This design comes from an exercise in tuning for small area, a short achievable clock period and few clock cycles per item on the open sky130 flow, not from production work. RTL that was checked went through simulation tests only; none was proved equivalent to the original. Not every run is shown, and edits may drop behaviour that the tests do not exercise. No functional check of the RTL was part of runs 5, 7 and 8. With no activity given, the tool overestimates toggling in this design, so its power and IR-drop figures are unreliable.

==> flow/design.v <==
`timescale 1ns / 1ps
module simon128_256 (
  input  wire          clk       ,
  input  wire          rst       ,
  input  wire          key_valid ,
  output logic         key_ready ,
  input  wire  [255:0] key       ,
  input  wire          in_valid  ,
  output logic         in_ready  ,
  input  wire  [127:0] in_data   ,
  output logic         out_valid ,
  input  wire          out_ready ,
  output logic [127:0] out_data
);
  localparam integer R = 3;            
  localparam integer N = 72 / R;       
  localparam integer P = 4;            
  localparam logic [61:0] Z4 = 62'b11010001111001101011011000100000010111000011001010010011101111;
  function automatic logic zbit(input integer i);
    zbit = Z4[61 - (i % 62)];
  endfunction
  function automatic logic [63:0] rol(input logic [63:0] v, input integer n);
    rol = (v << n) | (v >> (64 - n));
  endfunction
  function automatic logic [63:0] ror(input logic [63:0] v, input integer n);
    ror = (v >> n) | (v << (64 - n));
  endfunction
  function automatic logic [6:0] zinit();
    for (int j = 0; j < 7; j++) zinit[j] = zbit(j);
  endfunction
  function automatic logic [6:0] zadv(input logic [6:0] zs);
    logic [R+6:0] e;
    e[6:0] = zs;
    for (int j = 7; j < R + 7; j++) e[j] = e[j-2] ^ e[j-3] ^ e[j-7];
    zadv = e[R +: 7];
  endfunction
  function automatic logic [127:0] rounds(input logic [127:0] s, input logic [64*R-1:0] rk);
    logic [63:0] x, y, t;
    x = s[127:64];
    y = s[63:0];
    for (int j = 0; j < R; j++) begin
      t = x;
      x = y ^ (rol(x, 1) & rol(x, 8)) ^ rol(x, 2) ^ rk[64*j +: 64];
      y = t;
    end
    rounds = {x, y};
  endfunction
  logic [255:0] kreg;        
  logic [255:0] ks;          
  logic [  6:0] zs;          
  logic         busy;        
  logic [  5:0] cnt;         
  logic         last;        
  logic [127:0] s  [0:P-1];  
  logic [P-1:0] tp;          
  logic [P-1:0] tc;          
  logic [63:0]      w [0:R+3];
  logic [63:0]      t [0:R-1];
  logic [64*R-1:0]  rk;
  always_comb begin
    for (int j = 0; j < 4; j++) w[j] = ks[64*j +: 64];
    for (int j = 0; j < R; j++) begin
      t[j]   = ror(w[j+3], 3) ^ w[j+1];
      w[j+4] = ~w[j] ^ t[j] ^ ror(t[j], 1) ^ {63'd0, zs[j]} ^ 64'd3;
      rk[64*j +: 64] = w[j];
    end
  end
  logic any_c, any_p, shift, start;
  assign any_c     = |tc;
  assign any_p     = |tp;
  assign key_ready = ~busy & ~any_p;
  assign out_valid = ~busy & tc[0];
  assign out_data  = s[0];
  assign in_ready  = ~busy & ~tp[0] & (~tc[0] | out_ready);
  assign shift     = in_ready & (in_valid | any_c);
  assign start     = (shift & tp[1]) | (~busy & ~any_c & any_p & (tp[0] | ~in_valid));
  for (genvar p = 0; p < P; p++) begin : g_lane
    logic [127:0] nxt;
    logic         nxt_p;
    if (p == P - 1) begin : g_top
      assign nxt   = in_data;
      assign nxt_p = in_valid;
    end else begin : g_mid
      assign nxt   = s[p+1];
      assign nxt_p = tp[p+1];
    end
    always_ff @(posedge clk) begin
      if (shift)     s[p] <= nxt;
      else if (busy) s[p] <= rounds(s[p], rk);
    end
    always_ff @(posedge clk) begin
      if (rst) begin
        tp[p] <= 1'b0;
        tc[p] <= 1'b0;
      end else if (shift) begin
        tp[p] <= nxt_p;
        tc[p] <= (p == P - 1) ? 1'b0 : tc[p+1];
      end else if (busy && last) begin
        tp[p] <= 1'b0;
        tc[p] <= tp[p];
      end
    end
  end
  always_ff @(posedge clk) begin
    if (rst)               busy <= 1'b0;
    else if (start)        busy <= 1'b1;
    else if (busy && last) busy <= 1'b0;
  end
  always_ff @(posedge clk) begin
    if (key_valid && key_ready) kreg <= key;
  end
  always_ff @(posedge clk) begin
    if (busy) ks <= {w[R+3], w[R+2], w[R+1], w[R]};
    else      ks <= kreg;
  end
  always_ff @(posedge clk) begin
    if (!busy) cnt <= '0;
    else       cnt <= cnt + 1'b1;
  end
  always_ff @(posedge clk) begin
    if (rst)                zs <= zinit();
    else if (busy && !last) zs <= zadv(zs);
    else                    zs <= zinit();
  end
  always_ff @(posedge clk) begin
    if (rst) last <= 1'b0;
    else     last <= busy & (cnt == N - 2);
  end
endmodule
==> flow/flow/run.sh <==
#!/bin/bash
set -euo pipefail
export BUFFER_PORTS_ARGS="-buffer_cell sky130_fd_sc_hd__buf_1"
bash standard.sh finish > standard_flow.log 2>&1
==> flow/standard.sh <==
#!/bin/bash
# synth_recipe.tcl (not shown) runs the flow's synth.tcl, then flattens the netlist and writes it again
# the make line also repeats each setting of config.mk as NAME=value (left out here)
make -C /OpenROAD-flow-scripts/flow DESIGN_CONFIG=/design/flow/config.mk WORK_HOME=/design/flow/orfs CLKGATE_MAP_FILE= SYNTH_SCRIPT=/design/flow/synth_recipe.tcl "${@:-finish}"
==> flow/config.mk <==
export PLATFORM = sky130hd
export DESIGN_NAME = simon128_256
export DESIGN_NICKNAME = simon128_256
export VERILOG_FILES = /design/flow/design.v
export SDC_FILE = /design/flow/constraint.sdc
export NUM_CORES = 4
export LEC_CHECK = 0
export CAP_MARGIN = 20
export CORE_MARGIN = 2
export CORE_UTILIZATION = 60
export CTS_CLUSTER_DIAMETER = 100
export CTS_CLUSTER_SIZE = 20
export SETUP_SLACK_MARGIN = 2.3
export SLEW_MARGIN = 20
==> flow/constraint.sdc <==
create_clock -name core_clock -period 5.0 [get_ports {clk}]
set_input_delay 1.0000 -clock core_clock [delete_from_list [all_inputs] [get_ports {clk}]]
set_output_delay 1.0000 -clock core_clock [all_outputs]
set_load 0.01 [all_outputs]
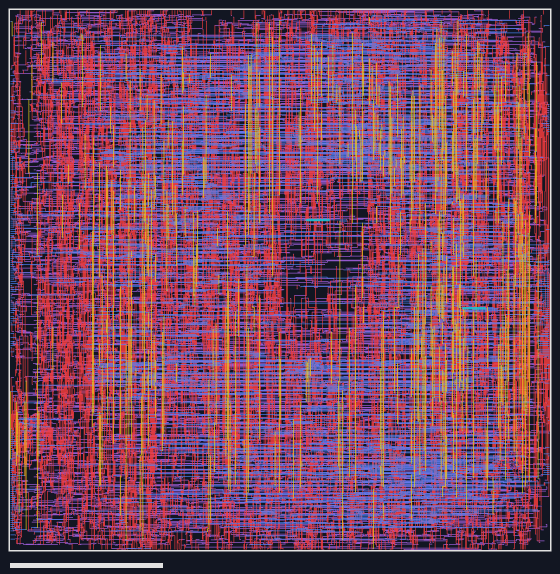
Run 1: signal wires by layer
Scale bar: 100 µm.
Key: purple = metal 1 [wire length 108 mm]; blue = metal 3 [wire length 46.9 mm]; red = metal 2 [wire length 124 mm]; yellow = metal 4 [wire length 17600 µm]; cyan = metal 5 [wire length 27.6 µm]

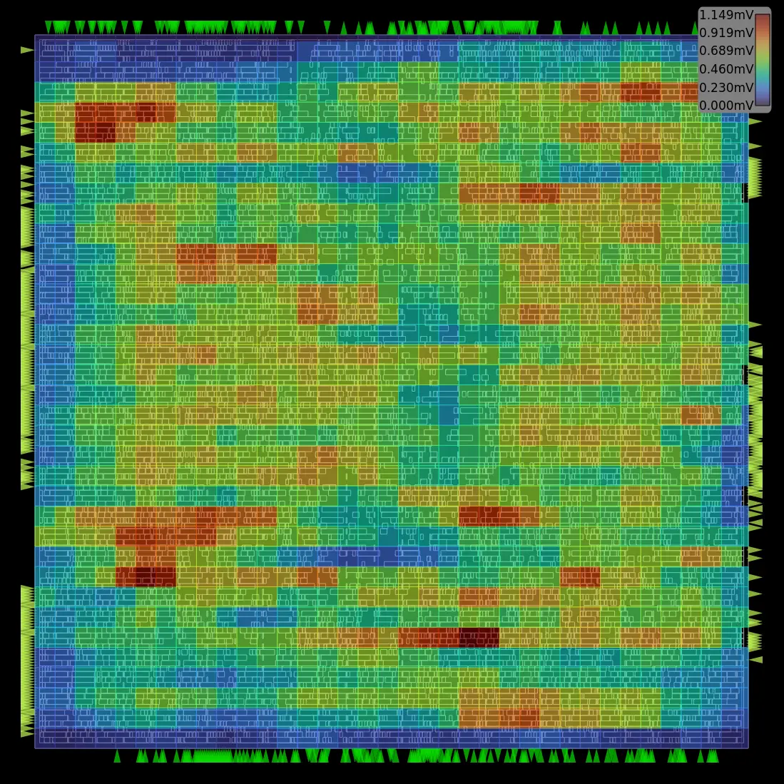
Run 1: static IR drop

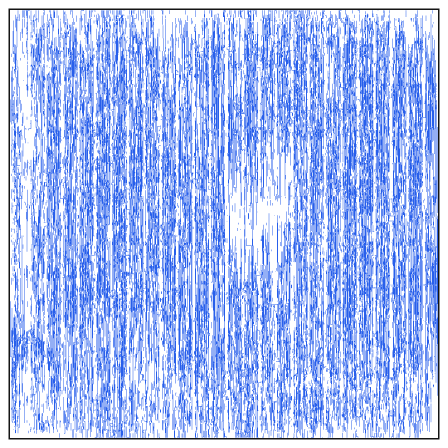
Run 1: M2 wires
The longest straight run is 122 µm. The layer holds 42% of the routed length. 6504 nets have wire on it. The wires run mostly vertical.

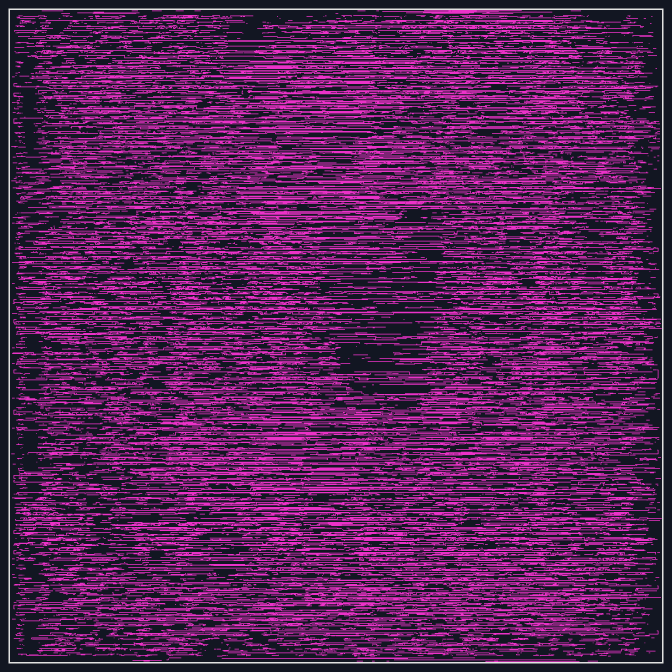
Run 1: the metal 1 layer
The layer holds 36% of the routed length. The layer carries 108 mm of wire. 7205 nets have wire on it. The wires run mostly horizontal.

==> impl.org, run 1 <==
** Run status
- The run finished with no timing, DRC or antenna violations.

** Logic synthesis
- Among all cell types in the netlist, the one instantiated most often is nand2_1.
- Area share of the leading cell type in the synthesized netlist :: 0.315
- The average instance in the mapped netlist occupies 11.1 µm².
- Count of yosys warnings during synthesis :: 4
- Sorting the synthesized cells by how often they occur yields 1566 x nand2_1, 1508 x xnor2_1, 768 x edfxtp_1.
- Simple-gate portion of the synthesized area :: 0.103
- The fraction of the mapped netlist area in compound gates was 0.0297.
- Of the total synthesized cell area, the portion taken by XOR and XNOR cells is 0.444.
- Among all flip-flop cells after synthesis, the most frequent one is edfxtp_1.

** Floorplanning
- Chip width :: 353 µm
- For this configuration, the core starts out at a cell density of 0.603.
- From bottom edge to top edge, the die measures about 350 µm.
- Site Rows :: approximately 130
- Die Area :: 0.125 mm²
- The flow inserted 1625 tap cells.

** CTS
- Clock edge transition at the registers on the reported setup and hold paths :: 0.09 ns
- TritonCTS built the clock tree.
- In this run the number of H-tree levels came out at 2.
- Clock latency of the later-clocked register in the worst-skew pair :: 0.77 ns
- Number of buffers inserted by post-CTS setup repair :: around 110
- The number of gates resized after CTS was 193.
- The tree is rooted in a clkbuf_16.
- Clock Sink Count :: 1047
- Number of buffers inserted during clock tree synthesis :: 60

** Finish
- Leaving out fill and tap cells, the most frequent cell in the layout is nand2_1.
- The non-clock inverters instantiated in the layout total 3.
- Buffers excl. clock :: 846
- Area used by multi-input combinational logic :: between 0.04 and 0.05 mm²
- Multi-input gate share of total cell area :: 0.540
- The largest registers in the layout are s (512), kreg (256), ks (256).
- The finished cells cover about 0.082 mm².
- In the layout the commonest cells are 1562 x nand2_1, 1437 x xnor2_1, 768 x edfxtp_1.
- Final-layout clock buffer total :: 103
- 8 antenna diodes ended up in the layout.
- Largest contributor to cell area by class :: multi-input combinational cells
- Of all the cell area in the finished design, the clock network holds 0.0229.
- There are 1047 flip-flops and latches.

** STA
- Across the routed clock network, the largest skew measured is 0.0485 ns.
- Final hold analysis gives a worst-case slack of 0.409 ns.
- Final cycle utilization of the critical path :: 0.569
- Total count of max-transition violations in the final report :: 0
- Setup repair after global routing could not meet its margin everywhere.
- Static timing analysis puts the maximum clock frequency at 0.351 GHz.
- Transition time of the tightest slew-check pin :: roughly 1.3 ns
- Aggregate negative setup slack :: 0 ns

** Placed design
- Detailed placement HPWL :: 229000 µm
- Total cell area at the placement stage :: ~0.077 mm²
- I/O Buffers :: 519
- Post-Place Worst Slack :: roughly 1.7 ns
- Routability-driven placement finished with a final weighted congestion of 1.09.
- The number of placed instances, taps included, is between 8000 and 9000.

** Worst setup path
- Register-to-register setup slack :: approximately 2.2 ns
- Setup crit end :: ks[202]
- The critical path in this run is classified as reg2reg.
- Worst path top cell family by delay :: XOR/XNOR gates
- The most numerous cell type found on the critical path is xnor2_1.
- The worst setup path is captured at a flop.
- Buffers plus inverters on the worst setup path :: 0

** Global routing
- Met1 Resource Use GR :: 0.629
- Total global-route track usage :: 0.459
- Number of global-route vias before repair :: 51051

** Worst hold path
- Cell depth of the worst min-delay path :: 1
- Kind of path behind the tightest hold check :: in2reg

** Detailed routing
- Count of TritonRoute iterations in the first routing pass :: 9
- For this run, design rule violations remaining after detail routing come to 0.
Testbench counts for the RTL of run 1, summed over its fixed seeds: cycles 1,072, items 144.
Run 1, sizing map:
Scale bar: 100 µm.
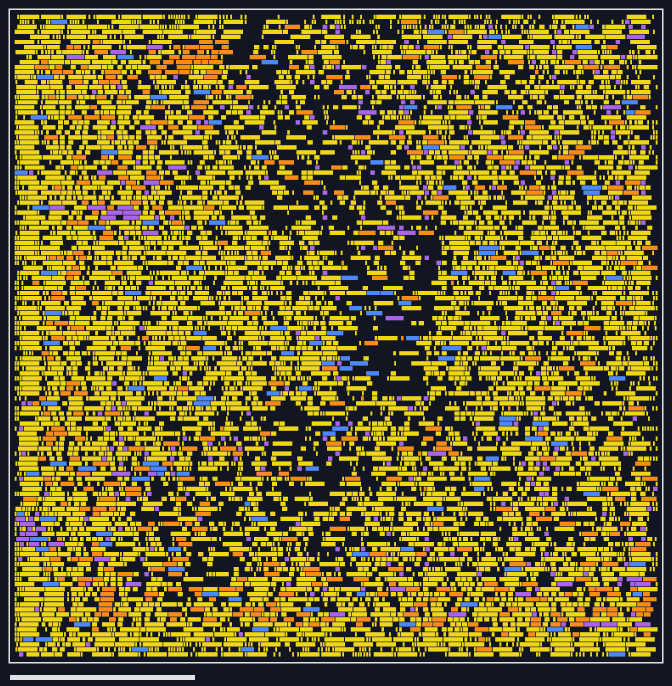

==> run 1 -> run 2 <==
--- a/flow/config.mk
+++ b/flow/config.mk
@@ -6,4 +6,5 @@
 export NUM_CORES = 4
 export LEC_CHECK = 0
+export ABC_AREA = 1
 export CAP_MARGIN = 20
 export CORE_MARGIN = 2
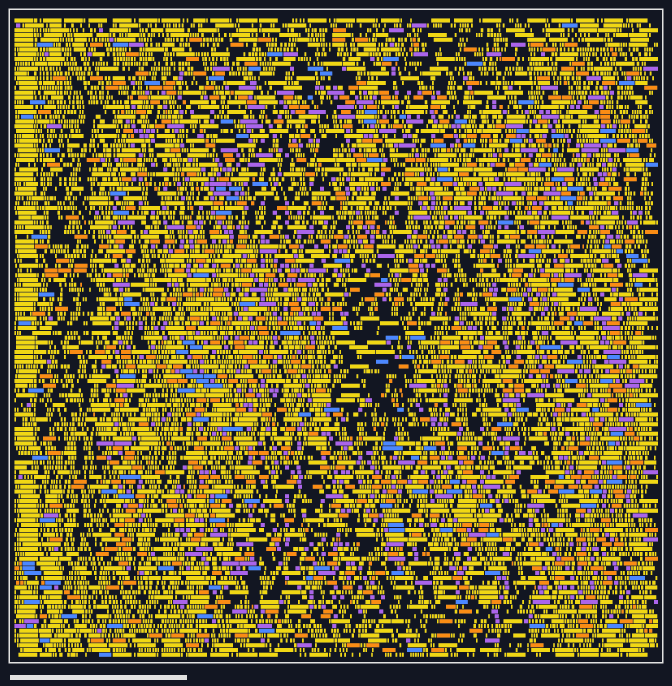
Run 2: sizing map
Scale bar: 100 µm.
Key: orange = _2 cells [cells 747]; blue = _6 and larger [cells 158]; purple = _3 and _4 cells [cells 976]; yellow = _0 and _1 cells [cells 10744]

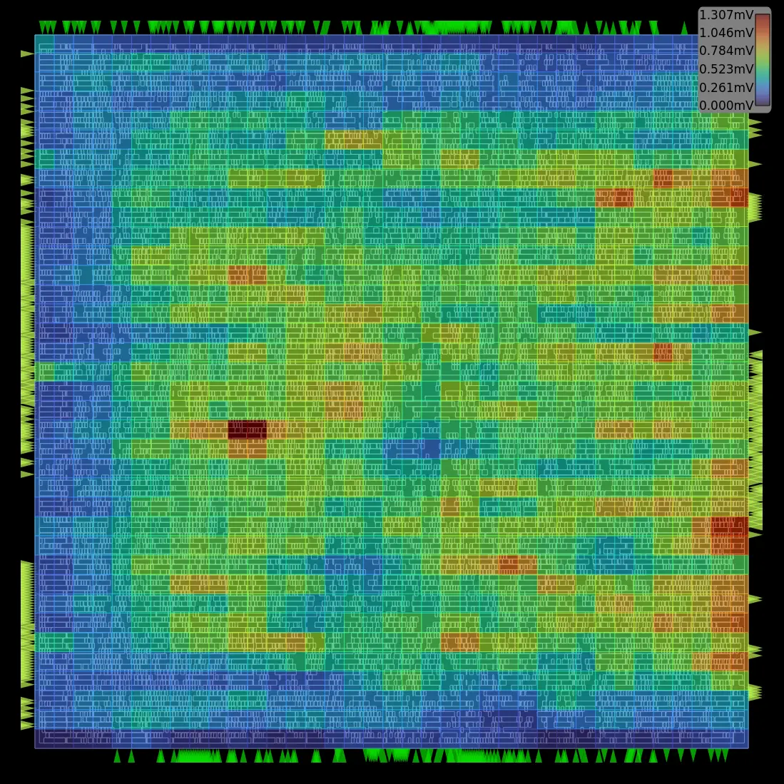
Run 2: static IR drop

==> run 2 against run 1 <==
Sequential cell count did not move. Critical endpoint is now ks[245]. Count of clock-buffer cells in the layout rose by 1. Synthesized area rose by 9.3%. Largest cell class unchanged. Critical path type unchanged.
==> impl.org, run 2 <==
** Worst setup path
- Buffers plus inverters on the worst setup path :: 2 (+2)
- Highest net fanout along the worst path :: 8
- Register-to-register setup slack :: 1.86 ns (-0.30 ns)
- The most numerous cell type found on the critical path is nand2_1.
- Nature of the critical path endpoint :: flop
- Critical path type :: reg2reg
- Setup crit end :: ks[245]
- Worst path top cell family by delay :: simple AND/OR/NAND/NOR gates

** CTS
- Clock Sink Count :: 1047 (unchanged)
- Maximum level of the CTS H-tree :: 3 (+1)
- The quantity of gates resized following cts was 357 (+85%).
- Root Buffer Master :: clkbuf_16
- The clock-pin slew on the worst setup and hold paths is 0.10 ns (about the same).
- The number of buffers inserted during clock tree synthesis came to 66 (+10%).
- The clock network latency to the later pin of the worst-skew pair came to 0.75 ns (-0.02 ns).
- Clock tree from TritonCTS :: done
- The total setup buffers inserted after CTS was 333 (+200%).

** Floorplanning
- Height of the die :: 369 µm (+4.5%)
- Number of tap instances :: 1755 (+8.0%)
- Starting density of the core :: 0.606 (+0.00328)
- The overall die width came to 369 µm (+4.5%).
- Site Rows :: 133 (+3.9%)
- The total die area is 0.136 mm² (+9.2%).

** Finish
- Highest-count cells in the layout ignoring fill and taps :: 4572 x nand2_1, 1590 x nand3_1, 1213 x inv_1
- Count of antenna diodes in the layout :: 27 (+19)
- Area used by multi-input combinational logic :: 0.0495 mm² (+11%)
- Multi-input gate share of total cell area :: 0.509 (-0.0311)
- Ranked by total area, the top cell class in this layout is multi-input combinational cells.
- Area of all placed cells without fillers :: 0.0972 mm² (+18%)
- The number of clock buffers in the layout was 104 (+0.97%).
- Seq_cells :: 1047 (unchanged)
- The clock network area share came to 0.0211 (-0.00172).
- The number of non-clock buffers came to 1418 (+68%).
- Non-Clock Inverter Count :: 1292 (+1289)

** Placed design
- Number of instances in the placed design :: 13422 (+57%)
- The count of buffers inserted at the top-level ports was 519 (unchanged).
- Post-Place Worst Slack :: 1.37 ns (-0.364 ns)
- The placer's final routability congestion estimate was 1.14 (+5.1%).
- Detailed placement HPWL :: 289000 µm (+26%)

** Detailed routing
- For this block, the initial DRC count from the detailed router was 16604.
- Count of TritonRoute iterations in the first routing pass :: 10 (+1)
- The post-route DRC violation count is 0 (unchanged).
- Detailed route wirelength on metal2 :: 153000 µm

** Logic synthesis
- Area share of the leading cell type in the synthesized netlist :: 0.288 (-0.0268)
- Leading cell type by number of instances after synthesis :: nand2_1
- Predominant post-synthesis flop cell :: edfxtp_1
- Synth cell count leaders :: 4673 x nand2_1, 1600 x nand3_1, 1244 x inv_1
- Fraction of the mapped netlist area in compound gates :: 0.0378 (+0.00808)
- The fraction of synthesized cell area in xor and xnor cells is 0.184 (-0.261).
- Mean Syn Cell Area :: 6.99 µm² (-37%)
- Simple-gate portion of the synthesized area :: 0.339 (+0.236)
- The number of warnings reported in the yosys synthesis log is 4 (unchanged).
- Largest family of logic cells by synthesized area :: simple AND/OR/NAND/NOR gates

** STA
- The routed design could run at a clock period as short as 3.14 ns.
- Aggregate negative setup slack :: 0 ns (unchanged)
- Setup violations remaining at the end of the flow were counted as 0.
- The pin slew with the least headroom to its limit is 0.958 ns (-0.390 ns).
- Peak clock frequency supported by timing :: 0.318 GHz (-9.4%)
- Final cycle utilization of the critical path :: 0.628 (+0.0593)
- RSZ-0062 raised after global routing :: yes
- The max-slew violation count was 0 (unchanged).
- Clock Skews :: 0.0550 ns (+0.00656 ns)
- The worst hold slack across all endpoints is 0.415 ns (+0.00564 ns).

** Global routing
- The number of global-route vias before repair was 79621 (+56%).
- The overall track demand over capacity in global routing was 0.543 (+0.0833).
- The global-route track usage on met1 is 0.665 (+0.0353).

** Run status
- The flow ran to the end and the layout has no timing, DRC or antenna violations.

** Worst hold path
- The cell depth of the worst min-delay path came to 1 (unchanged).
- Startpoint of the lowest-slack hold path :: key[168]
- Kind of path behind the tightest hold check :: in2reg
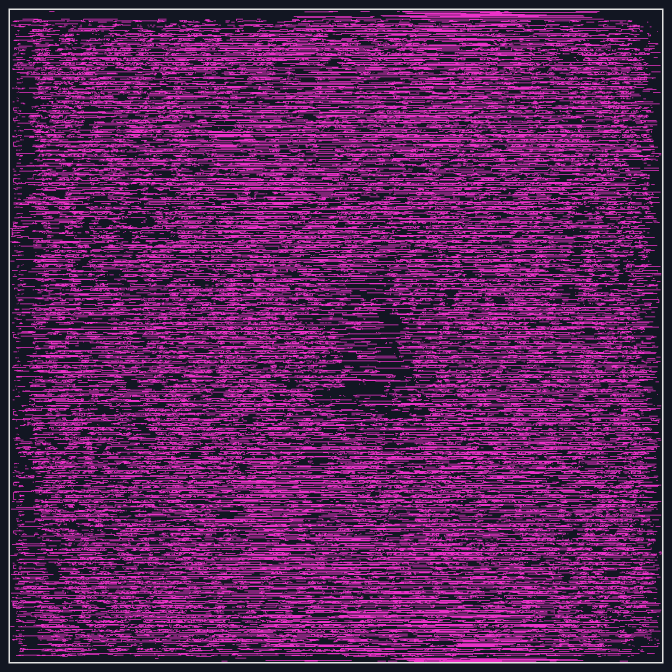
Run 2: the metal 1 layer
12291 nets have wire on it. The wires run mostly horizontal. The layer holds 32% of the routed length. The longest straight run is 317 µm. The layer carries 126 mm of wire.

Run 2, signal wires by layer:
Scale bar: 100 µm.
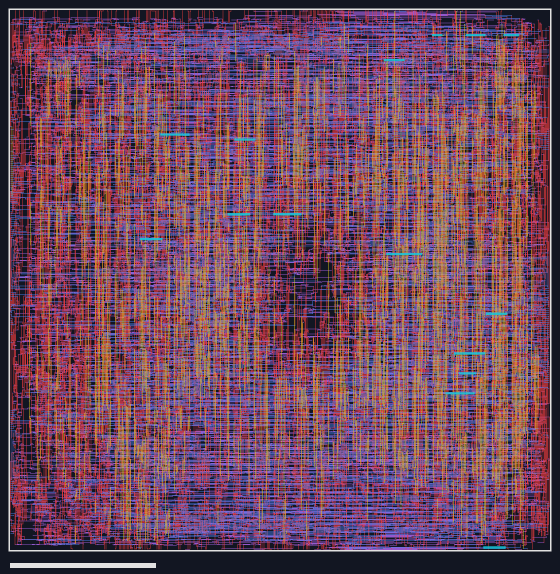

==> run 2 -> run 3 <==
--- a/flow/config.mk
+++ b/flow/config.mk
@@ -6,8 +6,7 @@
 export NUM_CORES = 4
 export LEC_CHECK = 0
-export ABC_AREA = 1
 export CAP_MARGIN = 20
 export CORE_MARGIN = 2
-export CORE_UTILIZATION = 60
+export CORE_UTILIZATION = 70
 export CTS_CLUSTER_DIAMETER = 100
 export CTS_CLUSTER_SIZE = 20
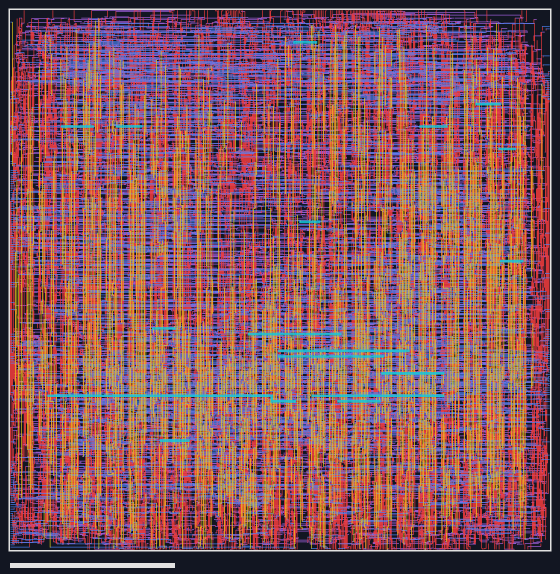
Run 3: signal wires by layer
Scale bar: 100 µm.
Key: cyan = metal 5 [wire length 627 µm]; purple = metal 1 [wire length 95.1 mm]; blue = metal 3 [wire length 53.8 mm]; red = metal 2 [wire length 129 mm]; yellow = metal 4 [wire length 41.7 mm]

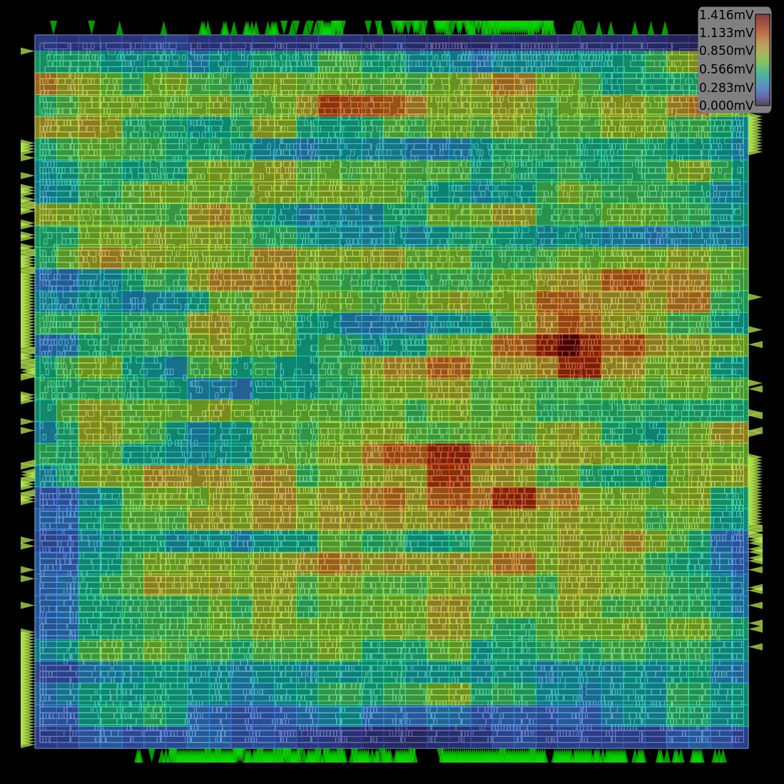
Run 3: static IR drop

==> run 3 against run 2 <==
Count of clock-buffer cells in the layout is 5 lower. First-iteration DRC count shrank 22%. Non-clock buffer count down 612. Critical endpoint is now ks[230]. Synthesized cell count shrank 42%. Die area fell by 21%. Utilization is 5.2 points higher. Highest routed layer unchanged. Final area fell by 16%. Still clean on timing, DRC and antenna.
==> impl.org, run 3 <==
** Floorplanning
- The total die area came to 0.107 mm² (-21%).
- The die extent in y came to 327 µm (-11%).
- The number of standard-cell rows in the floorplan came to 118 (-11%).
- Chip width :: 327 µm (-11%)
- Starting density of the core :: 0.706 (+0.100)
- Number of tap instances :: 1380 (-21%)

** Logic synthesis
- By area, the combinational part of the netlist is dominated by XOR/XNOR gates.
- Synth cell count leaders :: 1566 x nand2_1, 1508 x xnor2_1, 768 x edfxtp_1
- Predominant post-synthesis flop cell :: edfxtp_1
- The fraction of the mapped netlist area in compound gates was 0.0297 (-0.00808).
- Count of yosys warnings during synthesis :: 4 (unchanged)
- Mean Syn Cell Area :: 11.1 µm² (+58%)
- Leading cell type by number of instances after synthesis :: nand2_1
- Area share of the leading cell type in the synthesized netlist :: 0.315 (+0.0268)

** Worst setup path
- Highest net fanout along the worst path :: 3 (-5)
- Nature of the critical path endpoint :: flop
- Critical path type :: reg2reg
- Register-to-register setup slack :: 1.81 ns (-0.05 ns)
- The kind of cell with the highest combined delay along the critical path is XOR/XNOR gates.
- Setup crit end :: ks[230]

** CTS
- The number of buffers inserted during clock tree synthesis was 60 (-9.1%).
- Maximum level of the CTS H-tree :: 2 (-1)
- The number of sinks on the clock net was 1047 (unchanged).
- Clock edge transition at the registers on the reported setup and hold paths :: 0.09 ns (about the same)
- Root Buffer Master :: clkbuf_16
- TritonCTS built the clock tree.
- Number of buffers inserted by post-CTS setup repair :: 69 (-79%)
- Clock latency of the later-clocked register in the worst-skew pair :: 0.81 ns (+0.06 ns)

** Detailed routing
- The number of detailed-route iterations in the first pass came to 14 (+4).
- First DRT Iteration DRCs :: 12871 (-22%)
- Count of vias placed by the detailed router :: approximately 60000
- Post-route DRC :: 0 (unchanged)
- Detailed route wirelength on metal2 :: 129000 µm (-16%)

** Global routing
- The global-route track usage on met1 was 0.656 (-0.00901).
- The overall track demand over capacity in global routing was 0.560 (+0.0175).
- Number of global-route vias before repair :: 55571 (-30%)

** STA
- Final hold slack :: 0.362 ns (-0.0532 ns)
- Peak clock frequency supported by timing :: 0.314 GHz (-1.5%)
- The post-route minimum period came to 3.19 ns (+0.0464 ns).
- Total count of max-transition violations in the final report :: 0 (unchanged)
- RSZ-0062 raised after global routing :: yes
- The final total negative setup slack was 0 ns (unchanged).

** Finish
- Multi-input gate share of total cell area :: 0.547 (+0.0381)
- The area of all placed cells without fillers came to 0.0818 mm² (-16%).
- The number of clock buffers in the layout was 99 (-4.8%).
- Count of antenna diodes in the layout :: 12 (-56%)
- Largest contributor to cell area by class :: multi-input combinational cells
- Buffers excl. clock :: 806 (-43%)
- The footprint of the multi-input gates was 0.0447 mm² (-9.6%).

** Worst hold path
- In this run the most critical hold path is launched from key[24].
- In this run the worst hold path is classified as in2reg.
- The cell depth of the worst min-delay path was 1 (unchanged).

** Run status
- Status :: complete, no violations

** Placed design
- Post-Place Worst Slack :: 1.30 ns (-0.0713 ns)
- The half-perimeter wire length after placement is 226000 µm (-22%).
- Number of instances in the placed design :: 8317 (-38%)
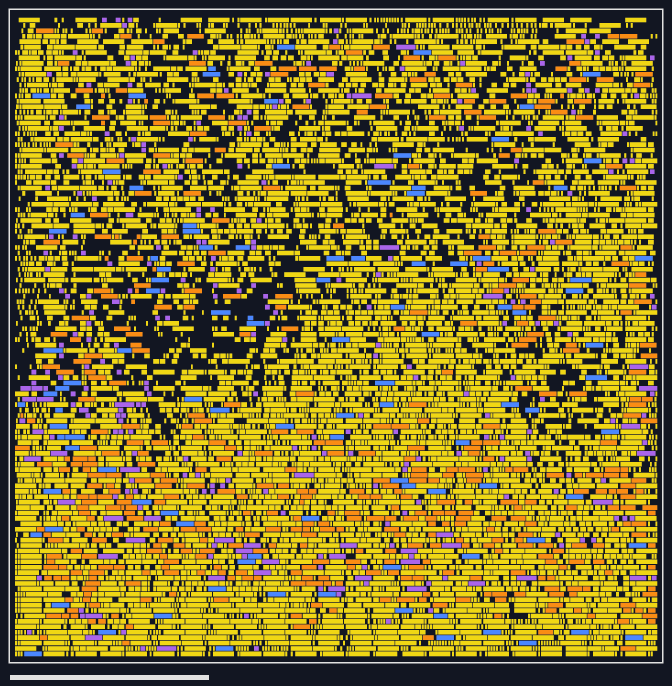
Run 3: sizing map
Scale bar: 100 µm.
Key: yellow = _0 and _1 cells [cells 6361]; orange = _2 cells [cells 491]; blue = _6 and larger [cells 106]; purple = _3 and _4 cells [cells 301]

==> run 3 -> run 4 <==
--- a/flow/config.mk
+++ b/flow/config.mk
@@ -8,7 +8,8 @@
 export CAP_MARGIN = 20
 export CORE_MARGIN = 2
-export CORE_UTILIZATION = 70
+export CORE_UTILIZATION = 60
 export CTS_CLUSTER_DIAMETER = 100
 export CTS_CLUSTER_SIZE = 20
+export GPL_TIMING_DRIVEN = 1
 export SETUP_SLACK_MARGIN = 2.3
 export SLEW_MARGIN = 20
==> run 4 against run 3 <==
Clock skew shrank 0.013 ns. Critical path depth unchanged. Fmax rose by 12%. Count of clock-buffer cells in the layout increased by 4. Register-to-register slack improved by 0.34 ns. Sequential cell count is the same. Critical path type unchanged. Non-clock buffer count grew 40. Global-route usage fell by 10 points.
==> impl.org, run 4 <==
** CTS
- Maximum level of the CTS H-tree :: 2 (unchanged)
- The clock network latency to the later pin of the worst-skew pair was 0.77 ns (-0.04 ns).
- Clock tree from TritonCTS :: done
- The tree is rooted in a clkbuf_16.
- Number of buffers inserted by post-CTS setup repair :: 112 (+62%)
- Clock Sink Count :: 1047 (unchanged)
- Number of buffers inserted during clock tree synthesis :: 60 (unchanged)
- Clock edge transition at the registers on the reported setup and hold paths :: 0.09 ns (about the same)

** Logic synthesis
- Distinct cell type count of the synthesized netlist :: 43
- Leading cell type by number of instances after synthesis :: nand2_1
- The commonest cells after synthesis are 1566 x nand2_1, 1508 x xnor2_1, 768 x edfxtp_1.
- Count of yosys warnings during synthesis :: 4 (unchanged)
- Largest family of logic cells by synthesized area :: XOR/XNOR gates
- Area share of the leading cell type in the synthesized netlist :: 0.315 (unchanged)
- Fraction of the mapped netlist area in compound gates :: 0.0297 (unchanged)
- The average size of a mapped cell was 11.1 µm² (unchanged).
- The most used flip-flop cell after synthesis is edfxtp_1.
- Synthesized instance count :: around 6600

** STA
- Post-layout min period :: 2.85 ns (-0.343 ns)
- The maximum clock rate came to 0.351 GHz (+12%).
- The final total negative setup slack was 0 ns (unchanged).
- Dividing the final minimum period by the clock period gives 0.569.
- RSZ-0062 raised after global routing :: yes
- The max-slew violation count was 0 (unchanged).
- The worst hold slack across all endpoints is 0.409 ns (+0.0476 ns).

** Detailed routing
- Post-DR vias/cell :: 6.16
- First DRT Iteration DRCs :: 9337 (-27%)
- Detailed route wirelength on metal2 :: 124000 µm (-3.6%)
- The via total after detailed routing is 55045 (-8.0%).
- Total detailed-routing wirelength :: a little under 300000 µm
- The post-route DRC violation count is 0 (unchanged).
- The number of detailed-route iterations in the first pass is 9 (-5).

** Floorplanning
- Site Rows :: 128 (+8.5%)
- The die extent in y came to 353 µm (+7.9%).
- The number of tapcells came to 1625 (+18%).
- The overall die width was 353 µm (+7.9%).
- The total die area is 0.125 mm² (+16%).
- The starting density of the core was 0.603 (-0.103).

** Worst setup path
- In this design, the largest share of critical-path delay is due to XOR/XNOR gates.
- Register-to-register setup slack :: 2.15 ns (+0.34 ns)
- Buffers plus inverters on the worst setup path :: 0
- The critical path crosses 7 cells after its start point.
- Setup crit end :: ks[202]
- The critical path is of the reg2reg type.
- Nature of the critical path endpoint :: flop
- The largest driver fanout on the critical path was 5 (+2).

** Finish
- Largest contributor to cell area by class :: multi-input combinational cells
- Of the total standard cell area in the layout, the sequential portion is 0.351.
- Multi-input gate share of total cell area :: 0.540 (-0.00701)
- Final-layout clock buffer total :: 103 (+4.0%)
- The number of non-clock buffers came to 846 (+5.0%).
- The register with the most flip-flops in the layout has slightly above 500 of them.
- Count of antenna diodes in the layout :: 8 (-4)
- Area used by multi-input combinational logic :: 0.0444 mm² (-0.64%)
- The area of all placed cells without fillers came to 0.0823 mm² (+0.65%).

** Worst hold path
- In this run the most critical hold path is launched from key[91].
- The cell depth of the worst min-delay path is 1 (unchanged).
- Kind of path behind the tightest hold check :: in2reg

** Placed design
- The cell count after placement is 8562 (+2.9%).
- Detailed placement HPWL :: 229000 µm (+1.7%)
- The worst slack at placement is 1.73 ns (+0.436 ns).

** Global routing
- Met1 Resource Use GR :: 0.629 (-0.0263)
- Entering global routing, the biggest net connects 213 pins.
- The overall track demand over capacity in global routing is 0.459 (-0.101).
- Number of global-route vias before repair :: 51051 (-8.1%)

** Run status
- The run finished with no timing, DRC or antenna violations.
==> run 4 -> run 5 <==
--- a/flow/design.v
+++ b/flow/design.v
@@ -15,5 +15,5 @@
   localparam integer R = 3;            
   localparam integer N = 72 / R;       
-  localparam integer P = 4;            
+  localparam integer P = 6;            
   localparam logic [61:0] Z4 = 62'b11010001111001101011011000100000010111000011001010010011101111;
   function automatic logic zbit(input integer i);
--- a/flow/config.mk
+++ b/flow/config.mk
@@ -11,5 +11,4 @@
 export CTS_CLUSTER_DIAMETER = 100
 export CTS_CLUSTER_SIZE = 20
-export GPL_TIMING_DRIVEN = 1
 export SETUP_SLACK_MARGIN = 2.3
 export SLEW_MARGIN = 20
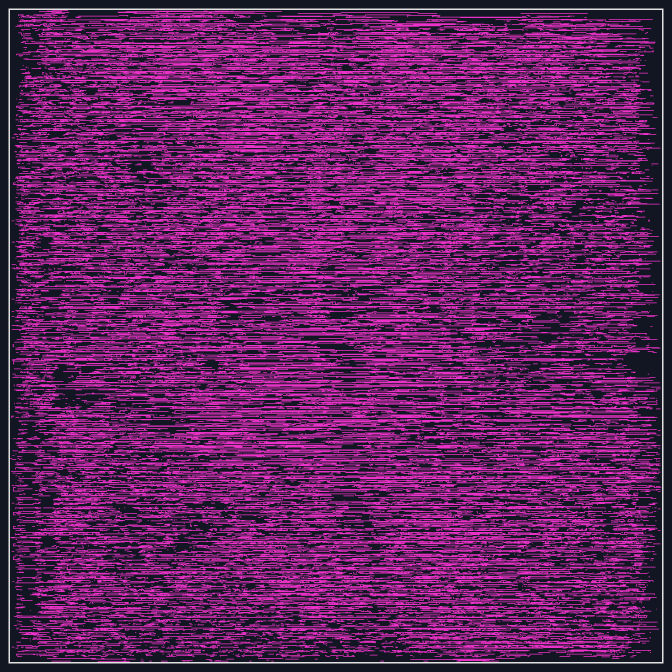
Run 5: the metal 1 layer
The layer holds 31% of the routed length. The layer carries 151 mm of wire.

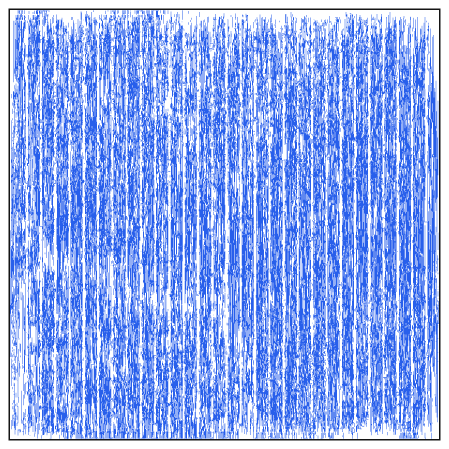
Run 5: M2 wires
The layer carries 192 mm of wire. The layer holds 39% of the routed length. 8787 nets have wire on it. The wires run mostly vertical. The longest straight run is 126 µm.

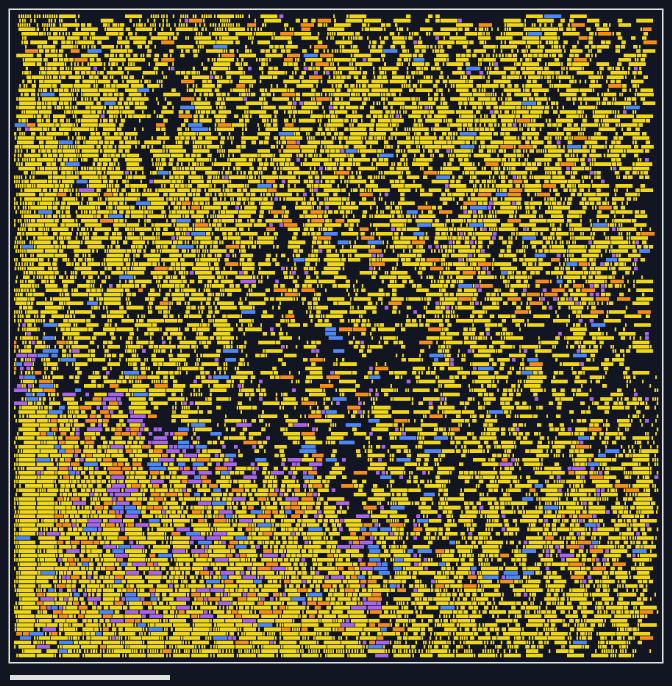
Run 5: sizing map
Scale bar: 100 µm.
Key: blue = _6 and larger [cells 211]; purple = _3 and _4 cells [cells 471]; orange = _2 cells [cells 367]; yellow = _0 and _1 cells [cells 8758]

==> run 5 against run 4 <==
Still clean on timing, DRC and antenna. Wire length grew 65%. Die area grew 33%. Fmax shrank 2.7%. Final area grew 33%. Critical endpoint is now s[2][107].
==> impl.org, run 5 <==
** Run status
- The flow ran to the end and the layout has no timing, DRC or antenna violations.

** Logic synthesis
- Mapped Nets :: 9417
- Counting flops with a built-in enable in the synthesized netlist gives approximately 1000.
- Predominant post-synthesis flop cell :: edfxtp_1
- Fraction of the mapped netlist area in compound gates :: 0.0292 (-0.000569)
- Count of state elements after synthesis :: between 1000 and 1500
- The commonest cells after synthesis are 2336 x nand2_1, 1992 x xnor2_1, 1024 x edfxtp_1.
- Yosys instantiated no cell more often than nand2_1.
- The unique cell type count in the Yosys netlist was 42 (-2.3%).
- The number of warnings reported in the yosys synthesis log came to 4 (unchanged).
- Yosys attributes the largest share of cell area to edfxtp_1 31%, xnor3_1 18%, xnor2_1 18%.
- Cell area after synthesis :: 0.0979 mm²
- The share of the Yosys chip area taken by registers is 0.372.
- The average size of a mapped cell is 10.8 µm² (-2.0%).
- Adder-cell area share of the yosys netlist :: 0.000256
- Multiplexer fraction of the synthesized cell area :: 0.0109
- Largest family of logic cells by synthesized area :: XOR/XNOR gates
- Xor/xnor cell area share of the yosys netlist :: 0.460
- Area share of the leading cell type in the synthesized netlist :: 0.314 (-0.000882)
- The post-synthesis instance total came to 9026 (+36%).
- Simple-gate portion of the synthesized area :: 0.112

** Worst setup path
- Critical path type :: reg2reg
- Nature of the critical path endpoint :: flop
- Worst Setup SP :: s[2][33]
- Setup crit end :: s[2][107]
- Sequence of cells on the critical path :: xor2_1 -> xnor3_2 -> xor2_1 -> xnor3_2 -> nand2_1 -> xnor2_1 -> a21oi_1
- STA classifies the critical path startpoint as a flop.
- The worst register-to-register path ends at s[2][107].
- The largest driver fanout on the critical path was 4 (-1).
- Critical Path AT :: 3.41 ns
- Broken down by cell family, the worst path's largest delay share belongs to XOR/XNOR gates.
- The number of stages on the worst setup path was 7 (unchanged).
- Buffers plus inverters on the worst setup path :: 0 (unchanged)
- On the critical path, the stage with the largest delay is an instance of edfxtp_1.

** Worst hold path
- The cell depth of the worst min-delay path was 1 (unchanged).
- Worst min-delay path endpoint :: kreg[36]
- The tightest min-delay check is of the in2reg type.
- Startpoint of the lowest-slack hold path :: key[36]

** Detailed routing
- The via total after detailed routing is 81179 (+47%).
- The number of DRC markers after the initial detailed-route iteration was 16192 (+73%).
- Post-DR vias/cell :: 6.73 (+9.3%)
- Total detailed-routing wirelength :: 491000 µm (+65%)
- Once detail routing completed, the nets flagged for antenna violations numbered 0.
- Average wire per cell in the routed design :: 40.7 µm
- The detailed route wirelength on metal2 came to 192000 µm (+55%).
- The number of detailed-route iterations in the first pass was 10 (+1).
- The post-route DRC violation count is 0 (unchanged).

** CTS
- Clock latency of the later-clocked register in the worst-skew pair :: 0.83 ns (+0.06 ns)
- The total setup buffers inserted after CTS is 103 (-8.0%).
- The clock-pin slew on the worst setup and hold paths came to 0.10 ns (about the same).
- The H-tree depth is 3 (+1).
- After clock tree synthesis, the repair step resized a little over 200 gates.
- Max Buffers Root-to-Sink :: 3
- The number of buffers inserted during clock tree synthesis is 77 (+28%).
- TritonCTS built the clock tree.
- In this run the clock root is driven by a clkbuf_16.
- The number of sinks on the clock net is 1307 (+25%).

** STA
- Setup repair after global routing could not meet its margin everywhere.
- Peak clock frequency supported by timing :: 0.342 GHz (-2.7%)
- Setup violations remaining at the end of the flow were counted as 0.
- The final total negative setup slack came to 0 ns (unchanged).
- The worst hold slack across all endpoints came to 0.348 ns (-0.0614 ns).
- The post-route minimum period is 2.93 ns (+0.0796 ns).
- The number of hold violations in the final report came to 0.
- Clock skew on the completed layout was measured at 0.0716 ns.
- The fraction of the cycle the final worst path needs came to 0.585 (+0.0159).
- Transition time of the tightest slew-check pin :: 1.10 ns
- Total count of max-transition violations in the final report :: 0 (unchanged)

** Placed design
- Summing all placed instances gives a cell area of 0.103 mm².
- Detailed placement HPWL :: 354000 µm (+54%)
- I/O Buffers :: a little over 500
- The cell count after placement was 11579 (+35%).
- Post-Place Worst Slack :: 1.41 ns (-0.327 ns)

** Global routing
- The global routing stage identified its most utilized layer as met2.
- Summed over all layers, the global routing overflow is 0.
- The largest net degree at the start of global routing is 206 (-3.3%).
- The overall track demand over capacity in global routing is 0.571 (+0.111).
- Met1 Resource Use GR :: 0.646 (+0.0164)
- The initial antenna violation count came to 48.
- Number of global-route vias before repair :: 73280 (+44%)
- First-pass GRT wire length :: 633000 µm
- GRT met2 Usage :: 0.755

** Floorplanning
- The overall die width came to 408 µm (+15%).
- The total die area came to 0.166 mm² (+33%).
- Height of the die :: 408 µm (+15%)
- Site Rows :: 148 (+16%)
- The total area inside the core boundary comes to 0.162 mm².
- Starting density of the core :: 0.603 (about the same)
- The number of tapcells is 2175 (+34%).

** Finish
- The area of all placed cells without fillers was 0.110 mm² (+33%).
- Number of non-filler instances in the completed layout :: 12055
- After filler insertion, the fill cell instance count of the layout stands at roughly 12000.
- The footprint of the multi-input gates came to 0.0609 mm² (+37%).
- In the final layout, flip-flops and latches occupy about 0.037 mm².
- Seq area share :: 0.334 (-0.0161)
- Leaving out the clock tree, the finished layout contains an inverter count of 6.
- The flip-flop count of the largest register after layout was 768 (+50%).
- In the final layout, the share of cells above drive strength 1 is 0.107.
- The final antenna diode count was 73 (+65).
- Multi-input gate share of total cell area :: 0.554 (+0.0140)
- The number of non-clock buffers came to 1008 (+19%).
- Final-layout clock buffer total :: 116 (+13%)
- Highest-count cells in the layout ignoring fill and taps :: 2332 x nand2_1, 1941 x xnor2_1, 1024 x edfxtp_1
- Measured on the final layout, the clock distribution area share stands at 0.0220.
- In the final design database the tool counted 10144 nets.
- Ranked by total area, the top cell class in this layout is multi-input combinational cells.
- Most flop-heavy register :: s
Run 5, signal wires by layer:
Scale bar: 100 µm.
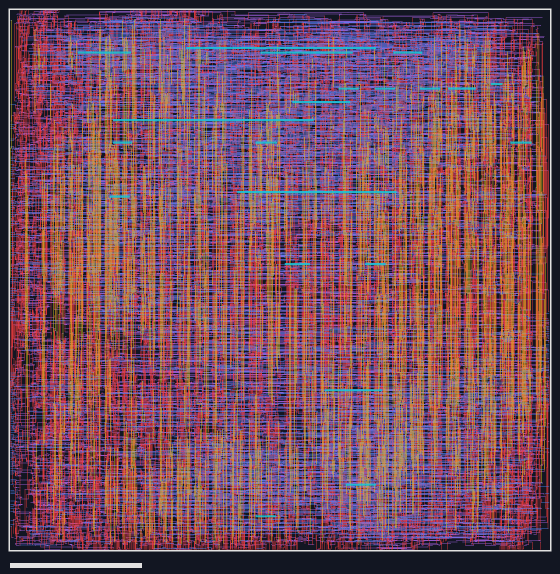

==> run 5 -> run 6 <==
--- a/flow/design.v
+++ b/flow/design.v
@@ -15,5 +15,5 @@
   localparam integer R = 3;            
   localparam integer N = 72 / R;       
-  localparam integer P = 6;            
+  localparam integer P = 4;            
   localparam logic [61:0] Z4 = 62'b11010001111001101011011000100000010111000011001010010011101111;
   function automatic logic zbit(input integer i);
--- a/flow/config.mk
+++ b/flow/config.mk
@@ -11,4 +11,4 @@
 export CTS_CLUSTER_DIAMETER = 100
 export CTS_CLUSTER_SIZE = 20
-export SETUP_SLACK_MARGIN = 2.3
+export SETUP_SLACK_MARGIN = 2.5
 export SLEW_MARGIN = 20
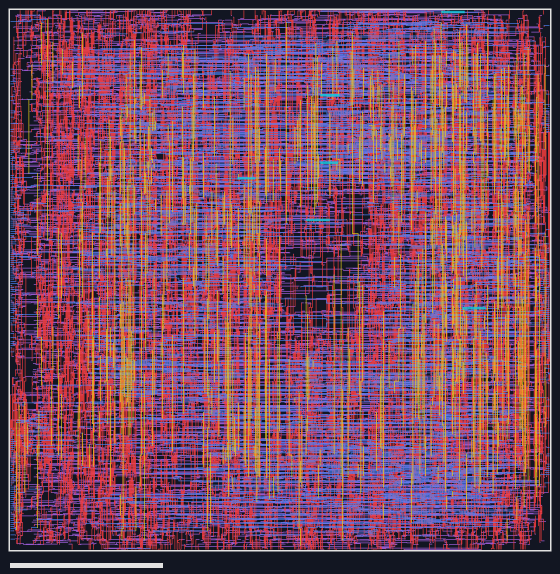
Run 6: signal wires by layer
Scale bar: 100 µm.
Key: red = metal 2 [wire length 129 mm]; yellow = metal 4 [wire length 23.6 mm]; blue = metal 3 [wire length 51.7 mm]; cyan = metal 5 [wire length 72.7 µm]; purple = metal 1 [wire length 109 mm]

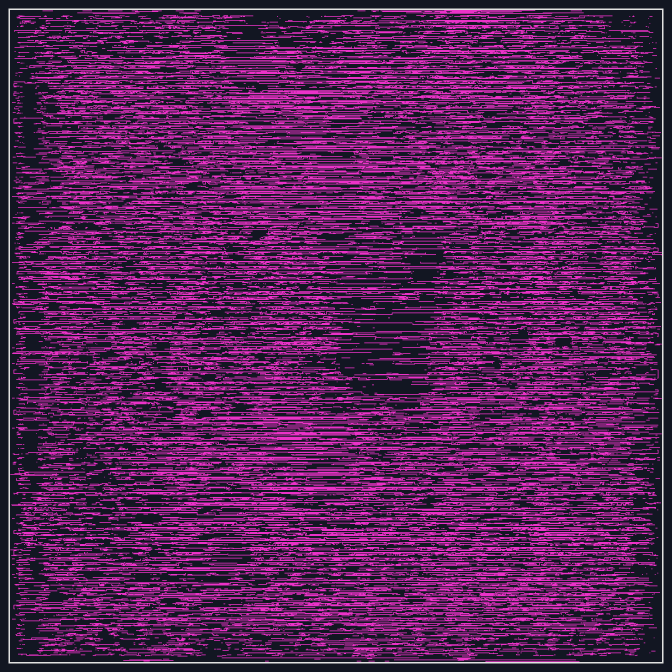
Run 6: the metal 1 layer
The layer carries 109 mm of wire. 7747 nets have wire on it. The wires run mostly horizontal. The layer holds 35% of the routed length.

==> run 6 against run 5 <==
Still clean on timing, DRC and antenna. Synthesized area is 25% lower. Critical path depth shrank 4. Non-clock buffer count is 398 higher. Via count fell by 28%. Die area is 25% lower. First-iteration DRC count fell by 39%. Synthesized cell count decreased by 27%. Worst setup slack gained 0.21 ns. Wire length decreased by 36%. Hold slack gained 0.057 ns. Highest routed layer unchanged.
==> impl.org, run 6 <==
** Run status
- Status :: complete, no violations

** Global routing
- In this run the most used layer during global routing was met2.
- The overall track demand over capacity in global routing came to 0.475 (-0.0955).
- Number of global-route vias before repair :: 53327 (-27%)
- The final global-route overflow total is 0 (unchanged).
- First-pass GRT wire length :: 411000 µm (-35%)
- The initial antenna violation count is 10 (-79%).
- Met1 Resource Use GR :: 0.636 (-0.0102)
- GRT met2 Usage :: 0.682 (-0.0734)
- Largest net degree at the start of global routing :: 213 (+3.4%)

** STA
- The worst setup skew after layout was 0.0450 ns (-0.0266 ns).
- Aggregate negative setup slack :: 0 ns (unchanged)
- The fraction of the cycle the final worst path needs was 0.544 (-0.0413).
- Transition time of the tightest slew-check pin :: 1.40 ns (+0.304 ns)
- The worst hold slack across all endpoints is 0.405 ns (+0.0572 ns).
- Final-report setup violation count :: 0 (unchanged)
- Post-layout min period :: 2.72 ns (-0.206 ns)
- The max-slew violation count was 0 (unchanged).
- Setup repair after global routing could not meet its margin everywhere.
- Peak clock frequency supported by timing :: 0.368 GHz (+7.6%)
- Final Hold Fails :: 0 (unchanged)

** Worst hold path
- The worst hold path terminates at kreg[91].
- Startpoint of the lowest-slack hold path :: key[91]
- Kind of path behind the tightest hold check :: in2reg
- Cell depth of the worst min-delay path :: 1 (unchanged)

** Finish
- Registers with the most flip-flops :: s (512), kreg (256), ks (256)
- The number of non-clock buffers was 1406 (+39%).
- The layout contains a multi-input combinational cell count of between 5000 and 6000.
- The area of all placed cells without fillers is 0.0913 mm² (-17%).
- The register area is 0.0290 mm² (-21%).
- The area growth from synthesis to layout is 24.8%.
- Count of antenna diodes in the layout :: 6 (-92%)
- Number of non-filler instances in the completed layout :: 9496 (-21%)
- The footprint of the multi-input gates was 0.0483 mm² (-21%).
- Number of flip-flops in the largest register :: 512 (-33%)
- Multi-input gate share of total cell area :: 0.529 (-0.0250)
- The number of clock buffers in the layout was 103 (-11%).
- The count of fill cells added during filler insertion came to 8031 (-36%).
- Relative area of clock buffers and inverters in the final design :: 0.0206 (-0.00138)
- The sequential share of cell area was 0.318 (-0.0168).
- Non-Clock Inverter Count :: 3 (-3)
- Count of nets after finishing :: 8205 (-19%)
- The fraction of final cell area spent on non-clock buffers in this run is 0.110.
- In the layout the commonest cells are 1458 x nand2_1, 1167 x xnor2_1, 768 x edfxtp_1.
- Largest contributor to cell area by class :: multi-input combinational cells
- Most flop-heavy register :: s
- Share of final-layout standard cells stronger than drive strength 1 :: 0.286 (+0.179)

** Logic synthesis
- Synthesized instance count :: 6614 (-27%)
- The simple-gate share of the synthesized area was 0.103 (-0.00898).
- The post-synthesis mux area share is 0.0149 (+0.00399).
- Largest family of logic cells by synthesized area :: XOR/XNOR gates
- Xor/xnor cell area share of the yosys netlist :: 0.444 (-0.0153)
- The register bit count reported by yosys was 1047 (-20%).
- Largest area contributor in the synthesized netlist :: edfxtp_1
- EDFF count, synth :: 768 (-25%)
- By instance count, the leading cell after synthesis is nand2_1.
- Fraction of the mapped netlist area in compound gates :: 0.0297 (+0.000569)
- Adder-cell area share of the yosys netlist :: 0.000342 (+0.0000862)
- Predominant post-synthesis flop cell :: edfxtp_1
- The net count after synthesis is 7005 (-26%).
- Post-synth ARST share :: 0
- The unique cell type count in the Yosys netlist was 43 (+2.4%).
- Post-synthesis sequential area ratio :: 0.391 (+0.0193)
- Mean Syn Cell Area :: 11.1 µm² (+2.1%)
- Ranked by total cell area, the synthesized netlist is headed by edfxtp_1 32%, xnor2_1 18%, xnor3_1 9.5%.
- Synth cell count leaders :: 1566 x nand2_1, 1508 x xnor2_1, 768 x edfxtp_1
- Cell area after synthesis :: 0.0732 mm² (-25%)
- The number of warnings reported in the yosys synthesis log is 4 (unchanged).
- The share of the synthesized area in the top cell type came to 0.315 (+0.000882).

** CTS
- The root buffer cell chosen for the clock tree is clkbuf_16.
- The H-tree depth was 2 (-1).
- The number of sinks on the clock net was 1047 (-20%).
- The total setup buffers inserted after CTS was 420 (+310%).
- The clock network latency to the later pin of the worst-skew pair came to 0.77 ns (-0.06 ns).
- Clock edge transition at the registers on the reported setup and hold paths :: 0.10 ns (about the same)
- Cts repair resizes :: 664 (+220%)
- Clock tree from TritonCTS :: done
- Number of buffers inserted during clock tree synthesis :: 60 (-22%)
- The maximum root-to-sink buffer count was 3 (unchanged).

** Placed design
- Final estimated routing congestion in global placement :: between 1 and 1.5
- Total cell area at the placement stage :: 0.0769 mm² (-26%)
- Number of instances in the placed design :: 8562 (-26%)
- Detailed placement HPWL :: 229000 µm (-35%)
- The count of buffers inserted at the top-level ports is 519 (unchanged).
- Post-Place Worst Slack :: 1.73 ns (+0.327 ns)

** Floorplanning
- The starting density of the core came to 0.603 (about the same).
- Height of the die :: 353 µm (-13%)
- Placeable core region :: 0.121 mm² (-25%)
- The total die area came to 0.125 mm² (-25%).
- The number of standard-cell rows in the floorplan came to 128 (-14%).
- The number of tapcells is 1625 (-25%).
- Chip width :: 353 µm (-13%)

** Detailed routing
- The detailed-route vias per instance is 6.19 (-8.1%).
- The final routed wirelength across all metal layers came to 313000 µm (-36%).
- Post-route DRC :: 0 (unchanged)
- Met1 Wirelength :: 109000 µm
- First DRT Iteration DRCs :: 9875 (-39%)
- Post-route ant nets :: 0 (unchanged)
- The number of detailed-route iterations in the first pass was 6 (-4).
- Detailed route wirelength on metal2 :: 129000 µm (-33%)
- Wire segments on met3 add up to 51700 µm in the final route.
- Count of vias placed by the detailed router :: 58794 (-28%)
- Average wire per cell in the routed design :: 33.0 µm (-19%)

** Worst setup path
- Element type at the critical path start :: flop
- Setup crit end :: key_ready
- The startpoint identified for the worst register-to-register timing path is ks[127].
- The buffering stage count on the worst path with inverters included came to 1 (+1).
- Register-to-register setup slack :: 2.31 ns (+0.24 ns)
- Highest net fanout along the worst path :: 2 (-2)
- Worst path top cell family by delay :: simple AND/OR/NAND/NOR gates
- By startpoint and endpoint, the worst setup path is classified as reg2out.
- Worst Setup SP :: tp[1]
- For the worst setup path, the data required time is roughly 4.0 ns.
- Critical Path AT :: 1.72 ns (-1.69 ns)
- Nature of the critical path endpoint :: output pin
- The signal on the critical path passes through nor3_4 -> nor3b_4 -> buf_2.
- The number of stages on the worst setup path was 3 (-4).
- Master of the slowest instance on the critical path :: dfxtp_2
- RR Endpoint :: s[3][65]
- Max stage delay on crit path :: 0.34 ns
Testbench counts for the RTL of run 6, summed over its fixed seeds: cycles 1,072, items 144.
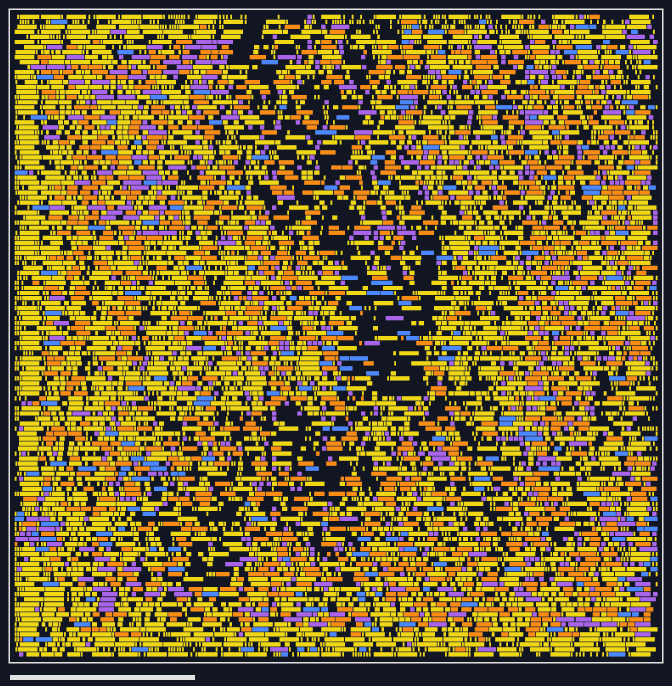
Run 6: sizing map
Scale bar: 100 µm.
Key: yellow = _0 and _1 cells [cells 5613]; purple = _3 and _4 cells [cells 919]; orange = _2 cells [cells 1115]; blue = _6 and larger [cells 218]

Run 6, static IR drop:
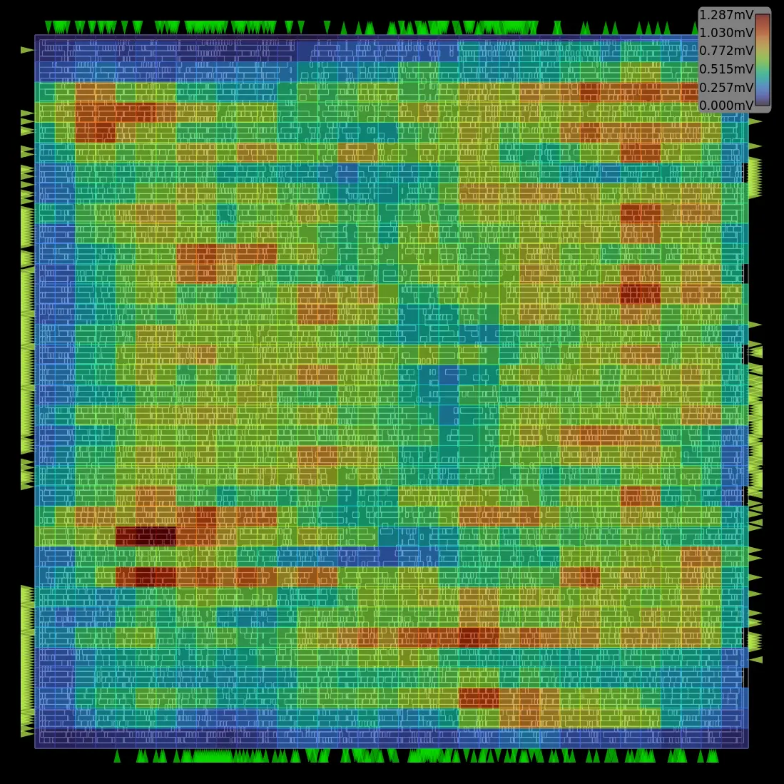

==> run 6 -> run 7 <==
--- a/flow/design.v
+++ b/flow/design.v
@@ -74,5 +74,5 @@
   assign in_ready  = ~busy & ~tp[0] & (~tc[0] | out_ready);
   assign shift     = in_ready & (in_valid | any_c);
-  assign start     = (shift & tp[1]) | (~busy & ~any_c & any_p & (tp[0] | ~in_valid));
+  assign start     = ~busy & ~any_c & any_p & (tp[0] | ~in_valid);
   for (genvar p = 0; p < P; p++) begin : g_lane
     logic [127:0] nxt;
--- a/flow/config.mk
+++ b/flow/config.mk
@@ -8,7 +8,5 @@
 export CAP_MARGIN = 20
 export CORE_MARGIN = 2
-export CORE_UTILIZATION = 60
-export CTS_CLUSTER_DIAMETER = 100
-export CTS_CLUSTER_SIZE = 20
-export SETUP_SLACK_MARGIN = 2.5
+export CORE_UTILIZATION = 40
+export SETUP_SLACK_MARGIN = 2.3
 export SLEW_MARGIN = 20
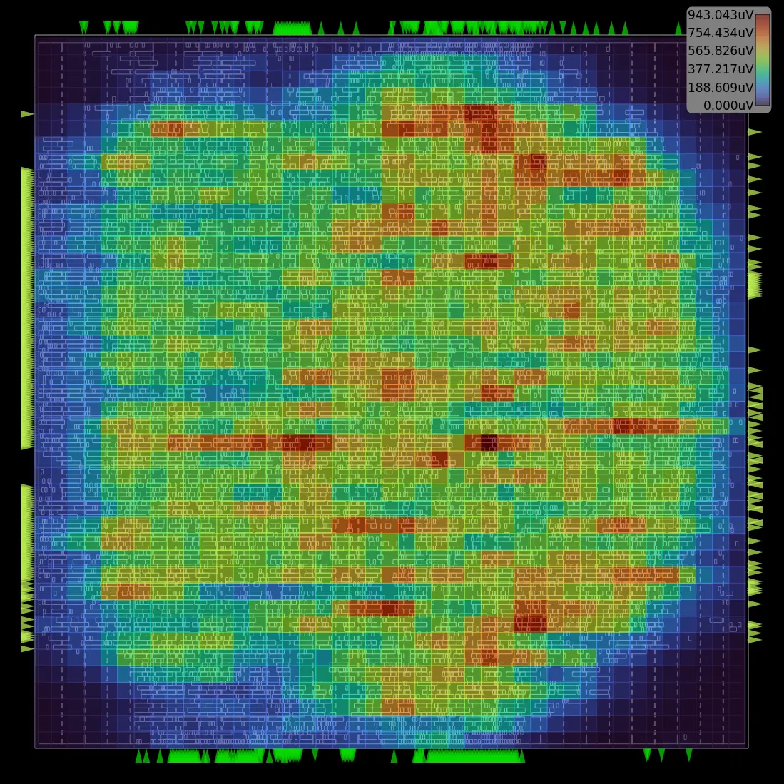
Run 7: static IR drop

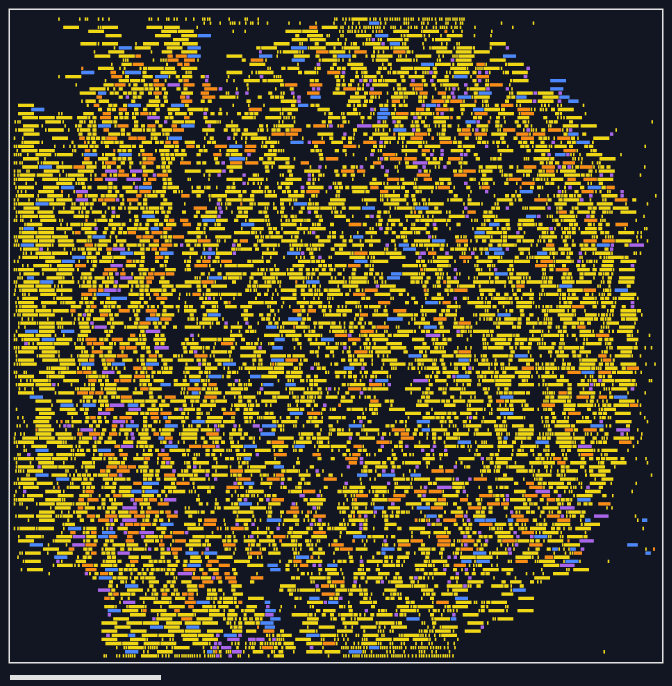
Run 7: sizing map
Scale bar: 100 µm.
Key: purple = _3 and _4 cells [cells 380]; orange = _2 cells [cells 521]; blue = _6 and larger [cells 226]; yellow = _0 and _1 cells [cells 6363]

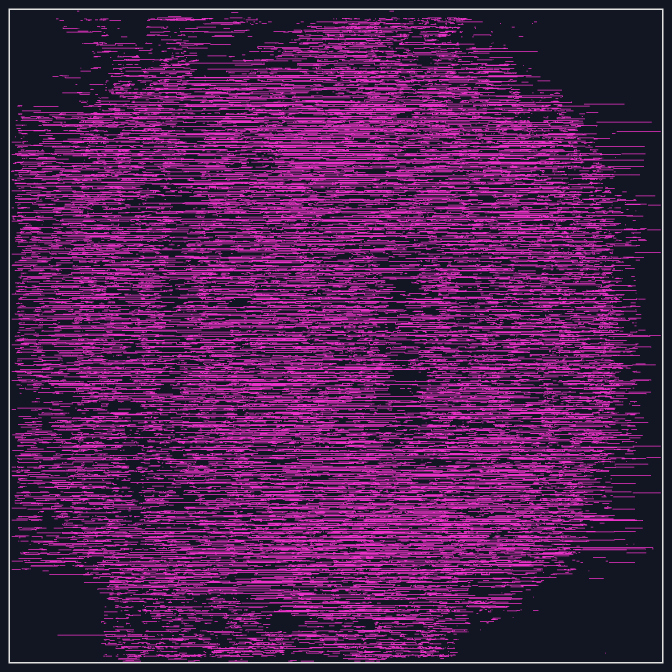
Run 7: the metal 1 layer
The layer carries 128 mm of wire. The layer holds 39% of the routed length. 7305 nets have wire on it.

==> run 7 against run 6 <==
Still clean on timing, DRC and antenna. Critical path depth up 5. Fmax down 3.3%. Non-clock buffer count down 502. Hold slack worse by 0.043 ns. Count of clock-buffer cells in the layout up 65. Synthesized cell count up 0.14%. Sequential share of layout area up 1.6 points. Critical path type is now reg2reg. Largest cell class unchanged. Highest routed layer unchanged.
==> impl.org, run 7 <==
** Finish
- The register area was 0.0288 mm² (-0.59%).
- Final-layout fill cell count :: 16817 (+110%)
- The sequential share of cell area came to 0.334 (+0.0159).
- Layout Utilization :: 0.477
- Non-clock buffer share of cell area :: 0.0653 (-0.0446)
- Number of flip-flops in the largest register :: 512 (unchanged)
- Leading cell type in the layout, fill and taps excluded :: nand2_1
- The fraction of area in multi-input gates was 0.518 (-0.0109).
- The area of all placed cells without fillers came to 0.0864 mm² (-5.3%).
- Non-Clock Inverter Count :: 4 (+1)
- Count of antenna diodes in the layout :: 5 (-1)
- Seq_cells :: 1047
- The final cell count without fillers came to 9865 (+3.9%).
- The footprint of the multi-input gates came to 0.0448 mm² (-7.3%).
- Largest contributor to cell area by class :: multi-input combinational cells
- The clock network area share came to 0.0482 (+0.0276).
- The final layout net count came to 7779 (-5.2%).
- The layout cell share with drive strength beyond 1 is 0.150 (-0.136).
- Counting flops per register, the top entry is s.
- The number of clock buffers in the layout is 168 (+63%).
- Registers with the most flip-flops :: s (512), kreg (256), ks (256)
- The top cell types in the final layout, fill and taps aside, are 1550 x nand2_1, 1387 x xnor2_1, 768 x edfxtp_1.
- The multi-input logic cell count came to 5301 (+0.094%).
- The area growth from synthesis to layout is 18.1%.
- The number of non-clock buffers was 904 (-36%).

** Worst setup path
- Critical path type :: reg2reg
- Required time at the endpoint of the critical path :: 5.51 ns (+1.51 ns)
- Sequence of cells on the critical path :: buf_4 -> xor2_4 -> xnor3_2 -> xnor2_2 -> xor3_2 -> nand2_1 -> xnor2_1 -> a21oi_1
- Element type at the critical path start :: flop
- The largest individual stage delay along the critical path comes from the cell xor3_2.
- Nature of the critical path endpoint :: flop
- Register-to-register setup slack :: 2.19 ns (-0.12 ns)
- Levels on crit path :: 8 (+5)
- The buffering stage count on the worst path with inverters included was 1 (unchanged).
- On the critical path the largest part of the delay comes from XOR/XNOR gates.
- Setup crit end :: s[1][70]
- The number of cells on the worst reg-to-reg path is 8.
- Max stage delay on crit path :: 0.47 ns (+0.13 ns)
- Worst Setup SP :: s[1][65]
- The signal arrival time at the worst endpoint came to 3.32 ns (+1.60 ns).
- In this run the critical register-to-register path is launched from s[1][65].
- RR Endpoint :: s[1][70]
- The largest driver fanout on the critical path was 4 (+2).

** STA
- The total of endpoints with negative setup slack in the final report is 0 (unchanged).
- The worst setup skew after layout is 0.0495 ns (+0.00453 ns).
- The post-route minimum period came to 2.81 ns (+0.0915 ns).
- Final Hold Fails :: 0 (unchanged)
- The worst hold slack across all endpoints is 0.362 ns (-0.0429 ns).
- The max-slew violation count is 0 (unchanged).
- Setup repair after global routing could not meet its margin everywhere.
- The pin slew with the least headroom to its limit was 1.19 ns (-0.211 ns).
- Slew headroom :: 0.200
- Final cycle utilization of the critical path :: 0.562 (+0.0183)
- Peak clock frequency supported by timing :: 0.356 GHz (-3.3%)
- Setup slack closes at 2.19 ns.
- The final total negative setup slack was 0 ns (unchanged).

** Floorplanning
- Number of tap instances :: 2370 (+46%)
- I/O pin count :: 520
- The total die area is 0.186 mm² (+49%).
- Starting density of the core :: 0.404 (-0.199)
- Chip width :: 432 µm (+22%)
- The die extent in y is 432 µm (+22%).
- The number of standard-cell rows in the floorplan was 156 (+22%).
- The placeable core region was 0.181 mm² (+49%).

** Placed design
- Detailed placement HPWL :: 258000 µm (+12%)
- Final estimated routing congestion in global placement :: 1.14 (+4.4%)
- The standard cell area after detailed placement is 0.0780 mm² (+1.3%).
- I/O Buffers :: 519 (unchanged)
- The cell count after placement came to 9317 (+8.8%).
- The worst slack at placement came to 1.40 ns (-0.335 ns).

** CTS
- Maximum level of the CTS H-tree :: 4 (+2)
- The number of buffers inserted during clock tree synthesis came to 130 (+120%).
- The total setup buffers inserted after CTS was 193 (-54%).
- The quantity of gates resized following cts is 277 (-58%).
- The clock-pin slew on the worst setup and hold paths is 0.06 ns (-0.04 ns).
- The cell sitting at the root of the clock tree is a clkbuf_16.
- Max Buffers Root-to-Sink :: 3 (unchanged)
- Clock latency of the later-clocked register in the worst-skew pair :: 0.83 ns (+0.06 ns)
- Clock tree from TritonCTS :: done
- Number of hold buffers added after CTS :: 0
- Clock Sink Count :: 1047 (unchanged)

** Logic synthesis
- The fraction of the mapped netlist area in compound gates is 0.0308 (+0.00103).
- After synthesis, the cell types taking the most area are edfxtp_1 32%, xnor2_1 18%, xnor3_1 9.2%.
- After synthesis, the largest family of logic cells by area is XOR/XNOR gates.
- Xor/xnor cell area share of the yosys netlist :: 0.445 (+0.000707)
- The register bit count reported by yosys was 1047 (unchanged).
- Area share of the leading cell type in the synthesized netlist :: 0.315 (about the same)
- Leading cell type by number of instances after synthesis :: nand2_1
- The total standard cell area after synthesis came to 0.0732 mm² (about the same).
- Of all cell types, the one taking the most synthesized area is edfxtp_1.
- The net count after synthesis came to 7014 (+0.13%).
- Synth cell count leaders :: 1568 x nand2_1, 1475 x xnor2_1, 768 x edfxtp_1
- The post-synthesis mux area share was 0.0126 (-0.00231).
- Distinct cell type count of the synthesized netlist :: 43 (unchanged)
- The average size of a mapped cell was 11.0 µm² (-0.16%).
- The post-synthesis instance total came to 6623 (+0.14%).
- The proportion of synthesized chip area in sequential cells was 0.392 (about the same).
- Post-synth ARST share :: 0 (unchanged)
- The area share of fa/ha/maj cells after synthesis is 0.000342 (about the same).
- Predominant post-synthesis flop cell :: edfxtp_1
- EDFF count, synth :: 768 (unchanged)
- The simple-gate share of the synthesized area was 0.104 (+0.000927).
- Count of yosys warnings during synthesis :: 4 (unchanged)

** Detailed routing
- The met3 wire length is 37800 µm (-27%).
- Post-route DRC :: 0 (unchanged)
- Total detailed-routing wirelength :: 326000 µm (+4.1%)
- The routed length on met1 was 128000 µm (+18%).
- The detailed-route vias per instance is 5.50 (-11%).
- Average wire per cell in the routed design :: 33.1 µm (+0.25%)
- Detailed route wirelength on metal2 :: 141000 µm (+9.2%)
- The number of detailed-route iterations in the first pass is 8 (+2).
- First DRT Iteration DRCs :: 7105 (-28%)
- The remaining number of nets flagged by the antenna check after routing is 0 (unchanged).
- Count of vias placed by the detailed router :: 54212 (-7.8%)
- The detailed router used layers up to and including met5.

** Worst hold path
- The path with the worst hold slack has its endpoint at kreg[107].
- In this run the worst hold path is classified as in2reg.
- Startpoint of the lowest-slack hold path :: key[107]
- Cell depth of the worst min-delay path :: 1 (unchanged)

** Global routing
- GRT met2 Usage :: 0.508 (-0.174)
- Number of global-route vias before repair :: 52161 (-2.2%)
- The overall track demand over capacity in global routing was 0.341 (-0.135).
- Antenna violations before repair :: 16 (+6)
- The wire length of the first global-routing pass came to 433000 µm (+5.2%).
- M3 GR Usage :: 0.0975
- After global routing, the most crowded layer is met2.
- The final global-route overflow total came to 0 (unchanged).
- Largest net degree at the start of global routing :: 188 (-12%)
- Met1 Resource Use GR :: 0.451 (-0.185)

** Job
- Max-cap violations in this run came to 0.

** Run status
- Status :: complete, no violations
Run 7, M2 wires:
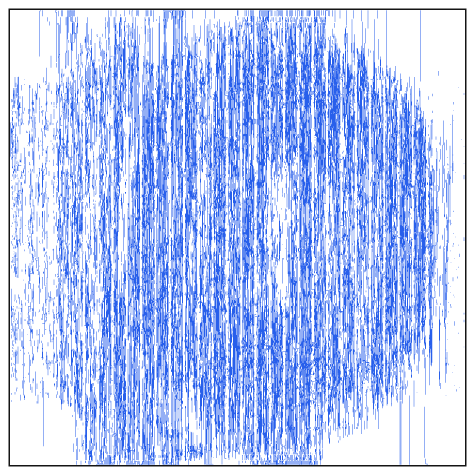

==> run 7 -> run 8 <==
--- a/flow/config.mk
+++ b/flow/config.mk
@@ -9,4 +9,4 @@
 export CORE_MARGIN = 2
 export CORE_UTILIZATION = 40
-export SETUP_SLACK_MARGIN = 2.3
+export SETUP_SLACK_MARGIN = 2.0
 export SLEW_MARGIN = 20
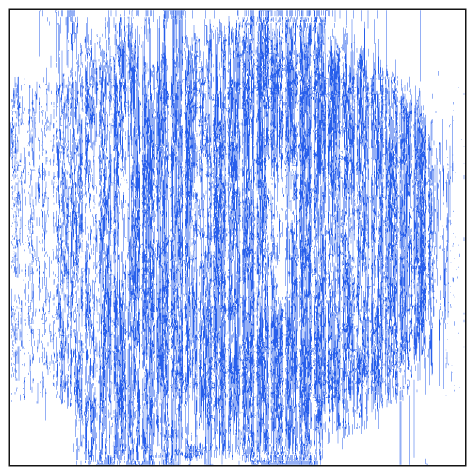
Run 8: M2 wires
The longest straight run is 158 µm. 6290 nets have wire on it.

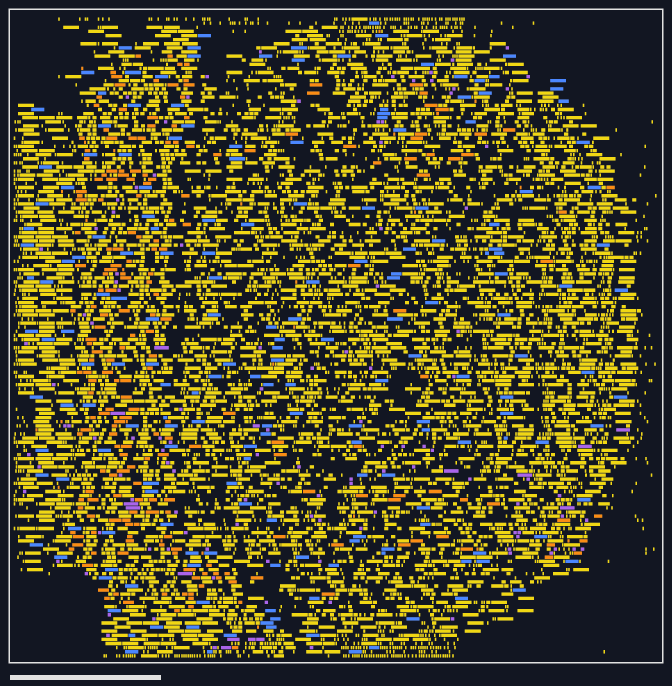
Run 8: sizing map
Scale bar: 100 µm.
Key: orange = _2 cells [cells 246]; blue = _6 and larger [cells 190]; purple = _3 and _4 cells [cells 128]; yellow = _0 and _1 cells [cells 6678]

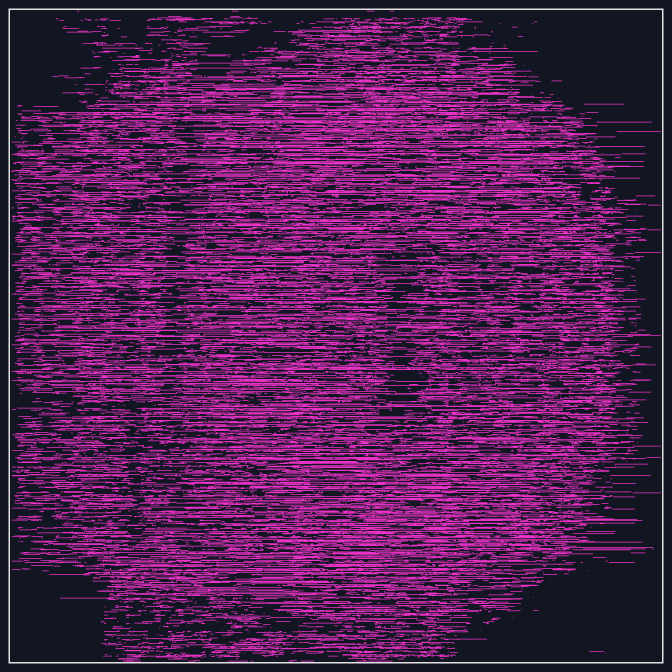
Run 8: the metal 1 layer
The layer carries 128 mm of wire. The layer holds 40% of the routed length.

==> run 8 against run 7 <==
Still clean on timing, DRC and antenna. Die area is the same. Register-to-register slack lost 0.32 ns. Utilization shrank 1.9 points. Synthesized cell count is the same. Via count shrank 2.4%. Count of clock-buffer cells in the layout is the same. Critical path depth shrank 1. Synthesized area is the same. Clock skew shrank 0.0061 ns. Highest routed layer unchanged.
==> impl.org, run 8 <==
** Global routing
- The wire length of the first global-routing pass is 429000 µm (-0.74%).
- Met1 Resource Use GR :: 0.453 (+0.00212)
- The met2 routing resource usage after global routing was 0.504 (-0.00421).
- The overall track demand over capacity in global routing is 0.339 (-0.00231).
- In this run the most used layer during global routing was met2.
- The largest net degree at the start of global routing is 188 (unchanged).
- The routing usage on met3 is 0.0914 (-0.00612).
- Antenna violations before repair :: 14 (-2)
- Global-route congestion overflow total :: 0 (unchanged)

** Logic synthesis
- Mean Syn Cell Area :: 11.0 µm² (unchanged)
- Largest family of logic cells by synthesized area :: XOR/XNOR gates
- The total standard cell area after synthesis was 0.0732 mm² (unchanged).
- By count the netlist is led by 1568 x nand2_1, 1475 x xnor2_1, 768 x edfxtp_1.
- The area share of fa/ha/maj cells after synthesis is 0.000342 (unchanged).
- Xor/xnor cell area share of the yosys netlist :: 0.445 (unchanged)
- Post-synth ARST share :: 0 (unchanged)
- The post-synthesis instance total is 6623 (unchanged).
- EDFF count, synth :: 768 (unchanged)
- The simple-gate share of the synthesized area came to 0.104 (unchanged).
- The post-synthesis mux area share was 0.0126 (unchanged).
- Mapped Nets :: 7014 (unchanged)
- Leading cell type by number of instances after synthesis :: nand2_1
- The fraction of the mapped netlist area in compound gates is 0.0308 (unchanged).
- Count of yosys warnings during synthesis :: 4 (unchanged)
- Post-synthesis sequential area ratio :: 0.392 (unchanged)
- The most used flip-flop cell after synthesis is edfxtp_1.
- The register bit count reported by yosys is 1047 (unchanged).
- Synth area leaders :: edfxtp_1 32%, xnor2_1 18%, xnor3_1 9.2%

** Finish
- Largest contributor to cell area by class :: multi-input combinational cells
- The sequential share of cell area was 0.346 (+0.0121).
- The number of flip-flops and latches was 1047 (unchanged).
- The fraction of area in multi-input gates is 0.527 (+0.00928).
- Registers with the most flip-flops :: s (512), kreg (256), ks (256)
- Area of all placed cells without fillers :: 0.0830 mm² (-3.9%)
- Leading cell type in the layout, fill and taps excluded :: nand2_1
- Non-clock buffer share of cell area :: 0.0406 (-0.0247)
- Final-layout fill cell count :: 17018 (+1.2%)
- The multi-input logic cell count is 5300 (-0.019%).
- Layout-stage area growth over the synthesis result :: 13.5%
- The final cell count without fillers came to 9614 (-2.5%).
- Most flop-heavy register :: s
- Layout Utilization :: 0.458 (-0.0188)
- In the layout the commonest cells are 1567 x nand2_1, 1450 x xnor2_1, 768 x edfxtp_1.
- Count of antenna diodes in the layout :: 2 (-3)
- The flip-flop count of the largest register after layout is 512 (unchanged).
- Count of nets after finishing :: 7531 (-3.2%)
- Final-layout clock buffer total :: 168 (unchanged)
- Non-Clock Inverter Count :: 4 (unchanged)
- Relative area of clock buffers and inverters in the final design :: 0.0502 (+0.00198)

** STA
- The max-slew violation count was 0 (unchanged).
- The worst hold slack across all endpoints was 0.359 ns (-0.00285 ns).
- The worst setup skew after layout is 0.0434 ns (-0.00614 ns).
- The number of hold violations in the final report is 0 (unchanged).
- Peak clock frequency supported by timing :: 0.320 GHz (-10%)
- The post-route minimum period was 3.13 ns (+0.315 ns).
- The fraction of the cycle the final worst path needs came to 0.625 (+0.0631).
- Slew headroom :: 0.220 (+0.0194)
- The final worst-path setup slack was 1.87 ns (-0.315 ns).
- The total of endpoints with negative setup slack in the final report is 0 (unchanged).
- RSZ-0062 raised after global routing :: yes
- Transition time of the tightest slew-check pin :: 1.16 ns (-0.0289 ns)

** Floorplanning
- The placeable core region came to 0.181 mm² (unchanged).
- Starting density of the core :: 0.404 (unchanged)
- Chip width :: 432 µm (unchanged)
- The number of standard-cell rows in the floorplan is 156 (unchanged).
- The number of tapcells came to 2370 (unchanged).
- Die Area :: 0.186 mm² (unchanged)
- The die extent in y came to 432 µm (unchanged).

** Run status
- The run finished with no timing, DRC or antenna violations.

** Placed design
- The placer's final routability congestion estimate was 1.14 (unchanged).
- The worst slack at placement was 1.40 ns (unchanged).
- Total cell area at the placement stage :: 0.0780 mm² (unchanged)
- The half-perimeter wire length after placement is 258000 µm (unchanged).
- The cell count after placement came to 9317 (unchanged).
- The count of buffers inserted at the top-level ports is 519 (unchanged).

** Worst setup path
- Buffers plus inverters on the worst setup path :: 0 (-1)
- Master of the slowest instance on the critical path :: edfxtp_1
- The worst reg-to-reg path cell count is 7 (-1).
- Setup crit end :: s[1][70]
- In this design, the largest share of critical-path delay is due to XOR/XNOR gates.
- Levels on crit path :: 7 (-1)
- Register-to-register setup slack :: 1.87 ns (-0.32 ns)
- The most critical setup path has its startpoint at s[1][66].
- RR Endpoint :: s[1][70]
- The required time at the endpoint of the critical path was 5.52 ns (about the same).
- In this run the critical register-to-register path is launched from s[1][66].
- Critical Path AT :: 3.65 ns (+0.33 ns)
- Critical path type :: reg2reg
- The delay of the slowest cell on the worst path is 0.58 ns (+0.11 ns).
- The largest driver fanout on the critical path came to 4 (unchanged).

** Detailed routing
- The number of DRC markers after the initial detailed-route iteration was 7221 (+1.6%).
- Count of TritonRoute iterations in the first routing pass :: 8 (unchanged)
- Post-route DRC :: 0 (unchanged)
- Uppermost signal routing layer after detailed routing :: met5
- Detailed route wirelength on metal2 :: 139000 µm (-1.6%)
- The detailed-route vias per instance came to 5.51 (+0.20%).
- Met1 Wirelength :: 128000 µm (-0.18%)
- Routed length on met3 :: 35800 µm (-5.3%)
- Post-route ant nets :: 0 (unchanged)
- The final routed wirelength across all metal layers came to 321000 µm (-1.6%).
- The wire length per cell after detailed routing was 33.4 µm (+0.99%).

** CTS
- Clock edge transition at the registers on the reported setup and hold paths :: 0.06 ns (about the same)
- Clock latency of the later-clocked register in the worst-skew pair :: 0.83 ns (about the same)
- The number of sinks on the clock net was 1047 (unchanged).
- Clock tree from TritonCTS :: done
- The quantity of gates resized following cts is 54 (-81%).
- The tree is rooted in a clkbuf_16.
- The H-tree depth was 4 (unchanged).
- Number of buffers inserted during clock tree synthesis :: 130 (unchanged)

** Job
- The count of max-cap constraint violations came to 0 (unchanged).

** Worst hold path
- The cell depth of the worst min-delay path came to 1 (unchanged).

separate check: timing with driven ports:
The flow's constraints put no driver on any port. The routed layouts listed below were extracted and timed again, unchanged, in two steps.
Step 1 sets driving cells, clkbuf_16 on the clock port and buf_2 on the other inputs (assumed; they add their load-dependent delay and slew).
Step 2, shift: input delay + t, output delay - t, t = (earliest + latest rising clock arrival at the registers) / 2. This alone moves slack from input paths to output paths.
a / b / c = no drivers / after step 1 / after step 2; a / b = the first two.
run | shift t [ns] | setup WS [ns] | worst hold slack (ns) | worst slew at a driven data input, ns
run 1 | 0.824 | 2.154 / 2.154 / 1.649 | 0.409 / 0.347 / 0.423 | 0.13
run 2 | 0.814 | 1.858 / 1.858 / 1.705 | 0.415 / 0.354 / 0.431 | 0.20
run 3 | 0.865 | 1.812 / 1.812 / 1.530 | 0.362 / 0.303 / 0.419 | 0.08
run 4 | 0.824 | 2.154 / 2.154 / 1.649 | 0.409 / 0.347 / 0.423 | 0.13
run 5 | 0.884 | 2.075 / 2.075 / 1.557 | 0.348 / 0.287 / 0.414 | 0.08
run 6 | 0.828 | 2.281 / 2.194 / 1.683 | 0.405 / 0.341 / 0.418 | 0.11
run 7 | 0.894 | 2.190 / 2.156 / 1.571 | 0.362 / 0.299 / 0.415 | 0.05
run 8 | 0.896 | 1.874 / 1.874 / 1.559 | 0.359 / 0.297 / 0.416 | 0.05
After both steps every run listed still meets setup and hold. For run 7, which loses most, drivers alone change the setup slack by -0.034 ns; drivers and shift together by -0.619 ns.
